This design comes from an exercise in tuning for a short achievable clock period and few clock cycles on the open sky130 flow, not from production work. Where RTL was checked, it was by simulation tests only, not by an equivalence proof against the original. Some runs may be left out. An edit can pass the tests and still lose a function that they never use. For runs 2, 4 and 5, only the layout was checked, not whether the RTL still works. No activity file was given, so power comes from the tool's default toggle rates.

--- flow/design.v: outline only ---
// module mul_stage1: 844 lines
// module mul_stage2: 104 lines
// module MIPSProcessor: 204 lines
module MIPSProcessor (
    input    wire               clk, rst,
    output   wire    [31:0]     imem_addr,
    input    wire    [31:0]     imem_rdata,
    output   wire    [31:0]     dmem_addr,
    output   wire    [31:0]     dmem_wdata,
    output   wire               dmem_we,
    input    wire    [31:0]     dmem_rdata
);
  // ...
==> flow/flow/run.sh <==
#!/bin/bash
# The standard layout, with timing repair aiming past the 12 ns clock:
# repair_timing treats any path with less than SETUP_SLACK_MARGIN of slack
# as failing, so it keeps sizing and buffering the longest paths.
set -euo pipefail
bash standard.sh SETUP_SLACK_MARGIN=8.3 finish > standard_flow.log 2>&1
==> flow/standard.sh <==
#!/bin/bash
# synth_recipe.tcl (not shown) runs the flow's synth.tcl, then flattens the netlist and writes it again
# the make line also repeats each setting of config.mk as NAME=value (left out here)
make -C /OpenROAD-flow-scripts/flow DESIGN_CONFIG=/design/flow/config.mk WORK_HOME=/design/flow/orfs CLKGATE_MAP_FILE= SYNTH_SCRIPT=/design/flow/synth_recipe.tcl "${@:-finish}"
==> flow/config.mk <==
export PLATFORM = sky130hd
export DESIGN_NAME = MIPSProcessor
export DESIGN_NICKNAME = MIPSProcessor
export VERILOG_FILES = /design/flow/design.v
export SDC_FILE = /design/flow/constraint.sdc
export NUM_CORES = 8
export LEC_CHECK = 0
export ABC_CLOCK_PERIOD_IN_PS = 3000
export CAP_MARGIN = 20
export CELL_PAD_IN_SITES_DETAIL_PLACEMENT = 1
export CELL_PAD_IN_SITES_GLOBAL_PLACEMENT = 1
export CORE_MARGIN = 2
export CORE_UTILIZATION = 50
export CTS_BUF_LIST = sky130_fd_sc_hd__clkbuf_16
export CTS_CLUSTER_DIAMETER = 100
export CTS_CLUSTER_SIZE = 25
export SETUP_SLACK_MARGIN = 5
export SLEW_MARGIN = 20
==> flow/constraint.sdc <==
create_clock -name core_clock -period 12.0 [get_ports {clk}]
set_input_delay 2.4000 -clock core_clock [delete_from_list [all_inputs] [get_ports {clk}]]
set_output_delay 2.4000 -clock core_clock [all_outputs]
set_load 0.01 [all_outputs]
**Run 1: I/O nets highlighted**

Drawn at 1.5 px/um.
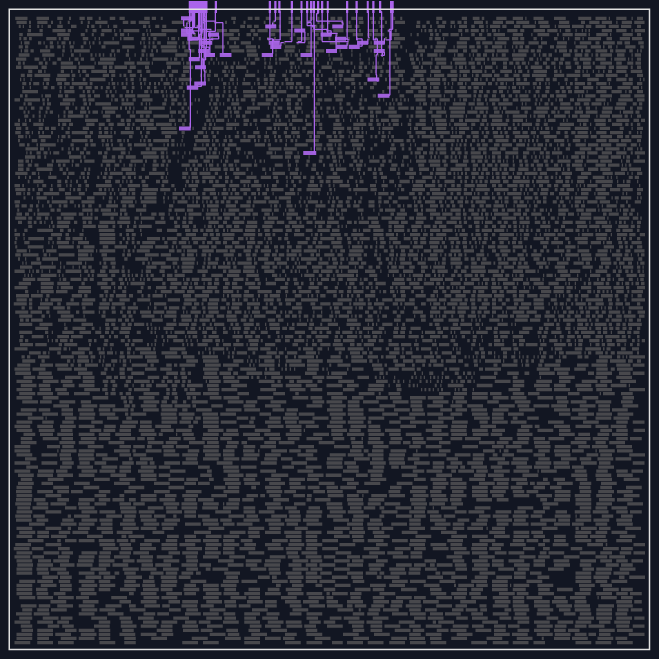
- dmem_addr: purple (bits 32; direction output; end cells 32; buffers 32; wire 1,210 um)

**Run 1: cell placement**

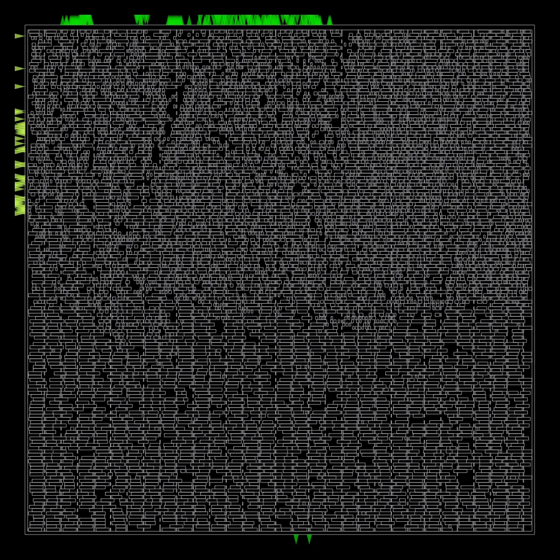
Final Util: 60.6%
fill cell count: 16,600
final cell count without fillers: 9,582
sequential share of cell area: 41.0%
# rows: 154

**Run 1: wiring by layer**

Drawn at 1 px/um. Two of the layers only.
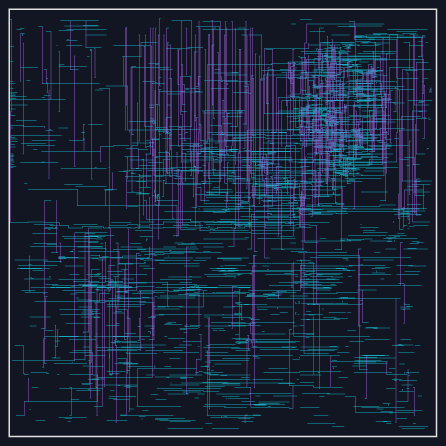
- M4: purple (wire length 24.4 mm)
- M3: cyan (wire length 29.4 mm)

==> run_results.csv, run 1 <==
group,metric,value,unit
status,status,"timing/DRC/antenna clean",
route,firstDrtPassIters,8,
final_layout,nNetsFinal,7608,
grt,grt_max_degree,75,
synthesis,ys_warn_count,1,
clock_tree,cts_tree,"built",
synthesis,yosysMostFrequentCell,"edfxtp_1",
timing,fmax,0.242,GHz
final_layout,multi_input_area_share,44.0,%
synthesis,yosysTopAreaCell,"edfxtp_1",
clock_tree,ctsHtreeMaxLevel,3,
route,routed_wl,356000,um
grt,grt_overflow,0,
floorplanning,initial_utilization,50.4,%
worst_setup_path,crit_path_end_kind,"register",
place,post-place-ws,6.34,ns
final_layout,seq_area,43900,um2
run,drv_cap,0,
synthesis,async_reset_ff_share,2.71,%
timing,finalClockSkew,0.0430,ns
timing,hold_violations,0,
place,place_area,93700,um2
grt,grt_util_met1,49.6,%
grt,grt_pass1_vias,65200,
worst_hold_path,whs_path_depth,0,
power_and_ir_drop,vdd_ir_drop_max,168,uV
final_layout,n_antenna_cell,6,
timing,finalWorstSetupSlack,7.87,ns
final_layout,syn_to_final_growth,20.3,%
timing,finalMaxSlewViolations,0,
route,wire_per_inst,37.2,um
clock_tree,numClockSinks,1622,
final_layout,nNonClkInverters,301,
synthesis,synth_fa_ha_area_share,6.86,%
power_and_ir_drop,clk-power,3270,uW
power_and_ir_drop,leakagePower,0.0385,uW
power_and_ir_drop,p_clk_share,28.8,%
final_layout,most-common-layout-cells,"1,088 x edfxtp_1, 660 x mux4_2, 440 x nor2_1",
floorplanning,core,176000,um2
floorplanning,tapCellCount,2340,
clock_tree,clock_tree.buffer_depth,3,
worst_setup_path,cp_common_cell,"fa_2",
power_and_ir_drop,total_power,11300,uW
clock_tree,cts.clk_slew.worst_paths,0.11,ns
place,globalplace.congestion,0.957,
final_layout,dominant-cell-class,"multi-input gates",
timing,post-route-period-util,34.4,%
place,port_buffers,162,
final_layout,bufAreaShareNonClock,8.87,%
route,met3_length,29400,um
final_layout,fin_area,107000,um2
grt,gr-usage-all-layers,37.3,%
clock_tree,cts_post_setup_buffers_inserted,271,
power_and_ir_drop,top_power_group,"sequential cells",
power_and_ir_drop,switching_share,27.8,%
synthesis,synth-main-ff-cell,"edfxtp_1",
place,dp.cells,8921,
final_layout,seq_cells,1622,
route,drtIter0Drc,7850,
synthesis,syn_area,88900,um2
synthesis,synth_area_leaders,"edfxtp_1 37%, mux4_2 17%, dfxtp_1 11%",
timing,worst_pin_slew,1.22,ns
route,drc,0,
clock_tree,cts-root-buf,"clkbuf_16",
grt,grt_pass1_wl,481000,um
timing,holdWs,0.387,ns
synthesis,synth_common_cells,"1,088 x edfxtp_1, 660 x mux4_2, 510 x nor2_1, 490 x dfxtp_1, 408 x nand2_1",
synthesis,synth-simple-area-share,6.55,%
final_layout,nClkBuffers,81,
route,ant_nets,0,
synthesis,syn_avg_cell_area,13.2,um2
timing,maxSlewHeadroom,18.0,%
route,highest_layer,"met5",
final_layout,largest_reg_flops,1024,
synthesis,synth-xor-area-share,5.06,%
clock_tree,worstSkewPairLatency,0.80,ns
floorplanning,die_h,426,um
timing,setup_tns,0,ns
power_and_ir_drop,p_comb,1690,uW
route,via_per_inst,6.79,
worst_setup_path,worstPathMaxFanout,13,
route,met2WireLength,168000,um
power_and_ir_drop,p_comb_share,15.0,%
final_layout,clock_area_share,2.31,%
power_and_ir_drop,power_frac_seq,56.2,%
power_and_ir_drop,p_seq,6370,uW
final_layout,layout_commonest_cell,"edfxtp_1",
worst_setup_path,crit_buf_inv,8,
final_layout,signal_buffers,849,
power_and_ir_drop,power_density,106,nW/um2
worst_setup_path,start_kind,"register",
power_and_ir_drop,switching_power,3150,uW
floorplanning,io_pins,163,
worst_setup_path,r2r_setup_slack,7.87,ns
place,dpl.hpwl,204000,um
synthesis,synth_edf_count,1088,
power_and_ir_drop,p_int,8180,uW
final_layout,multi_input_cells,4327,
Testbench counts for the RTL of run 1, summed over its fixed seeds: cycles 37,333.
**Run 1: placed cells, one color a class**

Drawn at 1 px/um. Fill, decap, tap and diode cells in gray.
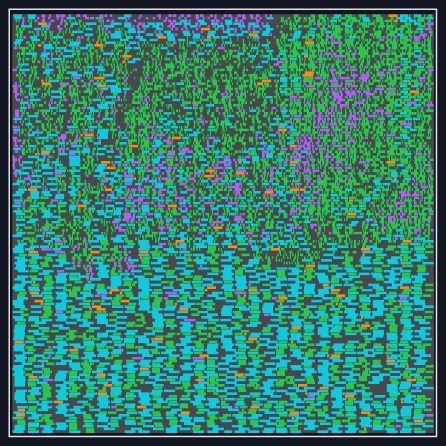

==> inputs of run 2 (changes only) <==
--- a/flow/design.v
+++ b/flow/design.v
@@ -970,9 +970,9 @@
 reg  [4:0]  dstE;
 reg  [1:0]  aluE;                
 reg  [31:0] opAE, opBE, sdE, tgtE;
-reg         fAME, fAWE, fBME, fBWE, fSME, fSWE, fSXE;
+reg         fAME, fBME, fSME, fSXE;
 reg  [31:0] mAE, mBE;
-reg         mfAME, mfAWE, mfBME, mfBWE;
+reg         mfAME, mfBME;
 reg         wenM, ldM, mulM, weM;
 reg  [4:0]  dstM;
 reg  [31:0] resM, sdM, addrM;
@@ -990,6 +990,7 @@
                     (instF[15:8] == 8'd0) & ~btLo[8];
 wire [31:0] btF   = {pc4F[31:10], btLo[7:0], pc4F[1:0]};
 assign imem_addr = pcF;
+wire [31:0] resMnext;
 wire [5:0]  opD  = irD[31:26];
 wire [5:0]  fnD  = irD[5:0];
 wire [4:0]  rsD  = irD[25:21];
@@ -1024,11 +1025,13 @@
 wire bWE = useRt & wenM & (rtD == dstM) & ~bME;
 wire [31:0] rfA = (wenW & (dstW == rsD)) ? resW : (rf[rsD] & {32{rfv[rsD]}});
 wire [31:0] rfB = (wenW & (dstW == rtD)) ? resW : (rf[rtD] & {32{rfv[rtD]}});
-wire [31:0] A  = fAME ? resM : fAWE ? resW : opAE;
-wire [31:0] B  = fBME ? resM : fBWE ? resW : opBE;
-wire [31:0] SD = fSME ? resM : fSWE ? resW : sdE;
-wire [31:0] MA = mfAME ? resM : mfAWE ? resW : mAE;
-wire [31:0] MB = mfBME ? resM : mfBWE ? resW : mBE;
+wire [31:0] opA = aWE ? resMnext : rfA;
+wire [31:0] opB = bWE ? resMnext : rfB;
+wire [31:0] A  = fAME ? resM : opAE;
+wire [31:0] B  = fBME ? resM : opBE;
+wire [31:0] SD = fSME ? resM : sdE;
+wire [31:0] MA = mfAME ? resM : mAE;
+wire [31:0] MB = mfBME ? resM : mBE;
 wire [31:0] sumE  = A + B;
 wire [32:0] difE  = {1'b0, A} - {1'b0, B};
 wire [31:0] aluOut = eldE          ? dmem_rdata :
@@ -1043,7 +1046,7 @@
 assign dmem_addr  = addrM;
 assign dmem_wdata = sdM;
 assign dmem_we    = weM;
-wire [31:0] resMnext = mulM ? mulP : ldM ? dmem_rdata : resM;
+assign resMnext = mulM ? mulP : ldM ? dmem_rdata : resM;
 always @(posedge clk) begin
     if (!rst) begin
         pcF <= 32'd0;
@@ -1091,25 +1094,20 @@
 always @(posedge clk) begin
     dstE <= dstD;
     aluE <= aluD;
-    opAE <= rfA;
-    opBE <= useImm ? immD : rfB;
-    sdE  <= rfB;
+    opAE <= opA;
+    opBE <= (bWE & ~useImm) ? resMnext : (useImm ? immD : rfB);
+    sdE  <= opB;
     tgtE <= tgtD;
     fAME <= aME;
-    fAWE <= aWE;
     fBME <= bME & ~useImm;
-    fBWE <= bWE & ~useImm;
     fSME <= bME;
-    fSWE <= bWE;
     fSXE <= hazE & rtHit & isSw;
 end
 always @(posedge clk) begin
-    mAE   <= rfA & {32{mulD}};
-    mBE   <= rfB & {32{mulD}};
+    mAE   <= (aWE & mulD) ? resMnext : (rfA & {32{mulD}});
+    mBE   <= (bWE & mulD) ? resMnext : (rfB & {32{mulD}});
     mfAME <= aME & mulD;
-    mfAWE <= aWE & mulD;
     mfBME <= bME & mulD;
-    mfBWE <= bWE & mulD;
 end
 always @(posedge clk or negedge rst) begin
     if (!rst) begin
**Run 2: placed cells, one color a class**

Drawn at 1 px/um. Fill, decap, tap and diode cells in gray.
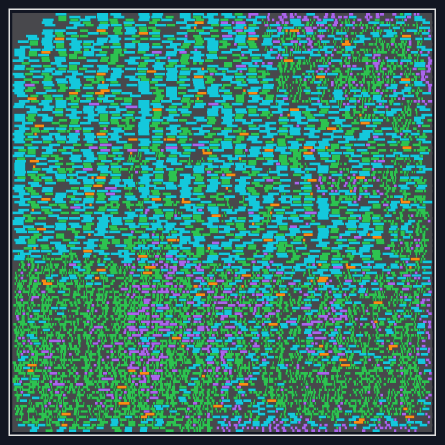
- registers: cyan (cells 1,617; share of their area 43%)
- remaining buffers and delay cells: purple (cells 778; share of their area 8.5%)
- remaining logic cells: green (cells 4,497; share of their area 46%)
- clock drivers and dummy loads: orange (cells 139; share of their area 2.4%)

**Run 2: cell placement**

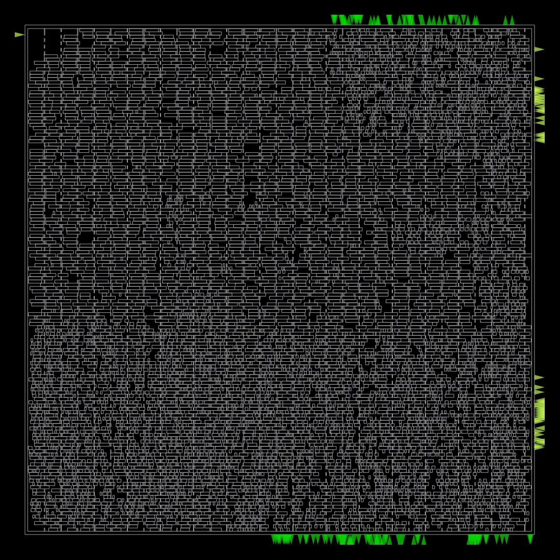
final cell count without fillers: 9,387
fill cell count: 16,500
sequential share of cell area: 41.6%
final sequential cell count: 1,617
Final Util: 59.8%

==> run 2 against run 1 <==
Still clean on timing, DRC and antenna. Sequential cell count fell by 5. Register-to-register slack got worse by 0.04 ns. Final area is 1.7% lower. Utilization fell by 0.85 points. Total power is 0.16% lower. Setup slack got worse by 0.044 ns. Via count grew 0.66%. Clock skew is 0.019 ns higher. Synthesized cell count fell by 2.2%. Wire length up 2.5%. Largest cell class unchanged. Largest power group unchanged. Highest routed layer unchanged.
==> run_results.csv, run 2 <==
group,metric,value,unit
status,status,"timing/DRC/antenna clean",
timing,maxSlewHeadroom,24.4,%
grt,grt_util_met1,54.1,%
final_layout,n_antenna_cell,16,
final_layout,multi_input_area_share,43.7,%
synthesis,synth_edf_count,1088,
final_layout,seq_area,43700,um2
floorplanning,row_count,154,
synthesis,synth_common_cells,"1,088 x edfxtp_1, 659 x mux4_2, 485 x dfxtp_1, 447 x nor2_1, 333 x inv_1",
timing,post-route-period-util,34.8,%
worst_hold_path,whs_path_depth,0,
grt,grt_overflow,0,
final_layout,multiInputGateArea,46000,um2
synthesis,synth-simple-area-share,5.70,%
clock_tree,cts_resized,1058,
final_layout,nClkBuffers,82,
final_layout,layout_commonest_cell,"edfxtp_1",
place,globalplace.congestion,0.926,
power_and_ir_drop,power_frac_seq,56.6,%
timing,finalMaxSlewViolations,0,
route,wire_per_inst,38.9,um
clock_tree,ctsHtreeMaxLevel,3,
floorplanning,dieArea,180000,um2
worst_setup_path,crit_required,12.62,ns
power_and_ir_drop,leakagePower,0.0382,uW
route,met2WireLength,163000,um
place,post-place-ws,6.50,ns
timing,finalClockSkew,0.0615,ns
worst_hold_path,hp-class,"register to register",
clock_tree,clock_tree.buffer_depth,3,
synthesis,synth_top_family_by_area,"multiplexers",
worst_setup_path,crit_path_end_kind,"register",
timing,setup_tns,0,ns
timing,fmax,0.239,GHz
floorplanning,io_pins,163,
power_and_ir_drop,p_clk_share,29.1,%
final_layout,clock_area_share,2.35,%
synthesis,ys_seq_area_share,49.2,%
final_layout,signal_buffers,778,
final_layout,nNetsFinal,7401,
place,dpl.hpwl,216000,um
route,highest_layer,"met5",
synthesis,syn_avg_cell_area,13.4,um2
power_and_ir_drop,power_density,108,nW/um2
synthesis,synth-xor-area-share,4.84,%
power_and_ir_drop,p_seq,6400,uW
timing,worst_pin_slew,1.13,ns
final_layout,dominant-cell-class,"multi-input gates",
synthesis,yosysMostFrequentCell,"edfxtp_1",
route,met3_length,41000,um
route,wirelength_met1,141000,um
synthesis,ys_warn_count,1,
power_and_ir_drop,switching_share,28.1,%
final_layout,most-common-layout-cells,"1,088 x edfxtp_1, 659 x mux4_2, 390 x dfxtp_1",
grt,grt_pass1_vias,64300,
final_layout,fin_area,105000,um2
worst_setup_path,start_kind,"register",
final_layout,nNonClkInverters,335,
timing,finalWorstSetupSlack,7.82,ns
route,routed_wl,365000,um
clock_tree,cts-root-buf,"clkbuf_16",
floorplanning,core,176000,um2
clock_tree,cts_post_setup_buffers_inserted,224,
worst_setup_path,r2r_cells,14,
power_and_ir_drop,p_comb,1620,uW
power_and_ir_drop,total_power,11300,uW
route,via_per_inst,6.98,
clock_tree,cts_tree,"built",
floorplanning,tapCellCount,2340,
synthesis,synth_fa_ha_area_share,6.90,%
route,firstDrtPassIters,7,
clock_tree,numClockSinks,1617,
grt,grt_max_degree,68,
worst_setup_path,r2r_setup_slack,7.82,ns
synthesis,synth-main-ff-cell,"edfxtp_1",
synthesis,async_reset_ff_share,2.72,%
synthesis,synth_area_leaders,"edfxtp_1 37%, mux4_2 17%, dfxtp_1 11%",
clock_tree,cts.clk_slew.worst_paths,0.11,ns
final_layout,bufAreaShareNonClock,8.28,%
route,drtIter0Drc,9023,
worst_setup_path,worstPathMaxFanout,4,
place,place_area,93400,um2
final_layout,largest_reg_flops,1024,
final_layout,multi_input_cells,4162,
power_and_ir_drop,p_int,8130,uW
grt,gr-usage-all-layers,38.6,%
synthesis,syn_area,88500,um2
timing,hold_violations,0,
route,ant_nets,0,
timing,holdWs,0.383,ns
place,port_buffers,162,
final_layout,syn_to_final_growth,18.8,%
power_and_ir_drop,top_power_group,"sequential cells",
clock_tree,worstSkewPairLatency,0.80,ns
power_and_ir_drop,switching_power,3180,uW
route,drc,0,
floorplanning,initial_utilization,50.3,%
power_and_ir_drop,p_comb_share,14.4,%
clock_tree,hold_buffers,0,
floorplanning,die_h,425,um
run,drv_cap,0,
power_and_ir_drop,vdd_ir_drop_max,111,uV
synthesis,yosysTopAreaCell,"edfxtp_1",
worst_setup_path,crit_buf_inv,2,
grt,grt_pass1_wl,493000,um
power_and_ir_drop,clk-power,3290,uW
place,dp.cells,8802,
**Run 2: signal wires on met3**

Drawn at 1 px/um.
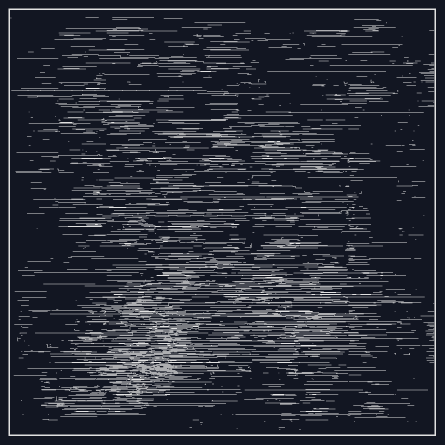
- nets with wire on the layer: 1,068
- wire length on this layer: 41.0 mm
- share of all routed wire: 11%
- longest straight run: 199 um

**Run 2: I/O nets highlighted**

Drawn at 1.5 px/um.
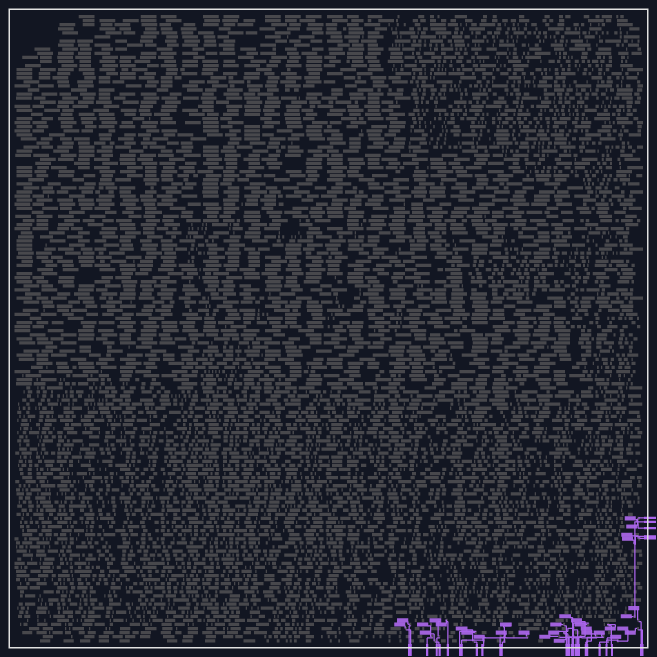

==> inputs of run 3 (changes only) <==
--- a/flow/design.v
+++ b/flow/design.v
@@ -1095,7 +1095,7 @@
     dstE <= dstD;
     aluE <= aluD;
     opAE <= opA;
-    opBE <= (bWE & ~useImm) ? resMnext : (useImm ? immD : rfB);
+    opBE <= useImm ? immD : opB;
     sdE  <= opB;
     tgtE <= tgtD;
     fAME <= aME;
@@ -1104,8 +1104,8 @@
     fSXE <= hazE & rtHit & isSw;
 end
 always @(posedge clk) begin
-    mAE   <= (aWE & mulD) ? resMnext : (rfA & {32{mulD}});
-    mBE   <= (bWE & mulD) ? resMnext : (rfB & {32{mulD}});
+    mAE   <= opA & {32{mulD}};
+    mBE   <= opB & {32{mulD}};
     mfAME <= aME & mulD;
     mfBME <= bME & mulD;
 end
**Run 3: I/O nets highlighted**

Drawn at 1.5 px/um.
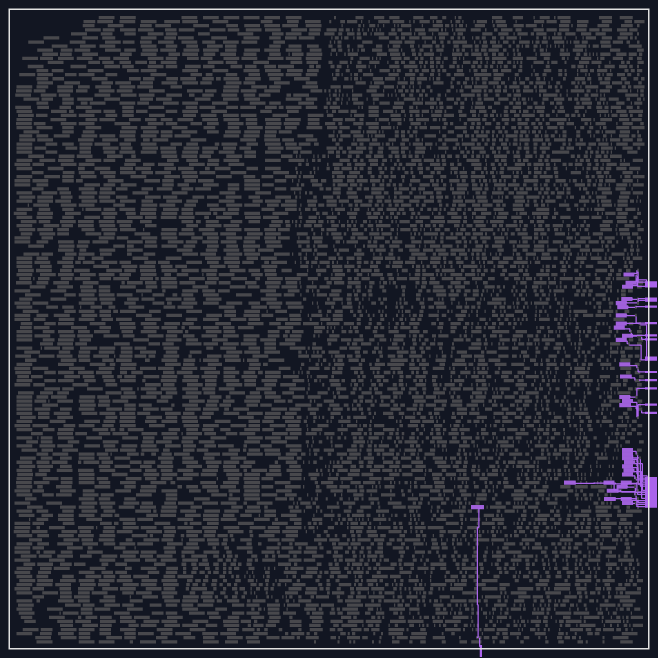
- dmem_addr: purple (bits 32; direction output; end cells 32; buffers 32; wire 702 um)

**Run 3: wiring by layer**

Drawn at 1 px/um. Two of the layers only.
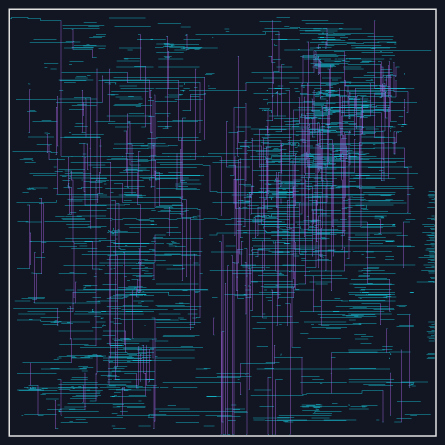
- M4: purple (wire length 15,800 um)
- M3: cyan (wire length 28.8 mm)

==> run 3 against run 2 <==
Sequential share of layout area increased by 0.74 points. Largest power group unchanged. Clock power decreased by 3%. Total power shrank 1.3%. Utilization down 1.2 points. Still clean. Combinational power fell by 2%. Critical endpoint is now opBE[30]$_DFF_P_. Setup slack improved by 0.28 ns. Die area rose by 0.31%. Global-route usage is 2.7 points lower. Clock-buffer cell count is 1 lower. Synthesized cell count rose by 0.50%. Sequential cell count stayed put. Final area fell by 1.7%.
==> run_results.csv, run 3 <==
group,metric,value,unit
place,globalplace.congestion,0.920,
timing,holdWs,0.384,ns
synthesis,yosysMostFrequentCell,"edfxtp_1",
power_and_ir_drop,p_seq,6400,uW
power_and_ir_drop,power_frac_seq,57.4,%
synthesis,ys_warn_count,1,
power_and_ir_drop,p_comb_share,14.1,%
power_and_ir_drop,switching_power,3070,uW
final_layout,seq_area,43700,um2
synthesis,async_reset_ff_share,2.72,%
worst_setup_path,crit_buf_inv,2,
synthesis,synth_top_family_by_area,"multiplexers",
power_and_ir_drop,clk-power,3180,uW
final_layout,fin_area,103000,um2
worst_setup_path,r2r_cells,13,
timing,finalMaxSlewViolations,0,
final_layout,fin_cells,9305,
floorplanning,tapCellCount,2340,
route,met3_length,28800,um
route,wirelength_met1,134000,um
floorplanning,row_count,154,
floorplanning,dieArea,181000,um2
final_layout,nClkBuffers,81,
worst_setup_path,crit_path_end_kind,"register",
power_and_ir_drop,p_clk_share,28.5,%
grt,grt_pass1_vias,63100,
final_layout,largest_reg_flops,1024,
route,ant_nets,0,
run,drv_cap,0,
synthesis,synth-simple-area-share,5.64,%
synthesis,yosysTopAreaCell,"edfxtp_1",
grt,grt_util_met1,49.8,%
clock_tree,cts_post_setup_buffers_inserted,158,
clock_tree,cts.clk_slew.worst_paths,0.11,ns
synthesis,synth-main-ff-cell,"edfxtp_1",
final_layout,bufAreaShareNonClock,6.99,%
final_layout,nNonClkInverters,328,
floorplanning,initial_utilization,50.3,%
timing,finalWorstSetupSlack,8.10,ns
synthesis,synth_fa_ha_area_share,6.88,%
worst_hold_path,whs_path_depth,0,
floorplanning,die_h,425,um
clock_tree,cts_resized,1079,
route,drc,0,
synthesis,synth_common_cells,"1,088 x edfxtp_1, 660 x mux4_2, 485 x dfxtp_1, 479 x nor2_1, 328 x xnor2_1",
final_layout,dominant-cell-class,"multi-input gates",
timing,fmax,0.257,GHz
clock_tree,worstSkewPairLatency,0.77,ns
clock_tree,cts_tree,"built",
power_and_ir_drop,leakagePower,0.0371,uW
route,drtIter0Drc,7277,
route,met2WireLength,157000,um
power_and_ir_drop,p_int,8090,uW
worst_setup_path,crit_required,12.62,ns
status,status,"timing/DRC/antenna clean",
timing,hold_violations,0,
clock_tree,ctsHtreeMaxLevel,3,
worst_setup_path,start_kind,"register",
synthesis,syn_area,88700,um2
final_layout,fin_util,58.6,%
synthesis,synth_area_leaders,"edfxtp_1 37%, mux4_2 17%, dfxtp_1 11%",
worst_setup_path,worstPathMaxFanout,3,
final_layout,multiInputGateArea,45800,um2
floorplanning,io_pins,163,
timing,setup_tns,0,ns
power_and_ir_drop,top_power_group,"sequential cells",
final_layout,multi_input_area_share,44.3,%
timing,maxSlewHeadroom,23.6,%
final_layout,layout_commonest_cell,"edfxtp_1",
route,routed_wl,335000,um
final_layout,syn_to_final_growth,16.4,%
power_and_ir_drop,total_power,11200,uW
route,wire_per_inst,36.0,um
final_layout,seq_cells,1617,
synthesis,syn_avg_cell_area,13.4,um2
final_layout,seq_area_share,42.3,%
Testbench counts for the RTL of run 3, summed over its fixed seeds: cycles 37,333.
**Run 3: placed cells, one color a class**

Drawn at 1 px/um. Fill, decap, tap and diode cells in gray.
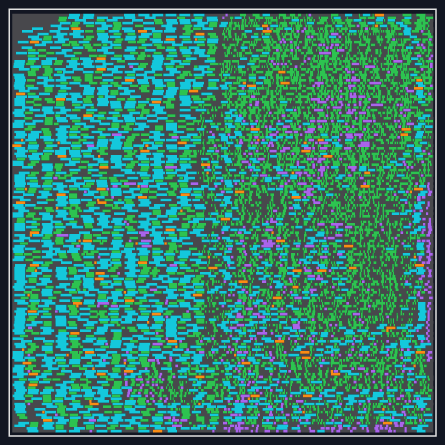
- clock drivers and dummy loads: orange (cells 135; share of their area 2.4%)
- registers: cyan (cells 1,617; share of their area 44%)
- remaining buffers and delay cells: purple (cells 689; share of their area 7.2%)
- remaining logic cells: green (cells 4,521; share of their area 47%)

**Run 3: cell placement**

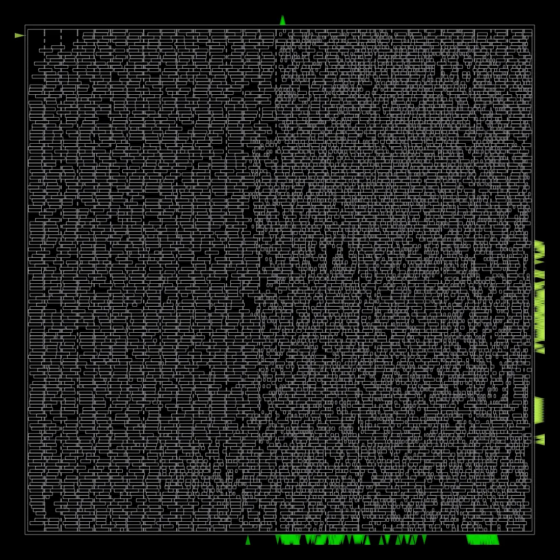

==> inputs of run 4 (changes only) <==
--- a/flow/design.v
+++ b/flow/design.v
@@ -985,10 +985,11 @@
 wire [31:0] instF = imem_rdata;
 wire        jF    = (instF[31:26] == OP_J);
 wire [31:0] pc4F  = pcF + 32'd4;
-wire [8:0]  btLo  = {1'b0, pc4F[9:2]} + {1'b0, instF[7:0]};
+wire [4:0]  btLo  = {1'b0, pc4F[5:2]} + {1'b0, instF[3:0]};
+wire [25:0] btHiP = pc4F[31:6] + 26'd1;
 wire        bsF   = (instF[31:26] == OP_BEQ) & (instF[25:21] == instF[20:16]) &
-                    (instF[15:8] == 8'd0) & ~btLo[8];
-wire [31:0] btF   = {pc4F[31:10], btLo[7:0], pc4F[1:0]};
+                    (instF[15:4] == 12'd0);
+wire [31:0] btF   = {(btLo[4] ? btHiP : pc4F[31:6]), btLo[3:0], pc4F[1:0]};
 assign imem_addr = pcF;
 wire [31:0] resMnext;
 wire [5:0]  opD  = irD[31:26];
**Run 4: cell placement**

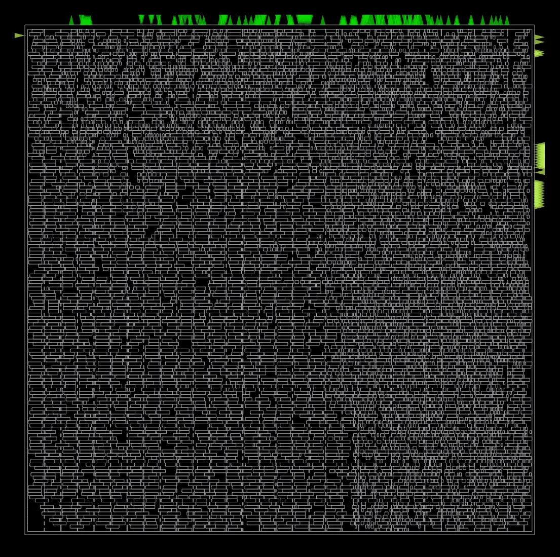
sequential share of cell area: 41.3%
n_taps: 2,340

**Run 4: wiring by layer**

Drawn at 1 px/um. Two of the layers only.
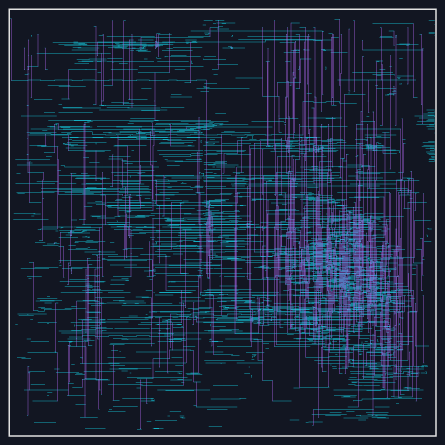
- M4: purple (wire length 25.4 mm)
- M3: cyan (wire length 34.2 mm)

**Run 4: I/O nets highlighted**

Drawn at 1.5 px/um.
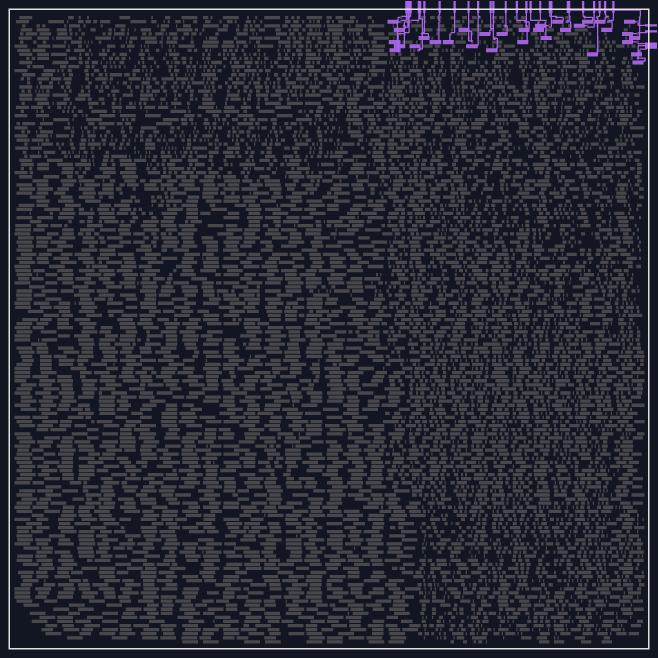
- dmem_addr: purple (bits 32; direction output; end cells 32; buffers 32; wire 709 um)

==> run 4 against run 3 <==
Sequential cell count stayed put. Via count grew 3.0%. Clock skew shrank 0.019 ns. Largest cell class unchanged. Non-clock buffer count up 111.
==> run_results.csv, run 4 <==
group,metric,value,unit
floorplanning,dieArea,181000,um2
final_layout,nNonClkInverters,330,
power_and_ir_drop,leakagePower,0.0382,uW
final_layout,nClkBuffers,84,
grt,grt_pass1_vias,64200,
route,met3_length,34200,um
worst_setup_path,crit_path_end_kind,"register",
timing,finalMaxSlewViolations,0,
route,routed_wl,358000,um
route,ant_nets,0,
worst_setup_path,crit_buf_inv,4,
route,wire_per_inst,38.2,um
final_layout,seq_area,43700,um2
route,met2WireLength,165000,um
worst_setup_path,crit_required,12.71,ns
power_and_ir_drop,power_frac_seq,55.9,%
final_layout,fin_cells,9377,
clock_tree,cts.clk_slew.worst_paths,0.10,ns
final_layout,syn_to_final_growth,19.1,%
final_layout,multi_input_area_share,43.9,%
final_layout,fin_util,59.9,%
synthesis,ys_warn_count,1,
power_and_ir_drop,clk-power,3340,uW
power_and_ir_drop,switching_power,3240,uW
route,wirelength_met1,133000,um
floorplanning,initial_utilization,50.3,%
route,drc,0,
timing,maxSlewHeadroom,17.7,%
final_layout,largest_reg_flops,1024,
power_and_ir_drop,top_power_group,"sequential cells",
clock_tree,worstSkewPairLatency,0.79,ns
power_and_ir_drop,p_seq,6430,uW
final_layout,seq_cells,1617,
synthesis,async_reset_ff_share,2.72,%
final_layout,layout_commonest_cell,"edfxtp_1",
grt,grt_util_met1,48.3,%
synthesis,synth_top_family_by_area,"multiplexers",
worst_setup_path,cp_common_cell,"buf_4",
status,status,"timing/DRC/antenna clean",
place,globalplace.congestion,0.940,
clock_tree,cts_tree,"built",
final_layout,fin_area,106000,um2
synthesis,syn_avg_cell_area,13.5,um2
synthesis,synth-simple-area-share,5.63,%
floorplanning,die_h,425,um
timing,holdWs,0.390,ns
timing,fmax,0.243,GHz
synthesis,synth_area_leaders,"edfxtp_1 37%, mux4_2 17%, dfxtp_1 11%",
route,drtIter0Drc,7963,
synthesis,synth_common_cells,"1,088 x edfxtp_1, 660 x mux4_2, 485 x dfxtp_1, 356 x nor2_1, 353 x xnor2_1",
floorplanning,row_count,154,
final_layout,bufAreaShareNonClock,8.30,%
worst_setup_path,start_kind,"input pin",
synthesis,syn_area,88800,um2
timing,finalWorstSetupSlack,7.89,ns
power_and_ir_drop,total_power,11500,uW
worst_hold_path,whs_path_depth,0,
synthesis,synth_fa_ha_area_share,6.83,%
run,drv_cap,0,
power_and_ir_drop,p_int,8260,uW
timing,setup_tns,0,ns
**Run 4: signal wires on met3**

Drawn at 1 px/um.
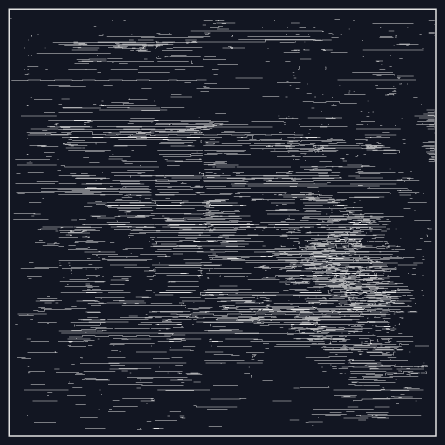

==> inputs of run 5 (changes only) <==
--- a/flow/design.v
+++ b/flow/design.v
@@ -1048,16 +1048,14 @@
 assign dmem_wdata = sdM;
 assign dmem_we    = weM;
 assign resMnext = mulM ? mulP : ldM ? dmem_rdata : resM;
+wire [31:0] pcSlow = redirE ? tgtE : redirD ? tgtD : stallD ? pcF : pc4F;
+wire        useF   = (jF | bsF) & ~redirE & ~redirD & ~stallD;
+wire [31:0] tgtF   = jF ? {4'b0000, instF[25:0], 2'b00} : btF;
 always @(posedge clk) begin
     if (!rst) begin
         pcF <= 32'd0;
-    end else if (redirE) begin
-        pcF <= tgtE;
-    end else if (redirD) begin
-        pcF <= tgtD;
-    end else if (!stallD) begin
-        pcF <= jF  ? {4'b0000, instF[25:0], 2'b00} :
-               bsF ? btF : pc4F;
+    end else begin
+        pcF <= useF ? tgtF : pcSlow;
     end
 end
 always @(posedge clk or negedge rst) begin
**Run 5: signal wires on met3**

Drawn at 1 px/um.
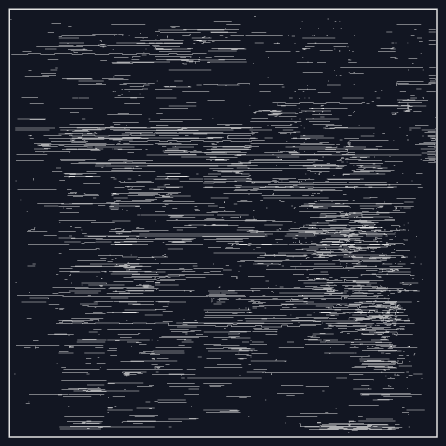
- share of all routed wire: 8.8%
- wire length on this layer: 31.0 mm
- nets with wire on the layer: 977
- main direction: horizontal
- longest straight run: 185 um

**Run 5: wiring by layer**

Drawn at 1 px/um. Two of the layers only.
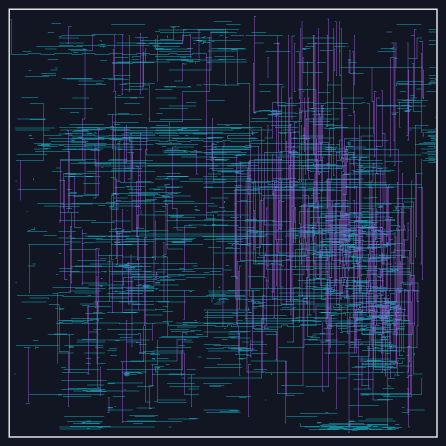
- M3: cyan (wire length 31.0 mm)
- M4: purple (wire length 26.4 mm)

**Run 5: I/O nets highlighted**

Drawn at 1.5 px/um.
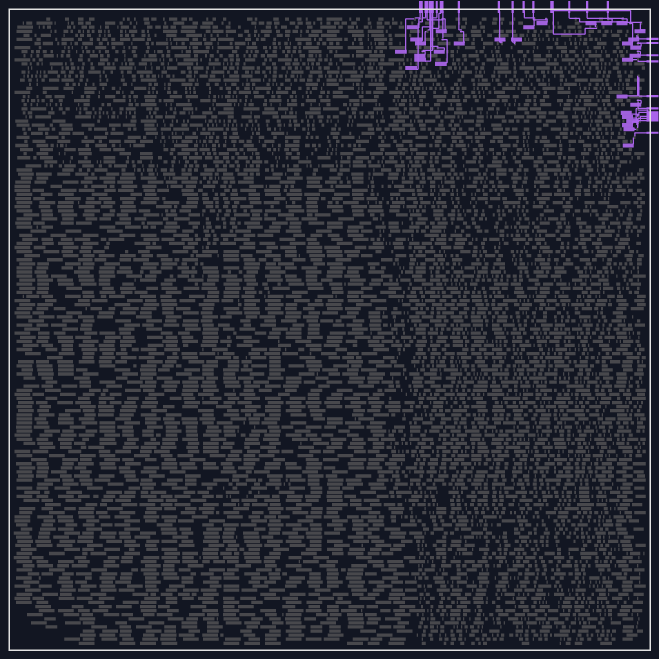
- dmem_addr: purple (bits 32; direction output; end cells 32; buffers 32; wire 883 um)

==> run 5 against run 4 <==
Synthesized area up 0.44%. Clock power about the same. Sequential power about the same. First-iteration DRC count down 2.8%. Critical path type unchanged. Utilization about the same. Via count down 0.90%. Register-to-register slack better by 0.07 ns. Wire length down 1.5%. Still clean. Non-clock buffer count down 18. Combinational power up 3%. Synthesized cell count up 2.0%.
==> run_results.csv, run 5 <==
group,metric,value,unit
worst_setup_path,crit_buf_inv,2,
floorplanning,initial_utilization,50.5,%
worst_setup_path,path_class,"input pin to register",
run,drv_cap,0,
grt,grtUsageMet3,6.91,%
route,drc,0,
timing,fmax,0.236,GHz
route,wire_per_inst,37.3,um
grt,grt_util_met1,48.5,%
synthesis,async_reset_ff_share,2.72,%
power_and_ir_drop,p_seq,6400,uW
route,ant_nets,0,
final_layout,multi_input_area_share,44.2,%
timing,setup_tns,0,ns
timing,hold_violations,0,
final_layout,seq_cells,1617,
power_and_ir_drop,total_power,11500,uW
synthesis,yosysTopAreaCell,"edfxtp_1",
power_and_ir_drop,power_frac_seq,55.6,%
final_layout,fin_cells,9457,
route,firstDrtPassIters,6,
final_layout,seq_area_share,41.3,%
grt,grt_pass1_vias,65200,
final_layout,seq_area,43700,um2
timing,holdWs,0.386,ns
floorplanning,die_h,426,um
route,drtIter0Drc,7739,
worst_setup_path,crit_path_end_kind,"register",
clock_tree,worstSkewPairLatency,0.80,ns
synthesis,yosysUniqueCellTypes,101,
clock_tree,cts_tree,"built",
worst_setup_path,path_depth,14,
final_layout,multi_input_cells,4243,
worst_setup_path,start_kind,"input pin",
timing,finalMaxSlewViolations,0,
worst_hold_path,whs_path_depth,0,
floorplanning,tapCellCount,2340,
final_layout,nNonClkInverters,333,
route,wirelength_met1,132000,um
place,dpl.hpwl,215000,um
worst_setup_path,r2r_cells,15,
power_and_ir_drop,clk-power,3340,uW
floorplanning,row_count,154,
clock_tree,cts.clk_slew.worst_paths,0.10,ns
synthesis,synth_top_family_by_area,"multiplexers",
floorplanning,core,177000,um2
synthesis,synth_compound_area_share,9.05,%
worst_setup_path,crit_required,12.71,ns
synthesis,ys_seq_area_share,48.8,%
final_layout,layout_commonest_cell,"edfxtp_1",
power_and_ir_drop,p_int,8250,uW
synthesis,synth-simple-area-share,5.86,%
route,met2WireLength,163000,um
power_and_ir_drop,switching_power,3260,uW
final_layout,fin_area,106000,um2
synthesis,syn_area,89200,um2
timing,finalWorstSetupSlack,7.76,ns
place,globalplace.congestion,0.944,
floorplanning,dieArea,182000,um2
final_layout,largest_reg_flops,1024,
final_layout,syn_to_final_growth,18.8,%
clock_tree,hold_buffers,0,
power_and_ir_drop,leakagePower,0.0384,uW
final_layout,nClkBuffers,81,
status,status,"timing/DRC/antenna clean",
power_and_ir_drop,top_power_group,"sequential cells",
final_layout,bufAreaShareNonClock,8.14,%
synthesis,syn_avg_cell_area,13.3,um2
synthesis,synth_area_leaders,"edfxtp_1 37%, mux4_2 17%, dfxtp_1 11%",
synthesis,synth_common_cells,"1,088 x edfxtp_1, 660 x mux4_2, 485 x dfxtp_1, 419 x nor2_1, 348 x clkbuf_1",
final_layout,fin_util,59.9,%
synthesis,synth_fa_ha_area_share,6.80,%
synthesis,ys_warn_count,1,
timing,maxSlewHeadroom,19.6,%
route,routed_wl,353000,um
route,met3_length,31000,um
**Run 5: placed cells, one color a class**

Drawn at 1 px/um. Fill, decap, tap and diode cells in gray.
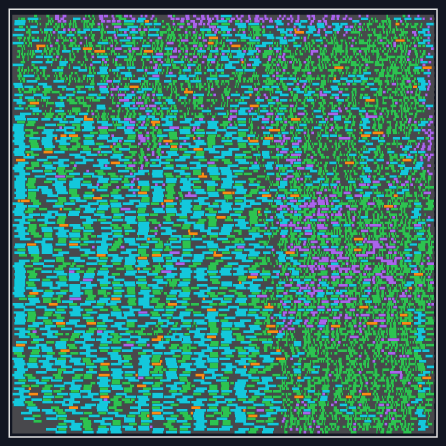

==> inputs of run 6 (changes only) <==
--- a/flow/design.v
+++ b/flow/design.v
@@ -981,15 +981,14 @@
 reg  [31:0] resW;
 reg  [31:0] rf [0:31];
 reg  [31:0] rfv;
-wire        stallD, redirD, redirE;
+wire        stallD, redirE;
 wire [31:0] instF = imem_rdata;
 wire        jF    = (instF[31:26] == OP_J);
 wire [31:0] pc4F  = pcF + 32'd4;
-wire [4:0]  btLo  = {1'b0, pc4F[5:2]} + {1'b0, instF[3:0]};
-wire [25:0] btHiP = pc4F[31:6] + 26'd1;
+wire [8:0]  btLo  = {1'b0, pc4F[9:2]} + {1'b0, instF[7:0]};
 wire        bsF   = (instF[31:26] == OP_BEQ) & (instF[25:21] == instF[20:16]) &
-                    (instF[15:4] == 12'd0);
-wire [31:0] btF   = {(btLo[4] ? btHiP : pc4F[31:6]), btLo[3:0], pc4F[1:0]};
+                    (instF[15:8] == 8'd0) & ~btLo[8];
+wire [31:0] btF   = {pc4F[31:10], btLo[7:0], pc4F[1:0]};
 assign imem_addr = pcF;
 wire [31:0] resMnext;
 wire [5:0]  opD  = irD[31:26];
@@ -1008,18 +1007,19 @@
 wire       useRs = vD & (isR | isAdi | isLw | isSw | isBeq) & (rsD != 5'd0);
 wire       useRt = vD & (isR | isSw | isBeq) & (rtD != 5'd0);
 wire       useImm = isAdi | isLw | isSw;
-wire       beqSame = isBeq & (rsD == rtD);
 wire       mulD  = isR & (fnD == 6'b011100);
 wire [1:0] aluD  = (isR & (fnD == 6'b100010)) ? 2'd1 :
                    (isR & (fnD == 6'b101010)) ? 2'd2 : 2'd0;
 wire [31:0] tgtD = pc4D + {immD[29:0], 2'b00};
 wire memE = ldE | swE;
 wire eldD = isLw & (rsD == 5'd0) & ~memE;
+wire esD  = vD & isSw & (rsD == 5'd0) & ~memE &
+            ~(useRt & ((wenE & (rtD == dstE)) | (wenM & (rtD == dstM))));
+wire esGo = esD & ~redirE;
 wire hazE   = wenE & (ldE | mulE);
 wire rsHit  = useRs & (rsD == dstE);
 wire rtHit  = useRt & (rtD == dstE);
 assign stallD = hazE & (rsHit | (rtHit & ~isSw));
-assign redirD = vD & beqSame & ~redirE;
 wire aME = useRs & wenE & (rsD == dstE);
 wire aWE = useRs & wenM & (rsD == dstM) & ~aME;
 wire bME = useRt & wenE & (rtD == dstE);
@@ -1048,20 +1048,20 @@
 assign dmem_wdata = sdM;
 assign dmem_we    = weM;
 assign resMnext = mulM ? mulP : ldM ? dmem_rdata : resM;
-wire [31:0] pcSlow = redirE ? tgtE : redirD ? tgtD : stallD ? pcF : pc4F;
-wire        useF   = (jF | bsF) & ~redirE & ~redirD & ~stallD;
-wire [31:0] tgtF   = jF ? {4'b0000, instF[25:0], 2'b00} : btF;
 always @(posedge clk) begin
     if (!rst) begin
         pcF <= 32'd0;
-    end else begin
-        pcF <= useF ? tgtF : pcSlow;
+    end else if (redirE) begin
+        pcF <= tgtE;
+    end else if (!stallD) begin
+        pcF <= jF  ? {4'b0000, instF[25:0], 2'b00} :
+               bsF ? btF : pc4F;
     end
 end
 always @(posedge clk or negedge rst) begin
     if (!rst) begin
         vD <= 1'b0;
-    end else if (redirE | redirD) begin
+    end else if (redirE) begin
         vD <= 1'b0;
     end else if (!stallD) begin
         vD <= ~(jF | bsF);
@@ -1086,8 +1086,8 @@
         ldE  <= isLw & ~eldD;
         eldE <= eldD;
         mulE <= mulD & wenD;
-        swE  <= isSw;
-        brE  <= isBeq & ~beqSame;
+        swE  <= isSw & ~esD;
+        brE  <= isBeq;
     end
 end
 always @(posedge clk) begin
@@ -1115,14 +1115,14 @@
         wenM <= wenE;
         ldM  <= ldE;
         mulM <= mulE;
-        weM  <= swE;
+        weM  <= swE | esGo;
     end
 end
 always @(posedge clk) begin
     dstM     <= dstE;
     resM     <= aluOut;
-    sdM      <= fSXE ? resMnext : SD;
-    addrM    <= (vD & eldD) ? immD : sumE;
+    sdM      <= esD ? rfB : fSXE ? resMnext : SD;
+    addrM    <= ((vD & eldD) | esD) ? immD : sumE;
     mulRowsM <= mulRowsE;
 end
 always @(posedge clk or negedge rst) begin
**Run 6: placed cells, one color a class**

Drawn at 1 px/um. Fill, decap, tap and diode cells in gray.
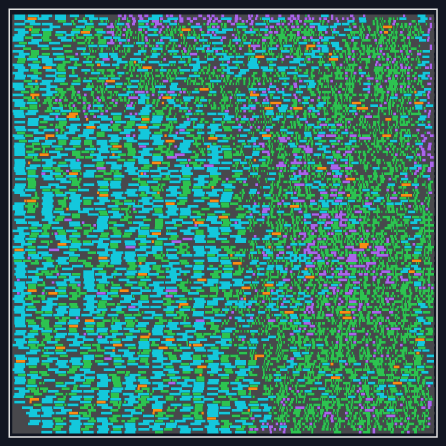
- clock drivers and dummy loads: orange (cells 138; share of their area 2.4%)
- registers: cyan (cells 1,617; share of their area 43%)
- remaining logic cells: green (cells 4,614; share of their area 47%)
- remaining buffers and delay cells: purple (cells 718; share of their area 7.4%)

**Run 6: cell placement**

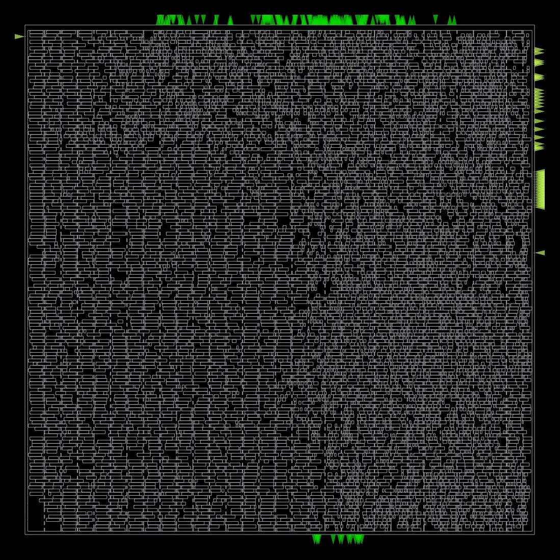
fill cell count: 16,700
Final Util: 58.8%
sequential share of cell area: 42.1%

==> run 6 against run 5 <==
Still clean. Synthesized area is essentially flat. Combinational power fell by 5%. Wire length decreased by 2.9%. Sequential power hardly changed. Worst hold slack worse by 0.026 ns. Clock skew down 0.0093 ns. Non-clock buffer count down 64. Global-route usage shrank 1.0 points. Final area fell by 1.9%. Critical path type unchanged. Largest power group unchanged.
==> run_results.csv, run 6 <==
group,metric,value,unit
grt,grt_util_met1,48.5,%
power_and_ir_drop,switching_power,3170,uW
power_and_ir_drop,p_seq,6380,uW
synthesis,synth_fa_ha_area_share,6.85,%
power_and_ir_drop,leakagePower,0.0380,uW
synthesis,ys_seq_area_share,48.8,%
floorplanning,core,177000,um2
synthesis,yosysTopAreaCell,"edfxtp_1",
worst_setup_path,start_kind,"input pin",
timing,setup_tns,0,ns
synthesis,synth_common_cells,"1,088 x edfxtp_1, 629 x mux4_2, 485 x dfxtp_1, 436 x nor2_1, 337 x a21oi_1",
synthesis,synth_area_leaders,"edfxtp_1 37%, mux4_2 16%, dfxtp_1 11%",
floorplanning,dieArea,182000,um2
timing,maxSlewHeadroom,23.7,%
final_layout,nClkBuffers,81,
synthesis,synth_compound_area_share,9.31,%
final_layout,fin_area,104000,um2
route,drc,0,
route,met2WireLength,163000,um
synthesis,syn_avg_cell_area,13.2,um2
route,firstDrtPassIters,6,
route,wire_per_inst,36.3,um
synthesis,synth-simple-area-share,5.78,%
final_layout,layout_commonest_cell,"edfxtp_1",
route,met3_length,26700,um
final_layout,syn_to_final_growth,16.6,%
status,status,"timing/DRC/antenna clean",
final_layout,largest_reg_flops,1024,
floorplanning,tapCellCount,2340,
worst_hold_path,whs_path_depth,0,
route,drtIter0Drc,7368,
final_layout,multi_input_area_share,44.3,%
clock_tree,cts_tree,"built",
synthesis,ys_warn_count,1,
clock_tree,worstSkewPairLatency,0.79,ns
worst_setup_path,crit_required,12.64,ns
route,routed_wl,342000,um
power_and_ir_drop,clk-power,3260,uW
timing,fmax,0.249,GHz
grt,grtUsageMet3,5.42,%
worst_setup_path,path_depth,7,
power_and_ir_drop,top_power_group,"sequential cells",
synthesis,synth_top_family_by_area,"multiplexers",
worst_setup_path,crit_path_end_kind,"register",
final_layout,seq_area,43700,um2
clock_tree,cts.clk_slew.worst_paths,0.11,ns
timing,hold_violations,0,
floorplanning,initial_utilization,50.4,%
timing,holdWs,0.360,ns
grt,grt_pass1_vias,63500,
clock_tree,hold_buffers,0,
worst_setup_path,crit_buf_inv,2,
final_layout,bufAreaShareNonClock,7.23,%
worst_setup_path,path_class,"input pin to register",
final_layout,nNonClkInverters,331,
final_layout,seq_cells,1617,
Testbench counts for the RTL of run 6, summed over its fixed seeds: cycles 37,178.
**Run 6: signal wires on met3**

Drawn at 1 px/um.
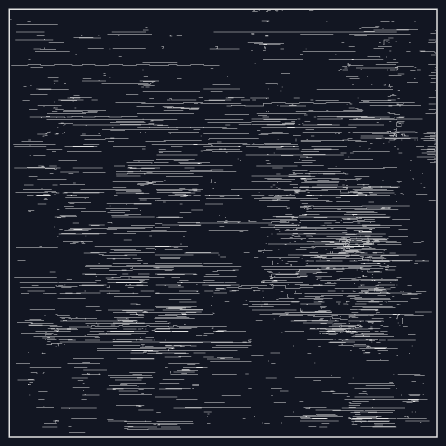
- nets with wire on the layer: 861
- wire length on this layer: 26.7 mm
- share of all routed wire: 7.8%
- longest straight run: 183 um

**Run 6: I/O nets highlighted**

Drawn at 1.5 px/um.
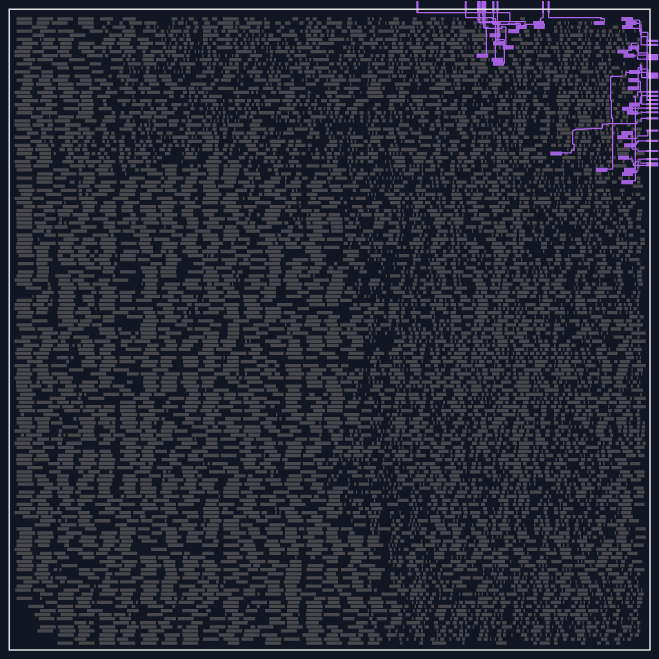

==> inputs of run 7 (changes only) <==
--- a/flow/config.mk
+++ b/flow/config.mk
@@ -10,7 +10,7 @@
 export CELL_PAD_IN_SITES_DETAIL_PLACEMENT = 1
 export CELL_PAD_IN_SITES_GLOBAL_PLACEMENT = 1
 export CORE_MARGIN = 2
-export CORE_UTILIZATION = 50
+export CORE_UTILIZATION = 60
 export CTS_BUF_LIST = sky130_fd_sc_hd__clkbuf_16
 export CTS_CLUSTER_DIAMETER = 100
 export CTS_CLUSTER_SIZE = 25
**Run 7: I/O nets highlighted**

Drawn at 1.5 px/um.
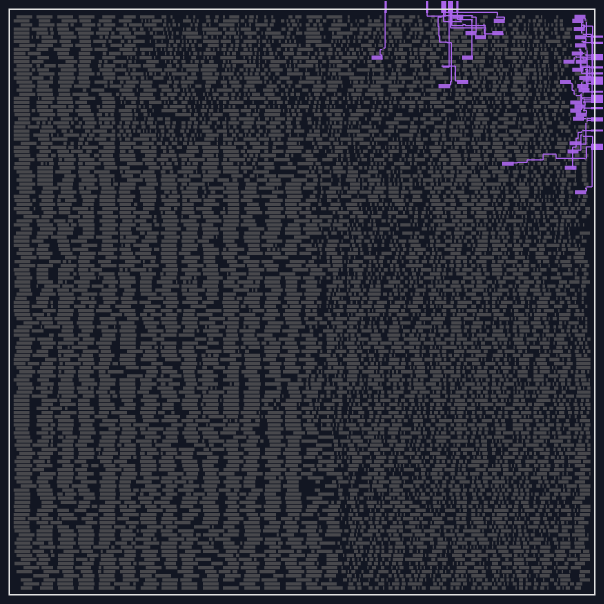
- dmem_addr: purple (bits 32; direction output; end cells 32; buffers 32; wire 983 um)

**Run 7: placed cells, one color a class**

Drawn at 1 px/um. Fill, decap, tap and diode cells in gray.
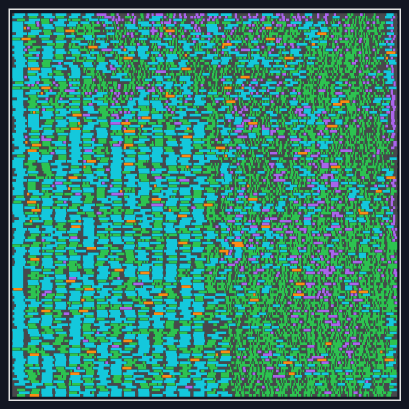
- clock drivers and dummy loads: orange (cells 123; share of their area 2.3%)
- remaining buffers and delay cells: purple (cells 680; share of their area 6.9%)
- registers: cyan (cells 1,617; share of their area 44%)
- remaining logic cells: green (cells 4,617; share of their area 47%)

==> run 7 against run 6 <==
Sequential cell count stayed put. Synthesized area is the same. Die area is 17% lower. Via count increased by 6.4%. Total power decreased by 1.2%. Worst hold slack got worse by 0.010 ns. Cell count shrank 4.9%. Clock skew up 0.014 ns. Non-clock buffer count is 38 lower. Critical path type is now register to register. Largest power group unchanged.
==> run_results.csv, run 7 <==
group,metric,value,unit
worst_setup_path,path_class,"register to register",
synthesis,ys_warn_count,1,
floorplanning,dieArea,152000,um2
power_and_ir_drop,power_density,109,nW/um2
clock_tree,worstSkewPairLatency,0.78,ns
final_layout,clock_area_share,2.25,%
worst_setup_path,crit_buf_inv,2,
synthesis,synth_top_family_by_area,"multiplexers",
final_layout,syn_to_final_growth,15.3,%
clock_tree,cts_resized,1000,
power_and_ir_drop,leakagePower,0.0377,uW
final_layout,fillerInstances,13200,
floorplanning,core,148000,um2
route,wire_per_inst,39.7,um
timing,holdWs,0.350,ns
synthesis,synth_compound_area_share,9.31,%
worst_setup_path,r2r_cells,14,
worst_setup_path,cpPeakStageDelay,0.56,ns
final_layout,nClkBuffers,78,
power_and_ir_drop,clk-power,3130,uW
final_layout,seq_cells,1617,
floorplanning,initial_utilization,60.4,%
final_layout,multi_input_area_share,44.8,%
route,firstDrtPassIters,10,
worst_hold_path,whs_path_depth,0,
synthesis,synth_fa_ha_area_share,6.85,%
worst_setup_path,crit_required,12.67,ns
final_layout,seq_area,43700,um2
final_layout,seq_area_share,42.5,%
worst_setup_path,crit_path_end_kind,"register",
timing,maxSlewHeadroom,22.1,%
final_layout,largest_reg_flops,1024,
worst_setup_path,path_depth,14,
grt,grt_util_met1,55.9,%
synthesis,synthCells,6748,
timing,finalClockSkew,0.0581,ns
route,num_vias,67700,
timing,setup_tns,0,ns
grt,grtUsageMet3,9.44,%
timing,hold_violations,0,
power_and_ir_drop,switching_power,3130,uW
power_and_ir_drop,p_seq,6410,uW
route,drc,0,
synthesis,synth_common_cells,"1,088 x edfxtp_1, 629 x mux4_2, 485 x dfxtp_1, 436 x nor2_1, 337 x a21oi_1",
synthesis,syn_avg_cell_area,13.2,um2
final_layout,layout_commonest_cell,"edfxtp_1",
clock_tree,hold_buffers,0,
final_layout,nNonClkInverters,331,
synthesis,yosysTopAreaCell,"edfxtp_1",
route,routed_wl,356000,um
power_and_ir_drop,top_power_group,"sequential cells",
final_layout,bufAreaShareNonClock,6.78,%
status,status,"timing/DRC/antenna clean",
final_layout,fin_util,69.6,%
route,met2WireLength,161000,um
synthesis,synth_area_leaders,"edfxtp_1 37%, mux4_2 16%, dfxtp_1 11%",
clock_tree,cts_tree,"built",
route,drtIter0Drc,9613,
**Run 7: signal wires on met3**

Drawn at 1 px/um.
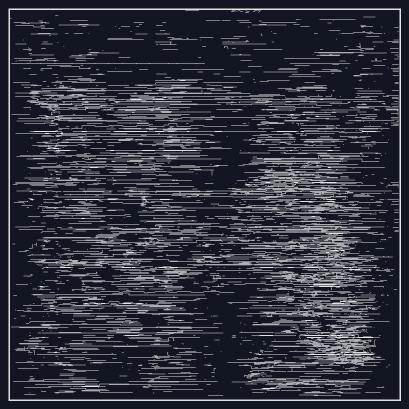
- main direction: horizontal
- wire length on this layer: 44.2 mm

**Run 7: cell placement**

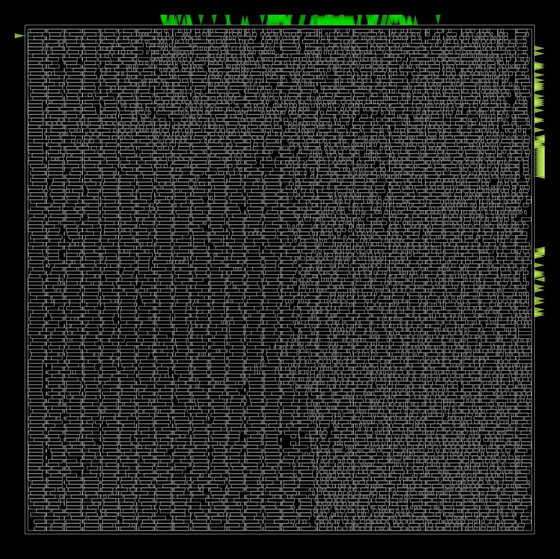

==> inputs of run 8 (changes only) <==
--- a/flow/config.mk
+++ b/flow/config.mk
@@ -10,7 +10,7 @@
 export CELL_PAD_IN_SITES_DETAIL_PLACEMENT = 1
 export CELL_PAD_IN_SITES_GLOBAL_PLACEMENT = 1
 export CORE_MARGIN = 2
-export CORE_UTILIZATION = 60
+export CORE_UTILIZATION = 55
 export CTS_BUF_LIST = sky130_fd_sc_hd__clkbuf_16
 export CTS_CLUSTER_DIAMETER = 100
 export CTS_CLUSTER_SIZE = 25
**Run 8: cell placement**

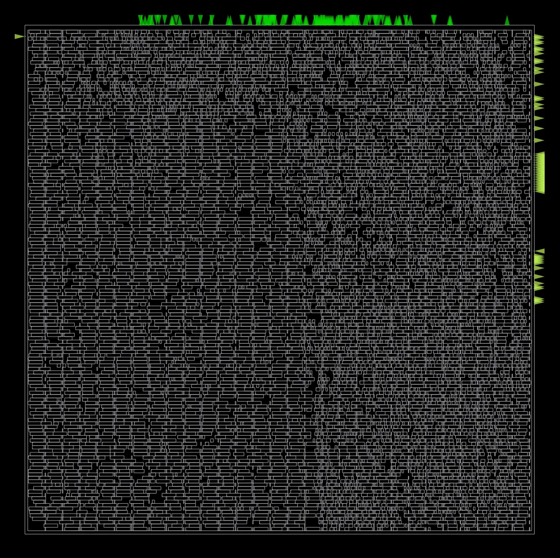
# rows: 147
fill cell count: 14,900
Core Area: 161,000 um2
n_taps: 2,160

**Run 8: wiring by layer**

Drawn at 1 px/um. Two of the layers only.
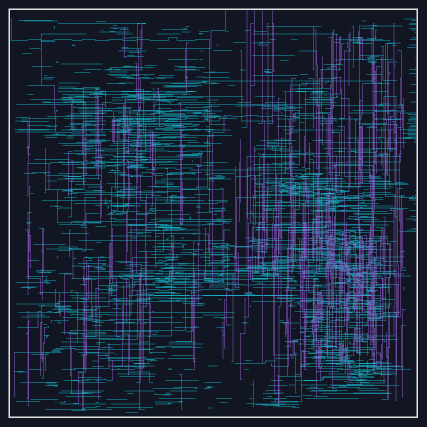
- M3: cyan (wire length 36.6 mm)
- M4: purple (wire length 25.7 mm)

**Run 8: placed cells, one color a class**

Drawn at 1 px/um. Fill, decap, tap and diode cells in gray.
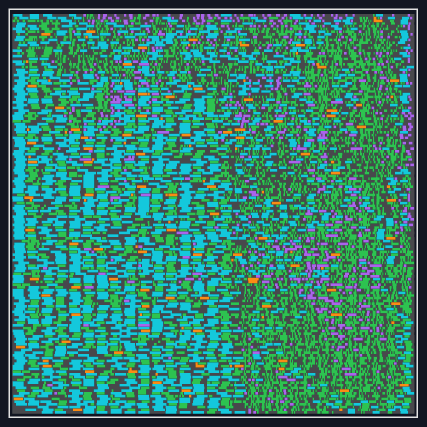
- registers: cyan (cells 1,617; share of their area 43%)
- remaining logic cells: green (cells 4,613; share of their area 47%)
- remaining buffers and delay cells: purple (cells 696; share of their area 7.2%)
- clock drivers and dummy loads: orange (cells 134; share of their area 2.4%)

==> run 8 against run 7 <==
Utilization is 5.2 points lower. Clock skew is 0.011 ns higher. Sequential share of layout area is 0.31 points lower. Critical endpoint is now mulRowsM[26]$_DFF_P_. Clock power is 2% higher. Non-clock buffer count is 16 higher. Highest routed layer unchanged. Worst hold slack better by 0.0034 ns. Setup slack better by 0.071 ns.
==> run_results.csv, run 8 <==
group,metric,value,unit
status,status,"timing/DRC/antenna clean",
timing,maxSlewHeadroom,25.2,%
final_layout,bufAreaShareNonClock,6.99,%
synthesis,yosysTopAreaCell,"edfxtp_1",
worst_setup_path,r2r_cells,14,
timing,hold_violations,0,
floorplanning,dieArea,165000,um2
final_layout,fin_util,64.4,%
clock_tree,hold_buffers,0,
clock_tree,worstSkewPairLatency,0.79,ns
synthesis,synthCells,6748,
power_and_ir_drop,top_power_group,"sequential cells",
timing,holdWs,0.354,ns
final_layout,seq_area,43700,um2
route,wire_per_inst,37.6,um
worst_setup_path,cpPeakStageDelay,0.52,ns
final_layout,syn_to_final_growth,16.1,%
floorplanning,initial_utilization,55.4,%
power_and_ir_drop,power_density,109,nW/um2
final_layout,seq_area_share,42.2,%
worst_hold_path,whs_path_depth,0,
final_layout,multi_input_area_share,44.6,%
synthesis,synth_area_leaders,"edfxtp_1 37%, mux4_2 16%, dfxtp_1 11%",
synthesis,synth_fa_ha_area_share,6.85,%
synthesis,syn_avg_cell_area,13.2,um2
route,drc,0,
grt,grt_util_met1,52.0,%
final_layout,layout_commonest_cell,"edfxtp_1",
worst_setup_path,crit_buf_inv,6,
route,met2WireLength,161000,um
route,firstDrtPassIters,6,
clock_tree,cts_resized,990,
worst_setup_path,path_class,"register to register",
synthesis,synth_top_family_by_area,"multiplexers",
worst_setup_path,path_depth,14,
power_and_ir_drop,p_seq,6400,uW
final_layout,nNonClkInverters,331,
synthesis,synth_compound_area_share,9.31,%
route,num_vias,65500,
clock_tree,cts_tree,"built",
timing,setup_tns,0,ns
power_and_ir_drop,switching_power,3150,uW
final_layout,nClkBuffers,79,
**Run 8: I/O nets highlighted**

Drawn at 1.5 px/um.
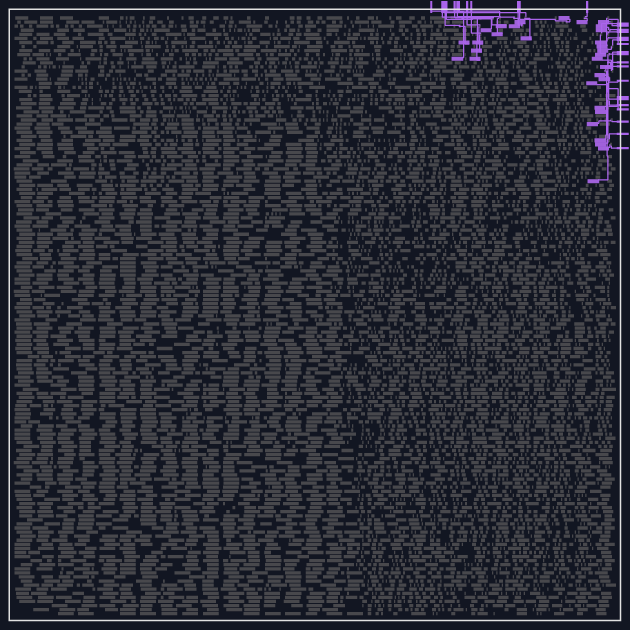

==> inputs of run 9 (changes only) <==
--- a/flow/config.mk
+++ b/flow/config.mk
@@ -7,8 +7,8 @@
 export LEC_CHECK = 0
 export ABC_CLOCK_PERIOD_IN_PS = 3000
 export CAP_MARGIN = 20
-export CELL_PAD_IN_SITES_DETAIL_PLACEMENT = 1
-export CELL_PAD_IN_SITES_GLOBAL_PLACEMENT = 1
+export CELL_PAD_IN_SITES_DETAIL_PLACEMENT = 0
+export CELL_PAD_IN_SITES_GLOBAL_PLACEMENT = 0
 export CORE_MARGIN = 2
 export CORE_UTILIZATION = 55
 export CTS_BUF_LIST = sky130_fd_sc_hd__clkbuf_16
**Run 9: I/O nets highlighted**

Drawn at 1.5 px/um.
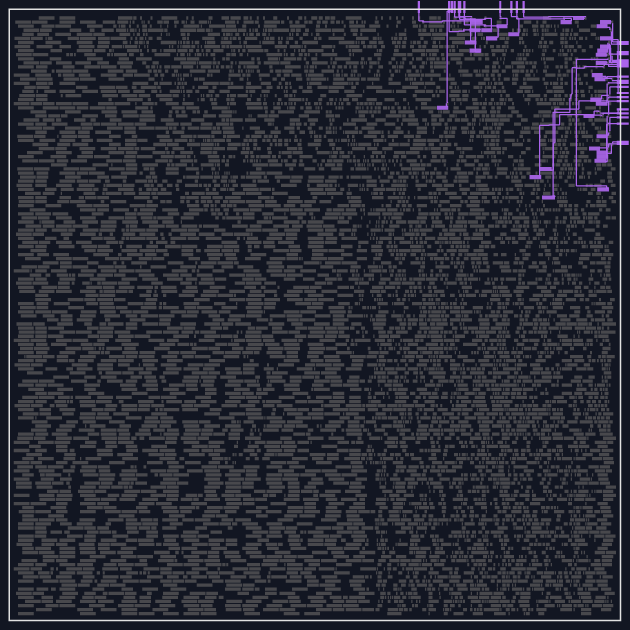
- dmem_addr: purple (bits 32; direction output; end cells 32; buffers 32; wire 1,240 um)

**Run 9: cell placement**

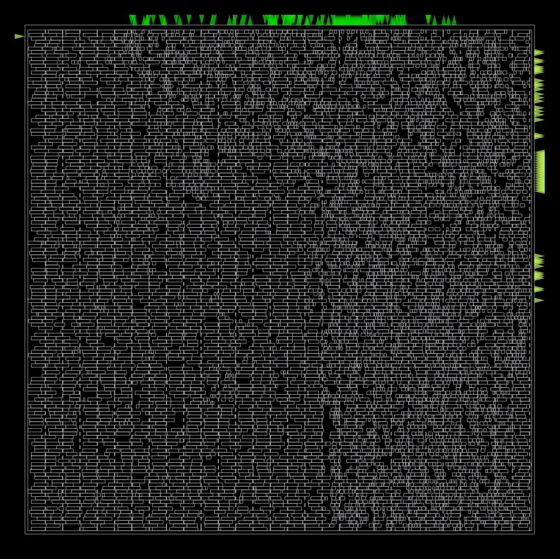
final cell count without fillers: 9,138
Final Util: 63.2%
sequential share of cell area: 43.0%
fill cell count: 12,300

==> run 9 against run 8 <==
Setup slack worse by 0.014 ns. Global-route usage down 2.8 points. Clock power about the same. Die area unchanged. Wire length down 8.9%. Total power down 0.80%. Register-to-register slack about the same. First-iteration DRC count up 1.3%. Sequential power about the same. Synthesized area unchanged. Critical path type unchanged. Critical endpoint is now opBE[28]$_DFF_P_. Highest routed layer unchanged.
==> run_results.csv, run 9 <==
group,metric,value,unit
status,status,"timing/DRC/antenna clean",
route,met2WireLength,146000,um
timing,worst_pin_slew,1.12,ns
synthesis,syn_avg_cell_area,13.2,um2
power_and_ir_drop,switching_power,3040,uW
route,num_vias,62500,
grt,grt_util_met1,50.6,%
worst_setup_path,path_depth,12,
worst_setup_path,cpPeakStageDelay,0.66,ns
final_layout,syn_to_final_growth,13.9,%
clock_tree,cts.clk_slew.worst_paths,0.11,ns
power_and_ir_drop,clk-power,3160,uW
clock_tree,hold_buffers,0,
synthesis,synth_top_family_by_area,"multiplexers",
route,firstDrtPassIters,6,
route,routed_wl,316000,um
worst_setup_path,r2r_cells,12,
final_layout,seq_area,43700,um2
synthesis,synthCells,6748,
final_layout,most-common-layout-cells,"1,088 x edfxtp_1, 629 x mux4_2, 394 x dfxtp_1",
timing,setup_tns,0,ns
floorplanning,initial_utilization,55.4,%
floorplanning,row_count,147,
route,wire_per_inst,34.6,um
final_layout,multi_input_area_share,44.6,%
worst_hold_path,whs_path_depth,0,
synthesis,synth_fa_ha_area_share,6.85,%
clock_tree,cts_resized,928,
timing,fmax,0.258,GHz
synthesis,yosysMostFrequentCell,"edfxtp_1",
timing,maxSlewHeadroom,25.5,%
timing,hold_violations,0,
power_and_ir_drop,power_density,110,nW/um2
timing,holdWs,0.353,ns
final_layout,bufAreaShareNonClock,6.09,%
final_layout,nClkBuffers,81,
route,drc,0,
place,globalplace.congestion,0.980,
floorplanning,dieArea,165000,um2
worst_setup_path,path_class,"register to register",
grt,top_usage_layer,"met2",
power_and_ir_drop,top_power_group,"sequential cells",
synthesis,yosysTopAreaCell,"edfxtp_1",
final_layout,layout_commonest_cell,"edfxtp_1",
final_layout,nNonClkInverters,331,
worst_setup_path,crit_buf_inv,2,
synthesis,synth_compound_area_share,9.31,%
power_and_ir_drop,power_frac_seq,57.2,%
synthesis,mappedNetlistNets,7175,
clock_tree,worstSkewPairLatency,0.74,ns
worst_setup_path,r2r_setup_slack,8.12,ns
final_layout,multi_input_cells,4283,
power_and_ir_drop,p_seq,6380,uW
grt,met2_usage,58.4,%
synthesis,synth_area_leaders,"edfxtp_1 37%, mux4_2 16%, dfxtp_1 11%",
floorplanning,tapCellCount,2160,
floorplanning,die_h,407,um
**Run 9: wiring by layer**

Drawn at 1 px/um. Two of the layers only.
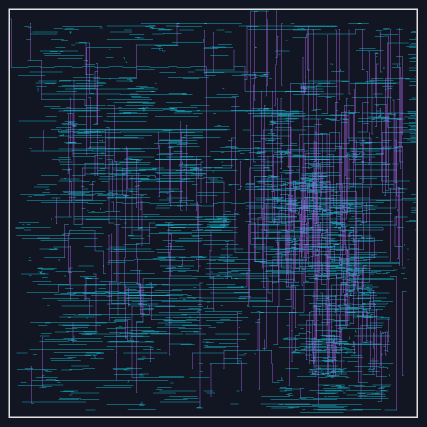
- M4: purple (wire length 18,700 um)
- M3: cyan (wire length 31.5 mm)

**Run 9: signal wires on met3**

Drawn at 1 px/um.
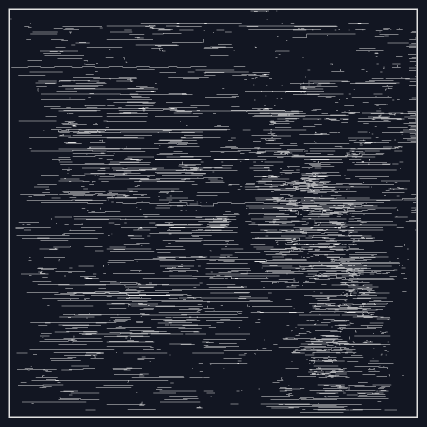

==> inputs of run 10 (changes only) <==
--- a/flow/config.mk
+++ b/flow/config.mk
@@ -10,7 +10,7 @@
 export CELL_PAD_IN_SITES_DETAIL_PLACEMENT = 0
 export CELL_PAD_IN_SITES_GLOBAL_PLACEMENT = 0
 export CORE_MARGIN = 2
-export CORE_UTILIZATION = 55
+export CORE_UTILIZATION = 45
 export CTS_BUF_LIST = sky130_fd_sc_hd__clkbuf_16
 export CTS_CLUSTER_DIAMETER = 100
 export CTS_CLUSTER_SIZE = 25
**Run 10: signal wires on met3**

Drawn at 1 px/um.
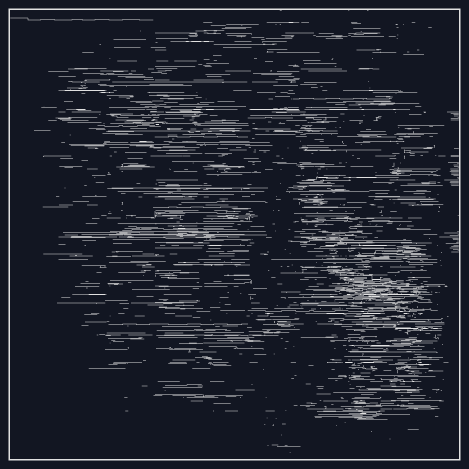
- longest straight run: 156 um
- nets with wire on the layer: 968

**Run 10: wiring by layer**

Drawn at 1 px/um. Two of the layers only.
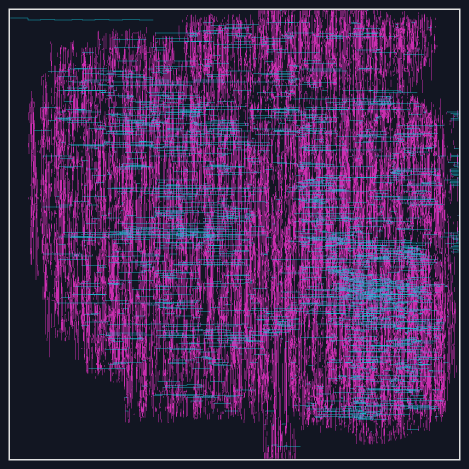
- M2: magenta (wire length 143 mm)
- M3: cyan (wire length 28.0 mm)

**Run 10: placed cells, one color a class**

Drawn at 1 px/um. Fill, decap, tap and diode cells in gray.
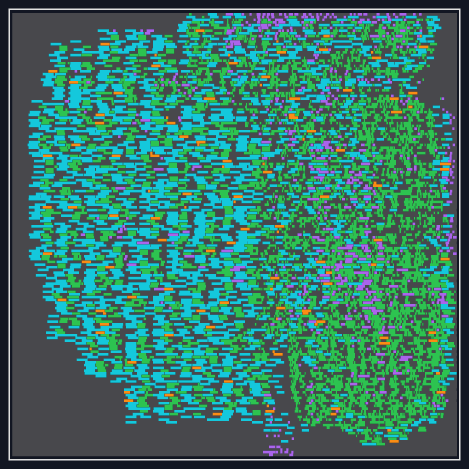
- remaining buffers and delay cells: purple (cells 607; share of their area 6.5%)
- remaining logic cells: green (cells 4,613; share of their area 47%)
- registers: cyan (cells 1,617; share of their area 44%)
- clock drivers and dummy loads: orange (cells 119; share of their area 2.4%)

==> run 10 against run 9 <==
Still clean on timing, DRC and antenna. Clock power about the same. Fmax decreased by 5.8%. Setup slack got worse by 0.24 ns. Synthesized area unchanged. Utilization decreased by 11 points. Cell count increased by 5.1%. Clock-buffer cell count decreased by 2. Critical endpoint is now opBE[31]$_DFF_P_.
==> run_results.csv, run 10 <==
group,metric,value,unit
worst_hold_path,whs_path_depth,0,
clock_tree,worstSkewPairLatency,0.79,ns
final_layout,seq_area,43700,um2
synthesis,synthCells,6748,
final_layout,bufAreaShareNonClock,6.32,%
clock_tree,cts.clk_slew.worst_paths,0.10,ns
power_and_ir_drop,power_frac_seq,58.1,%
worst_setup_path,path_class,"input pin to register",
final_layout,fillerInstances,16500,
floorplanning,initial_utilization,45.2,%
power_and_ir_drop,power_density,108,nW/um2
floorplanning,tapCellCount,2640,
worst_setup_path,r2r_setup_slack,8.19,ns
grt,top_usage_layer,"met2",
final_layout,nClkBuffers,79,
timing,maxSlewHeadroom,11.8,%
final_layout,fin_cells,9605,
synthesis,synth_fa_ha_area_share,6.85,%
power_and_ir_drop,top_power_group,"sequential cells",
synthesis,synth_area_leaders,"edfxtp_1 37%, mux4_2 16%, dfxtp_1 11%",
final_layout,most-common-layout-cells,"1,088 x edfxtp_1, 629 x mux4_2, 379 x nor2_1",
route,routed_wl,310000,um
route,firstDrtPassIters,7,
worst_setup_path,cpPeakStageDelay,1.07,ns
grt,met2_usage,46.9,%
final_layout,syn_to_final_growth,15.0,%
worst_setup_path,path_depth,7,
synthesis,yosysMostFrequentCell,"edfxtp_1",
floorplanning,die_h,449,um
synthesis,syn_avg_cell_area,13.2,um2
final_layout,layout_commonest_cell,"edfxtp_1",
final_layout,multi_input_cells,4282,
timing,hold_violations,0,
clock_tree,cts_resized,923,
status,status,"timing/DRC/antenna clean",
synthesis,synth_top_family_by_area,"multiplexers",
worst_setup_path,crit_buf_inv,2,
synthesis,yosysTopAreaCell,"edfxtp_1",
place,globalplace.congestion,0.933,
worst_setup_path,r2r_cells,15,
grt,grt_util_met1,39.8,%
route,wire_per_inst,32.3,um
**Run 10: I/O nets highlighted**

Drawn at 1 px/um.
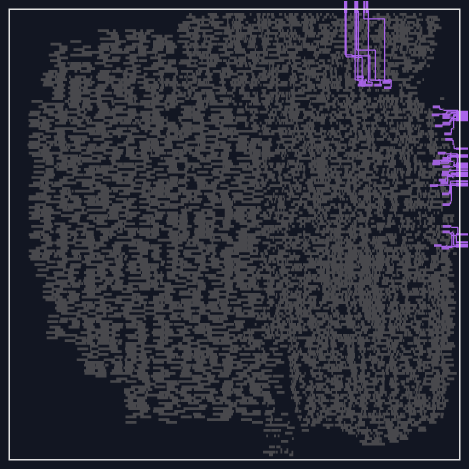

==> inputs of run 11 (changes only) <==
--- a/flow/config.mk
+++ b/flow/config.mk
@@ -10,7 +10,7 @@
 export CELL_PAD_IN_SITES_DETAIL_PLACEMENT = 0
 export CELL_PAD_IN_SITES_GLOBAL_PLACEMENT = 0
 export CORE_MARGIN = 2
-export CORE_UTILIZATION = 45
+export CORE_UTILIZATION = 52
 export CTS_BUF_LIST = sky130_fd_sc_hd__clkbuf_16
 export CTS_CLUSTER_DIAMETER = 100
 export CTS_CLUSTER_SIZE = 25
**Run 11: I/O nets highlighted**

Drawn at 1.5 px/um.
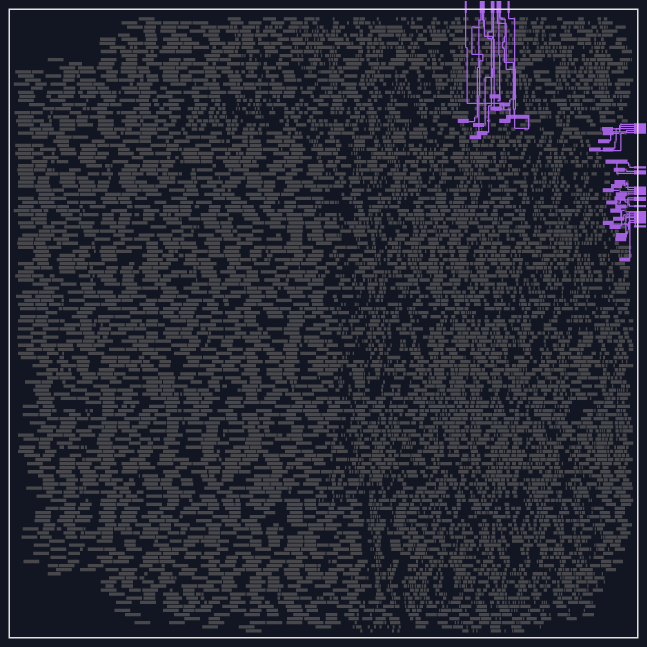
- dmem_addr: purple (bits 32; direction output; end cells 32; buffers 32; wire 1,240 um)

**Run 11: wiring by layer**

Drawn at 1 px/um. Two of the layers only.
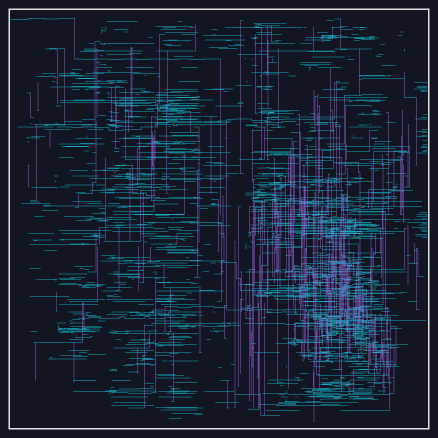
- M4: purple (wire length 16,500 um)
- M3: cyan (wire length 28.5 mm)

**Run 11: cell placement**

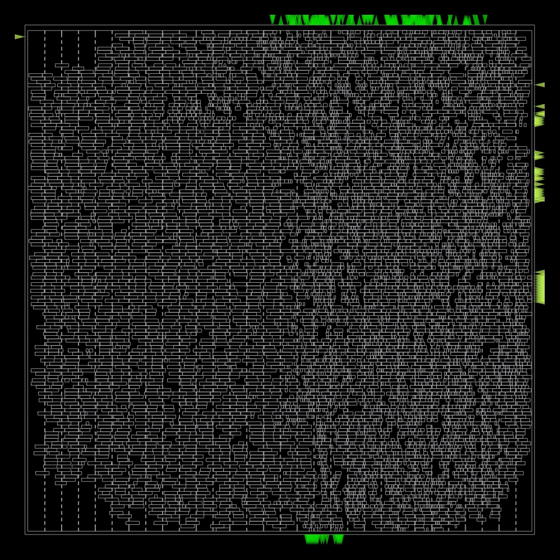
Final Util: 60.5%
final cell count without fillers: 9,204
Core Area: 170,000 um2

==> run 11 against run 10 <==
Final area rose by 0.24%. Die area fell by 13%. Critical endpoint is now sdM[30]$_DFF_P_. Cell count shrank 4.2%. Global-route usage rose by 4.5 points. Register-to-register slack worse by 0.09 ns. Utilization is 8.5 points higher. Total power barely moved. Via count grew 0.11%. Critical path depth up 8.
==> run_results.csv, run 11 <==
group,metric,value,unit
route,firstDrtPassIters,7,
synthesis,yosysTopAreaCell,"edfxtp_1",
floorplanning,die_h,418,um
worst_setup_path,cpPeakStageDelay,0.58,ns
synthesis,yosysMostFrequentCell,"edfxtp_1",
final_layout,fillerInstances,13200,
timing,finalWorstSetupSlack,8.10,ns
synthesis,synth_fa_ha_area_share,6.85,%
worst_setup_path,path_class,"register to register",
synthesis,synth_top_family_by_area,"multiplexers",
clock_tree,cts_post_setup_buffers_inserted,110,
route,wire_per_inst,33.5,um
route,routed_wl,308000,um
route,met2WireLength,145000,um
final_layout,syn_to_final_growth,15.2,%
worst_hold_path,hp-class,"register to register",
final_layout,multiInputGateArea,45800,um2
floorplanning,initial_utilization,52.5,%
synthesis,synthCells,6748,
grt,top_usage_layer,"met2",
final_layout,layout_commonest_cell,"edfxtp_1",
final_layout,fin_area,103000,um2
worst_hold_path,whs_path_depth,0,
final_layout,nClkBuffers,79,
worst_setup_path,path_depth,15,
floorplanning,tapCellCount,2218,
status,status,"timing/DRC/antenna clean",
synthesis,synth_compound_area_share,9.31,%
power_and_ir_drop,power_density,108,nW/um2
worst_setup_path,r2r_cells,15,
final_layout,most-common-layout-cells,"1,088 x edfxtp_1, 629 x mux4_2, 380 x nor2_1",
grt,met2_usage,54.7,%
place,globalplace.congestion,0.946,
grt,grt_util_met1,46.7,%
clock_tree,worstSkewPairLatency,0.77,ns
power_and_ir_drop,clk-power,3140,uW
clock_tree,cts_resized,1012,
clock_tree,hold_buffers,0,
synthesis,synth_area_leaders,"edfxtp_1 37%, mux4_2 16%, dfxtp_1 11%",
timing,maxSlewHeadroom,26.5,%
floorplanning,row_count,151,
power_and_ir_drop,top_power_group,"sequential cells",
worst_setup_path,r2r_setup_slack,8.10,ns
synthesis,syn_avg_cell_area,13.2,um2
final_layout,seq_area,43700,um2
final_layout,multi_input_cells,4287,
clock_tree,cts.clk_slew.worst_paths,0.10,ns
**Run 11: placed cells, one color a class**

Drawn at 1 px/um. Fill, decap, tap and diode cells in gray.
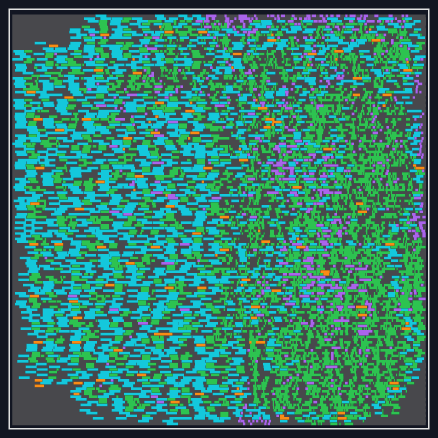

==> inputs of run 12 (changes only) <==
--- a/flow/config.mk
+++ b/flow/config.mk
@@ -10,7 +10,7 @@
 export CELL_PAD_IN_SITES_DETAIL_PLACEMENT = 0
 export CELL_PAD_IN_SITES_GLOBAL_PLACEMENT = 0
 export CORE_MARGIN = 2
-export CORE_UTILIZATION = 52
+export CORE_UTILIZATION = 50
 export CTS_BUF_LIST = sky130_fd_sc_hd__clkbuf_16
 export CTS_CLUSTER_DIAMETER = 100
 export CTS_CLUSTER_SIZE = 25
**Run 12: placed cells, one color a class**

Drawn at 1 px/um. Fill, decap, tap and diode cells in gray.
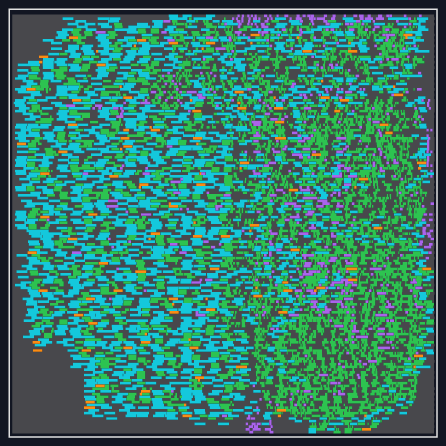
- remaining logic cells: green (cells 4,616; share of their area 47%)
- remaining buffers and delay cells: purple (cells 603; share of their area 6.4%)
- registers: cyan (cells 1,617; share of their area 44%)
- clock drivers and dummy loads: orange (cells 128; share of their area 2.4%)

**Run 12: wiring by layer**

Drawn at 1 px/um. Two of the layers only.
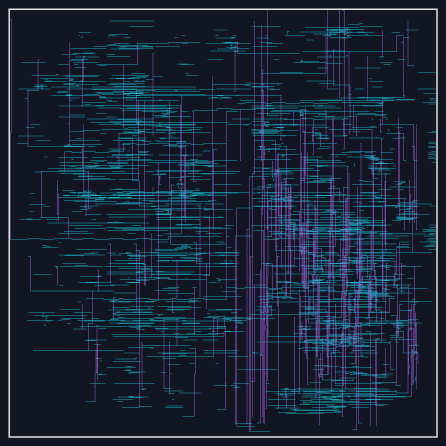
- M4: purple (wire length 17,400 um)
- M3: cyan (wire length 29.5 mm)

==> run 12 against run 11 <==
Largest power group unchanged. Clock power is essentially flat. Sequential cell count is the same. First-iteration DRC count grew 7.7%. Total power shrank 0.16%. Cell count grew 1.2%. Utilization shrank 2.7 points. Die area grew 4.0%. Worst hold slack gained 0.0085 ns. Via count shrank 0.39%. Sequential share of layout area grew 0.28 points. Wire length shrank 0.18%. Clock skew grew 0.0060 ns.
==> run_results.csv, run 12 <==
group,metric,value,unit
worst_setup_path,slowest_stage,"clkdlybuf4s50_1",
final_layout,nNonClkInverters,332,
timing,finalClockSkew,0.0398,ns
synthesis,mappedNetlistNets,7175,
final_layout,nClkBuffers,80,
worst_setup_path,cpPeakStageDelay,0.64,ns
synthesis,yosysMostFrequentCell,"edfxtp_1",
worst_hold_path,hp-class,"register to register",
final_layout,n_antenna_cell,6,
final_layout,fin_area,102000,um2
synthesis,muxShareOfSynthArea,20.7,%
grt,grt_max_degree,77,
floorplanning,die_w,426,um
route,wirelength_met1,119000,um
clock_tree,cts_resized,950,
synthesis,async_reset_ff_share,2.72,%
final_layout,clock_area_share,2.31,%
final_layout,seq_area,43800,um2
final_layout,fin_util,57.8,%
worst_setup_path,r2r_cells,13,
place,dpl.hpwl,191000,um
timing,post-route-period-util,31.9,%
synthesis,synth_area_leaders,"edfxtp_1 37%, mux4_2 16%, dfxtp_1 11%",
place,port_buffers,162,
grt,antenna_found_initial,11,
synthesis,syn_avg_cell_area,13.2,um2
synthesis,synthCells,6748,
worst_setup_path,crit_arrival,4.48,ns
synthesis,synth_compound_area_share,9.31,%
floorplanning,dieArea,182000,um2
clock_tree,cts.clk_slew.worst_paths,0.10,ns
power_and_ir_drop,total_power,11100,uW
timing,worst_pin_slew,1.20,ns
synthesis,synth_common_cells,"1,088 x edfxtp_1, 629 x mux4_2, 485 x dfxtp_1, 436 x nor2_1, 337 x a21oi_1",
worst_setup_path,path_class,"input pin to register",
clock_tree,clock_tree.buffer_depth,3,
grt,top_usage_layer,"met2",
power_and_ir_drop,switching_power,2990,uW
synthesis,synth_edf_count,1088,
worst_hold_path,whs_path_depth,0,
floorplanning,core,177000,um2
floorplanning,initial_utilization,50.4,%
route,wire_per_inst,33.1,um
grt,grt_util_met1,45.6,%
place,post-place-ws,6.73,ns
floorplanning,die_h,426,um
timing,holdWs,0.364,ns
power_and_ir_drop,power_frac_seq,58.1,%
final_layout,dominant-cell-class,"multi-input gates",
timing,fmax,0.261,GHz
grt,grtUsageMet3,5.42,%
route,drc,0,
timing,rsz0062_at_grt,"true",
grt,met2_usage,52.1,%
final_layout,layout_commonest_cell,"edfxtp_1",
synthesis,synth-simple-area-share,5.78,%
route,routed_wl,308000,um
final_layout,seq_area_share,42.9,%
synthesis,yosysTopAreaCell,"edfxtp_1",
grt,grt_overflow,0,
place,dp.cells,8890,
final_layout,signal_buffers,603,
timing,period_needed,3.83,ns
timing,setup_viol,0,
final_layout,fillerInstances,13900,
final_layout,nNetsFinal,7344,
power_and_ir_drop,power_density,108,nW/um2
power_and_ir_drop,p_comb,1480,uW
final_layout,multi_input_area_share,44.5,%
power_and_ir_drop,top_power_group,"sequential cells",
worst_setup_path,critPathTopFamily,"compound AO/OA/AOI/OAI gates",
grt,gr-usage-all-layers,33.1,%
status,status,"timing/DRC/antenna clean",
synthesis,ys_ff_latch,1617,
clock_tree,cts_post_setup_buffers_inserted,128,
worst_setup_path,worstPathMaxFanout,3,
synthesis,ys_warn_count,1,
route,num_vias,62100,
final_layout,multi_input_cells,4284,
final_layout,fin_cells,9310,
timing,finalMaxSlewViolations,0,
floorplanning,io_pins,163,
final_layout,multiInputGateArea,45400,um2
power_and_ir_drop,p_int,8070,uW
route,met3_length,29500,um
power_and_ir_drop,clk-power,3140,uW
synthesis,synth_top_family_by_area,"multiplexers",
floorplanning,row_count,154,
place,place_area,93600,um2
synthesis,synth_top_area_share,36.7,%
worst_setup_path,r2r_setup_slack,8.20,ns
final_layout,most-common-layout-cells,"1,088 x edfxtp_1, 629 x mux4_2, 377 x nor2_1",
timing,maxSlewHeadroom,19.4,%
floorplanning,tapCellCount,2340,
power_and_ir_drop,p_comb_share,13.4,%
power_and_ir_drop,switching_share,27.0,%
clock_tree,hold_buffers,0,
clock_tree,worstSkewPairLatency,0.75,ns
clock_tree,numClockSinks,1617,
synthesis,synth_fa_ha_area_share,6.85,%
timing,finalWorstSetupSlack,8.17,ns
route,met2WireLength,142000,um
synthesis,ys_seq_area_share,48.8,%
worst_setup_path,crit_buf_inv,2,
route,ant_nets,0,
worst_setup_path,path_depth,7,
place,globalplace.congestion,0.958,
final_layout,syn_to_final_growth,14.5,%
route,firstDrtPassIters,6,
**Run 12: I/O nets highlighted**

Drawn at 1.5 px/um.
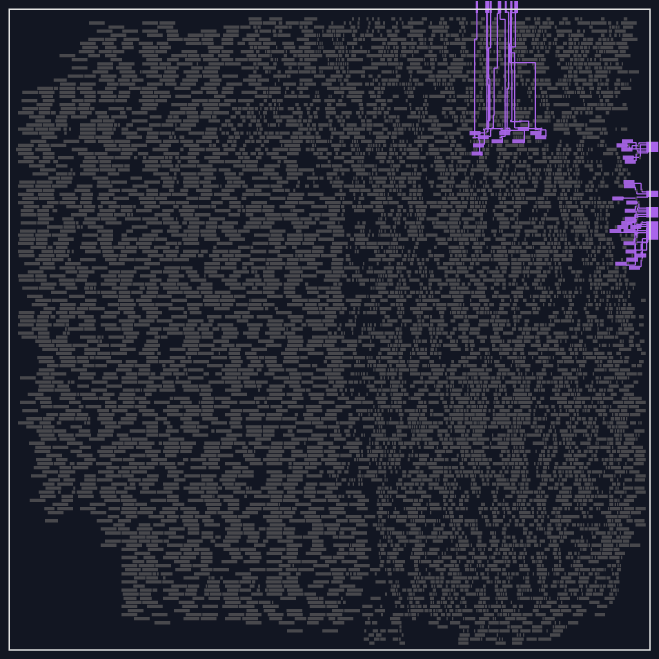
- dmem_addr: purple (bits 32; direction output; end cells 32; buffers 32; wire 1,350 um)

**Run 12: signal wires on met3**

Drawn at 1 px/um.
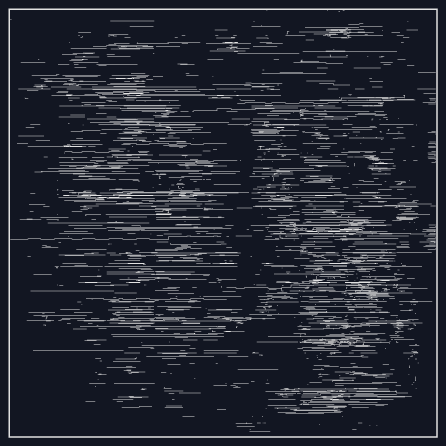

==> inputs of run 13 (changes only) <==
--- a/flow/config.mk
+++ b/flow/config.mk
@@ -14,5 +14,6 @@
 export CTS_BUF_LIST = sky130_fd_sc_hd__clkbuf_16
 export CTS_CLUSTER_DIAMETER = 100
 export CTS_CLUSTER_SIZE = 25
+export PLACE_DENSITY = 0.7
 export SETUP_SLACK_MARGIN = 5
 export SLEW_MARGIN = 20
**Run 13: signal wires on met3**

Drawn at 1 px/um.
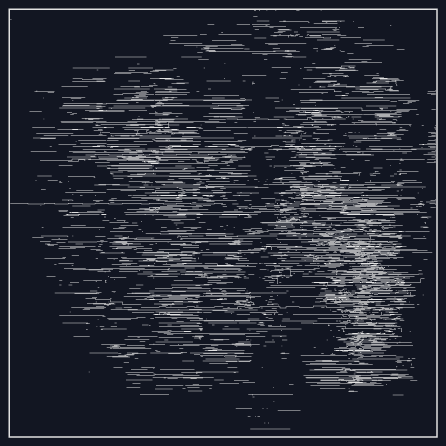
- main direction: horizontal
- nets with wire on the layer: 1,206
- wire length on this layer: 36.4 mm
- longest straight run: 144 um
- share of all routed wire: 12%

**Run 13: cell placement**

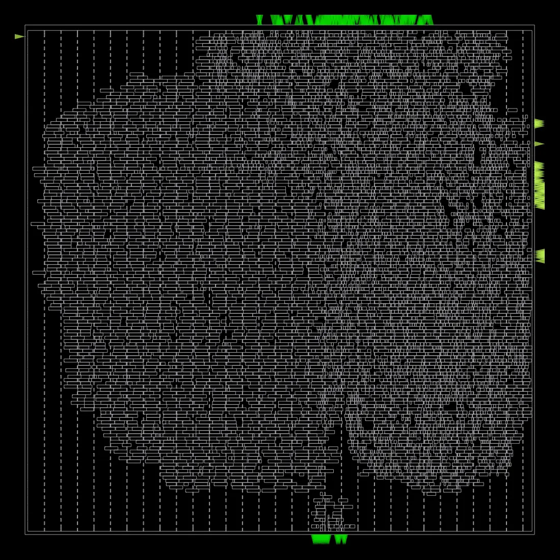
# rows: 154
n_taps: 2,340
sequential share of cell area: 42.8%
fill cell count: 13,500

**Run 13: wiring by layer**

Drawn at 1 px/um. Two of the layers only.
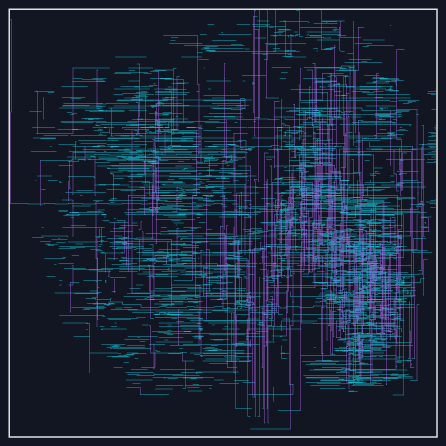
- M4: purple (wire length 21.5 mm)
- M3: cyan (wire length 36.4 mm)

==> run 13 against run 12 <==
Still clean on timing, DRC and antenna. Global-route usage decreased by 0.64 points. Wire length fell by 1.6%. Register-to-register slack barely moved.
==> run_results.csv, run 13 <==
group,metric,value,unit
floorplanning,die_w,426,um
place,port_buffers,162,
floorplanning,io_pins,163,
grt,gr-usage-all-layers,32.5,%
timing,post-route-period-util,32.2,%
worst_setup_path,path_class,"input pin to register",
worst_setup_path,crit_buf_inv,2,
timing,rsz0062_at_grt,"true",
floorplanning,die_h,426,um
power_and_ir_drop,clk-power,3180,uW
worst_setup_path,crit_arrival,4.47,ns
worst_setup_path,path_depth,7,
grt,grt_overflow,0,
final_layout,nNonClkInverters,332,
clock_tree,cts_resized,955,
timing,period_needed,3.86,ns
power_and_ir_drop,switching_power,3020,uW
synthesis,synthCells,6748,
timing,holdWs,0.348,ns
synthesis,yosysMostFrequentCell,"edfxtp_1",
power_and_ir_drop,power_density,108,nW/um2
power_and_ir_drop,p_comb_share,13.3,%
power_and_ir_drop,switching_share,27.2,%
grt,grt_util_met1,43.0,%
synthesis,synth_compound_area_share,9.31,%
power_and_ir_drop,p_int,8070,uW
route,wire_per_inst,32.5,um
synthesis,synth_top_area_share,36.7,%
timing,setup_viol,0,
final_layout,most-common-layout-cells,"1,088 x edfxtp_1, 629 x mux4_2, 385 x nor2_1",
power_and_ir_drop,p_comb,1470,uW
clock_tree,cts_post_setup_buffers_inserted,154,
floorplanning,core,177000,um2
final_layout,n_antenna_cell,10,
timing,finalMaxSlewViolations,0,
worst_setup_path,worstPathMaxFanout,3,
synthesis,mappedNetlistNets,7175,
clock_tree,clock_tree.buffer_depth,3,
worst_hold_path,whs_path_depth,0,
synthesis,ys_seq_area_share,48.8,%
power_and_ir_drop,top_power_group,"sequential cells",
synthesis,synth_top_family_by_area,"multiplexers",
clock_tree,worstSkewPairLatency,0.77,ns
grt,met2_usage,50.2,%
timing,fmax,0.259,GHz
route,ant_nets,0,
clock_tree,cts.clk_slew.worst_paths,0.10,ns
synthesis,synth_fa_ha_area_share,6.85,%
synthesis,synth-simple-area-share,5.78,%
timing,finalWorstSetupSlack,8.14,ns
place,dp.cells,8882,
worst_setup_path,r2r_setup_slack,8.19,ns
synthesis,syn_avg_cell_area,13.2,um2
route,met2WireLength,136000,um
status,status,"timing/DRC/antenna clean",
place,post-place-ws,6.93,ns
synthesis,synth_edf_count,1088,
floorplanning,dieArea,182000,um2
route,met3_length,36400,um
final_layout,layout_commonest_cell,"edfxtp_1",
power_and_ir_drop,total_power,11100,uW
grt,grt_max_degree,83,
timing,worst_pin_slew,1.17,ns
worst_setup_path,slowest_stage,"mux2i_1",
place,dpl.hpwl,188000,um
grt,antenna_found_initial,18,
**Run 13: placed cells, one color a class**

Drawn at 1 px/um. Fill, decap, tap and diode cells in gray.
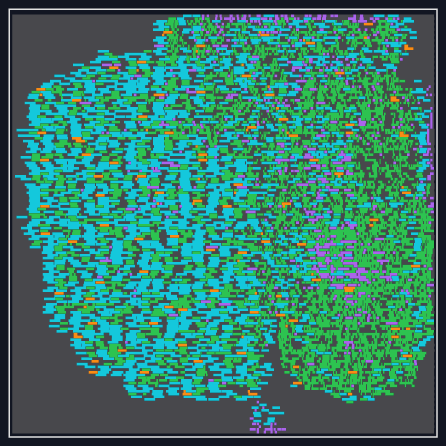

==> inputs of run 14 (changes only) <==
--- a/flow/config.mk
+++ b/flow/config.mk
@@ -14,6 +14,6 @@
 export CTS_BUF_LIST = sky130_fd_sc_hd__clkbuf_16
 export CTS_CLUSTER_DIAMETER = 100
 export CTS_CLUSTER_SIZE = 25
-export PLACE_DENSITY = 0.7
+export GPL_ROUTABILITY_DRIVEN = 0
 export SETUP_SLACK_MARGIN = 5
 export SLEW_MARGIN = 20
**Run 14: placed cells, one color a class**

Drawn at 1 px/um. Fill, decap, tap and diode cells in gray.
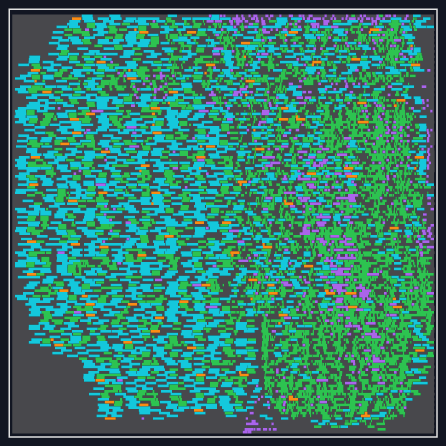
- remaining logic cells: green (cells 4,620; share of their area 47%)
- remaining buffers and delay cells: purple (cells 643; share of their area 6.9%)
- clock drivers and dummy loads: orange (cells 119; share of their area 2.3%)
- registers: cyan (cells 1,617; share of their area 44%)

**Run 14: I/O nets highlighted**

Drawn at 1.5 px/um.
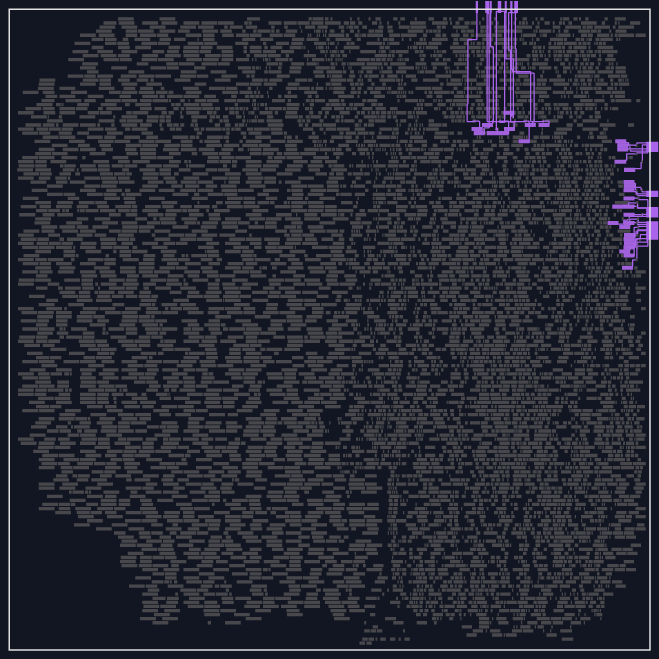
- dmem_addr: purple (bits 32; direction output; end cells 32; buffers 32; wire 1,290 um)

**Run 14: wiring by layer**

Drawn at 1 px/um. Two of the layers only.
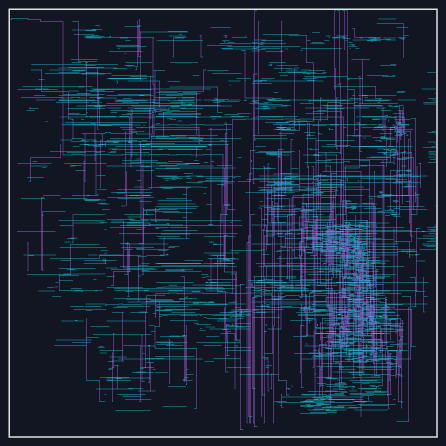
- M3: cyan (wire length 32.1 mm)
- M4: purple (wire length 18,800 um)

==> run 14 against run 13 <==
Utilization up 0.49 points. Synthesized area unchanged. Final area up 0.85%. Setup slack better by 0.038 ns. Combinational power up 4%. Fmax up 1.0%. First-iteration DRC count down 12%. Via count down 1.5%. Sequential cell count unchanged. Clock power down 1%. Critical path type is now register to register. Critical endpoint is now mulRowsM[73]$_DFF_P_.
==> run_results.csv, run 14 <==
group,metric,value,unit
worst_setup_path,crit_buf_inv,7,
clock_tree,cts.clk_slew.worst_paths,0.11,ns
grt,gr-usage-all-layers,33.2,%
floorplanning,tapCellCount,2340,
synthesis,synth_edf_count,1088,
floorplanning,core,177000,um2
power_and_ir_drop,switching_power,3020,uW
floorplanning,initial_utilization,50.4,%
synthesis,yosysMostFrequentCell,"edfxtp_1",
status,status,"timing/DRC/antenna clean",
power_and_ir_drop,power_density,108,nW/um2
place,dp.cells,8879,
power_and_ir_drop,power_frac_seq,58.0,%
timing,worst_pin_slew,1.29,ns
worst_setup_path,slowest_stage,"fa_1",
worst_setup_path,path_class,"register to register",
place,dpl.hpwl,186000,um
final_layout,nNonClkInverters,331,
final_layout,fin_area,103000,um2
final_layout,layout_commonest_cell,"edfxtp_1",
grt,grt_overflow,0,
final_layout,fillerInstances,13800,
floorplanning,die_h,426,um
final_layout,bufAreaShareNonClock,6.66,%
final_layout,n_antenna_cell,4,
grt,met2_usage,51.8,%
clock_tree,cts_post_setup_buffers_inserted,160,
route,met3_length,32100,um
power_and_ir_drop,p_comb_share,13.7,%
final_layout,multi_input_cells,4289,
synthesis,ys_seq_area_share,48.8,%
route,ant_nets,0,
route,wire_per_inst,33.3,um
grt,antenna_found_initial,9,
power_and_ir_drop,p_int,8080,uW
synthesis,yosysTopAreaCell,"edfxtp_1",
place,place_area,93500,um2
clock_tree,cts_resized,1010,
final_layout,most-common-layout-cells,"1,088 x edfxtp_1, 629 x mux4_2, 375 x dfxtp_1",
worst_hold_path,hp-class,"register to register",
synthesis,async_reset_ff_share,2.72,%
clock_tree,worstSkewPairLatency,0.78,ns
worst_setup_path,worstPathMaxFanout,6,
synthesis,synth-simple-area-share,5.78,%
grt,grt_max_degree,91,
timing,post-route-period-util,31.8,%
floorplanning,io_pins,163,
floorplanning,dieArea,182000,um2
timing,period_needed,3.82,ns
power_and_ir_drop,p_comb,1530,uW
synthesis,mappedNetlistNets,7175,
synthesis,synthCells,6748,
worst_hold_path,whs_path_depth,0,
timing,rsz0062_at_grt,"true",
synthesis,synth_compound_area_share,9.31,%
floorplanning,row_count,154,
power_and_ir_drop,total_power,11100,uW
worst_setup_path,crit_path_end_kind,"register",
timing,finalClockSkew,0.0616,ns
timing,finalMaxSlewViolations,0,
floorplanning,die_w,426,um
worst_setup_path,r2r_setup_slack,8.18,ns
place,port_buffers,162,
timing,setup_viol,0,
run,drv_cap,0,
timing,finalWorstSetupSlack,8.18,ns
worst_setup_path,r2r_cells,14,
clock_tree,clock_tree.buffer_depth,3,
synthesis,synth_top_family_by_area,"multiplexers",
synthesis,synth_fa_ha_area_share,6.85,%
worst_setup_path,start_kind,"register",
timing,fmax,0.262,GHz
timing,holdWs,0.348,ns
worst_setup_path,path_depth,14,
grt,grt_util_met1,44.9,%
final_layout,seq_area_share,42.4,%
route,num_vias,62800,
power_and_ir_drop,switching_share,27.2,%
route,met2WireLength,142000,um
worst_setup_path,crit_arrival,4.43,ns
synthesis,synth_common_cells,"1,088 x edfxtp_1, 629 x mux4_2, 485 x dfxtp_1, 436 x nor2_1, 337 x a21oi_1",
clock_tree,cts_tree,"built",
power_and_ir_drop,clk-power,3140,uW
synthesis,syn_avg_cell_area,13.2,um2
route,drc,0,
power_and_ir_drop,top_power_group,"sequential cells",
place,post-place-ws,6.57,ns
synthesis,synth_top_area_share,36.7,%
**Run 14: cell placement**

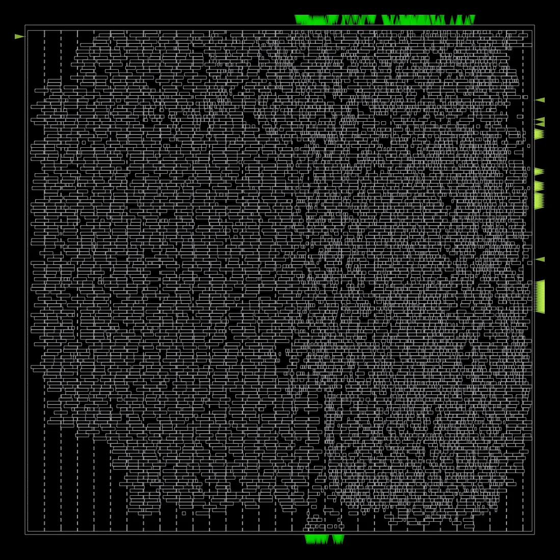

==> inputs of run 15 (changes only) <==
--- a/flow/config.mk
+++ b/flow/config.mk
@@ -12,8 +12,7 @@
 export CORE_MARGIN = 2
 export CORE_UTILIZATION = 50
 export CTS_BUF_LIST = sky130_fd_sc_hd__clkbuf_16
-export CTS_CLUSTER_DIAMETER = 100
-export CTS_CLUSTER_SIZE = 25
-export GPL_ROUTABILITY_DRIVEN = 0
+export CTS_CLUSTER_DIAMETER = 120
+export CTS_CLUSTER_SIZE = 20
 export SETUP_SLACK_MARGIN = 5
 export SLEW_MARGIN = 20
**Run 15: cell placement**

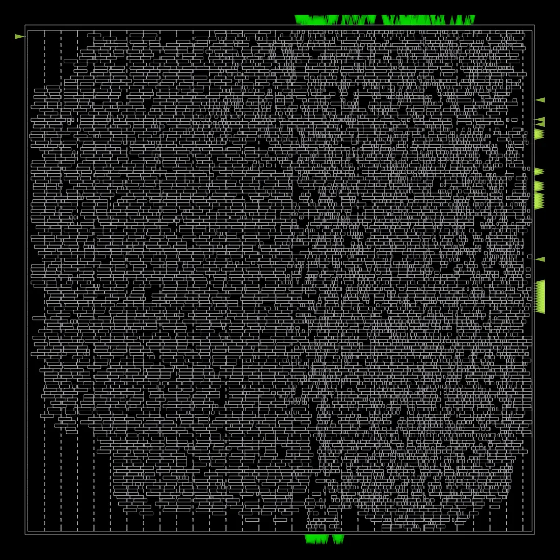
Final Util: 58.2%
sequential share of cell area: 42.5%
fill cell count: 13,800
Core Area: 177,000 um2
final cell count without fillers: 9,349

**Run 15: signal wires on met3**

Drawn at 1 px/um.
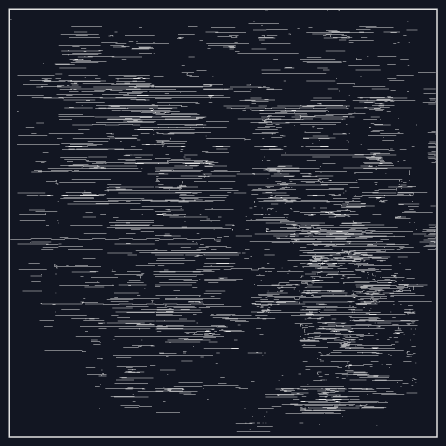
- share of all routed wire: 9.2%
- main direction: horizontal
- nets with wire on the layer: 993
- longest straight run: 137 um

**Run 15: wiring by layer**

Drawn at 1 px/um. Two of the layers only.
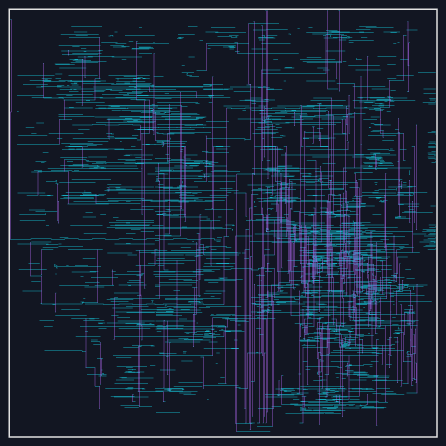
- M3: cyan (wire length 28.4 mm)
- M4: purple (wire length 16,800 um)

==> run 15 against run 14 <==
Sequential cell count is the same. Highest routed layer unchanged. Final area decreased by 0.27%. Largest power group unchanged. Utilization decreased by 0.16 points. Synthesized cell count unchanged. Total power up 1.2%. Wire length shrank 0.76%. Still clean on timing, DRC and antenna. Via count down 0.92%. Sequential power barely moved. Global-route usage up 0.11 points.
==> run_results.csv, run 15 <==
group,metric,value,unit
floorplanning,tapCellCount,2340,
timing,holdWs,0.360,ns
timing,setup_viol,0,
floorplanning,initial_utilization,50.4,%
status,status,"timing/DRC/antenna clean",
worst_setup_path,path_depth,8,
clock_tree,cts.clk_slew.worst_paths,0.09,ns
synthesis,synth_fa_ha_area_share,6.85,%
grt,antenna_found_initial,11,
route,num_vias,62300,
route,wire_per_inst,33.1,um
power_and_ir_drop,top_power_group,"sequential cells",
final_layout,nNonClkInverters,332,
final_layout,layout_commonest_cell,"edfxtp_1",
timing,finalWorstSetupSlack,8.04,ns
worst_hold_path,whs_path_depth,0,
timing,worst_pin_slew,1.17,ns
final_layout,bufAreaShareNonClock,6.63,%
timing,finalClockSkew,0.0514,ns
grt,gr-usage-all-layers,33.3,%
worst_setup_path,crit_arrival,4.55,ns
final_layout,multi_input_cells,4284,
synthesis,async_reset_ff_share,2.72,%
synthesis,yosysMostFrequentCell,"edfxtp_1",
floorplanning,row_count,154,
floorplanning,dieArea,182000,um2
worst_setup_path,crit_path_end_kind,"register",
clock_tree,cts_resized,1008,
place,place_area,93600,um2
power_and_ir_drop,power_density,109,nW/um2
clock_tree,clock_tree.buffer_depth,3,
power_and_ir_drop,p_comb_share,13.1,%
timing,rsz0062_at_grt,"true",
worst_hold_path,hp-class,"register to register",
place,post-place-ws,6.73,ns
synthesis,synthCells,6748,
synthesis,synth_common_cells,"1,088 x edfxtp_1, 629 x mux4_2, 485 x dfxtp_1, 436 x nor2_1, 337 x a21oi_1",
route,met3_length,28400,um
timing,post-route-period-util,33.0,%
power_and_ir_drop,clk-power,3340,uW
synthesis,synth_compound_area_share,9.31,%
grt,grt_util_met1,45.7,%
worst_setup_path,worstPathMaxFanout,3,
synthesis,synth_top_family_by_area,"multiplexers",
power_and_ir_drop,total_power,11200,uW
worst_setup_path,r2r_setup_slack,8.23,ns
final_layout,n_antenna_cell,7,
power_and_ir_drop,switching_power,3030,uW
synthesis,yosysTopAreaCell,"edfxtp_1",
synthesis,syn_avg_cell_area,13.2,um2
synthesis,synth_top_area_share,36.7,%
worst_setup_path,start_kind,"input pin",
synthesis,synth-simple-area-share,5.78,%
floorplanning,die_w,426,um
grt,grt_overflow,0,
power_and_ir_drop,power_frac_seq,57.2,%
floorplanning,die_h,426,um
floorplanning,io_pins,163,
worst_setup_path,slowest_stage,"a211oi_1",
synthesis,mappedNetlistNets,7175,
place,dp.cells,8890,
timing,finalMaxSlewViolations,0,
worst_setup_path,r2r_cells,14,
clock_tree,cts_tree,"built",
final_layout,most-common-layout-cells,"1,088 x edfxtp_1, 629 x mux4_2, 379 x nor2_1",
clock_tree,worstSkewPairLatency,0.79,ns
power_and_ir_drop,switching_share,27.0,%

==> what the ideal ports hide <==
How much do the figures lean on ideal ports? The routed layouts below were timed once more, with nothing changed but the port constraints.
Step 1, drivers: a clkbuf_16 drives clk and a buf_2 each remaining input, both assumed.
Step 2 adds t to the input delays and takes it off the output delays; t is the mean of the earliest and latest rising clock arrival at the registers after step 1. Input paths then give back, and output paths get back, about the clock's delay inside the block.
Slacks: ideal / step 1 / step 2; pairs: ideal / step 1.
run	t (ns)	setup slack, ns	hold slack, ns	worst register clock-pin slew, ns	worst data-port slew with drivers (ns)
run 1	0.862	7.866 / 7.866 / 7.310	0.387 / 0.387 / 0.387	0.12 / 0.12	0.08
run 2	0.861	7.823 / 7.823 / 7.093	0.383 / 0.383 / 0.383	0.12 / 0.12	0.09
run 3	0.832	8.103 / 8.103 / 7.368	0.384 / 0.384 / 0.384	0.11 / 0.11	0.07
run 4	0.862	7.890 / 7.913 / 7.079	0.390 / 0.390 / 0.390	0.12 / 0.12	0.06
run 5	0.873	7.761 / 7.798 / 6.925	0.386 / 0.386 / 0.386	0.12 / 0.12	0.07
run 6	0.863	7.981 / 8.045 / 7.182	0.360 / 0.360 / 0.360	0.11 / 0.11	0.10
run 7	0.843	8.063 / 8.063 / 7.317	0.350 / 0.350 / 0.350	0.12 / 0.12	0.07
run 8	0.843	8.133 / 8.133 / 7.373	0.354 / 0.354 / 0.354	0.11 / 0.11	0.09
run 9	0.801	8.119 / 8.119 / 7.400	0.353 / 0.353 / 0.353	0.11 / 0.11	0.08
run 10	0.853	7.879 / 7.934 / 7.082	0.353 / 0.353 / 0.353	0.11 / 0.11	0.15
run 11	0.852	8.101 / 8.101 / 7.421	0.355 / 0.355 / 0.355	0.11 / 0.11	0.15
run 12	0.818	8.172 / 8.196 / 7.396	0.364 / 0.364 / 0.364	0.11 / 0.11	0.14
run 13	0.817	8.141 / 8.180 / 7.379	0.348 / 0.348 / 0.348	0.11 / 0.11	0.13
run 14	0.835	8.180 / 8.155 / 7.376	0.348 / 0.348 / 0.348	0.11 / 0.11	0.14
run 15	0.846	8.039 / 8.097 / 7.251	0.360 / 0.360 / 0.360	0.10 / 0.10	0.14
After both steps every run listed still meets setup and hold. The setup slack of run 5, which loses most, moves by +0.037 ns with the drivers and by -0.836 ns with both steps.
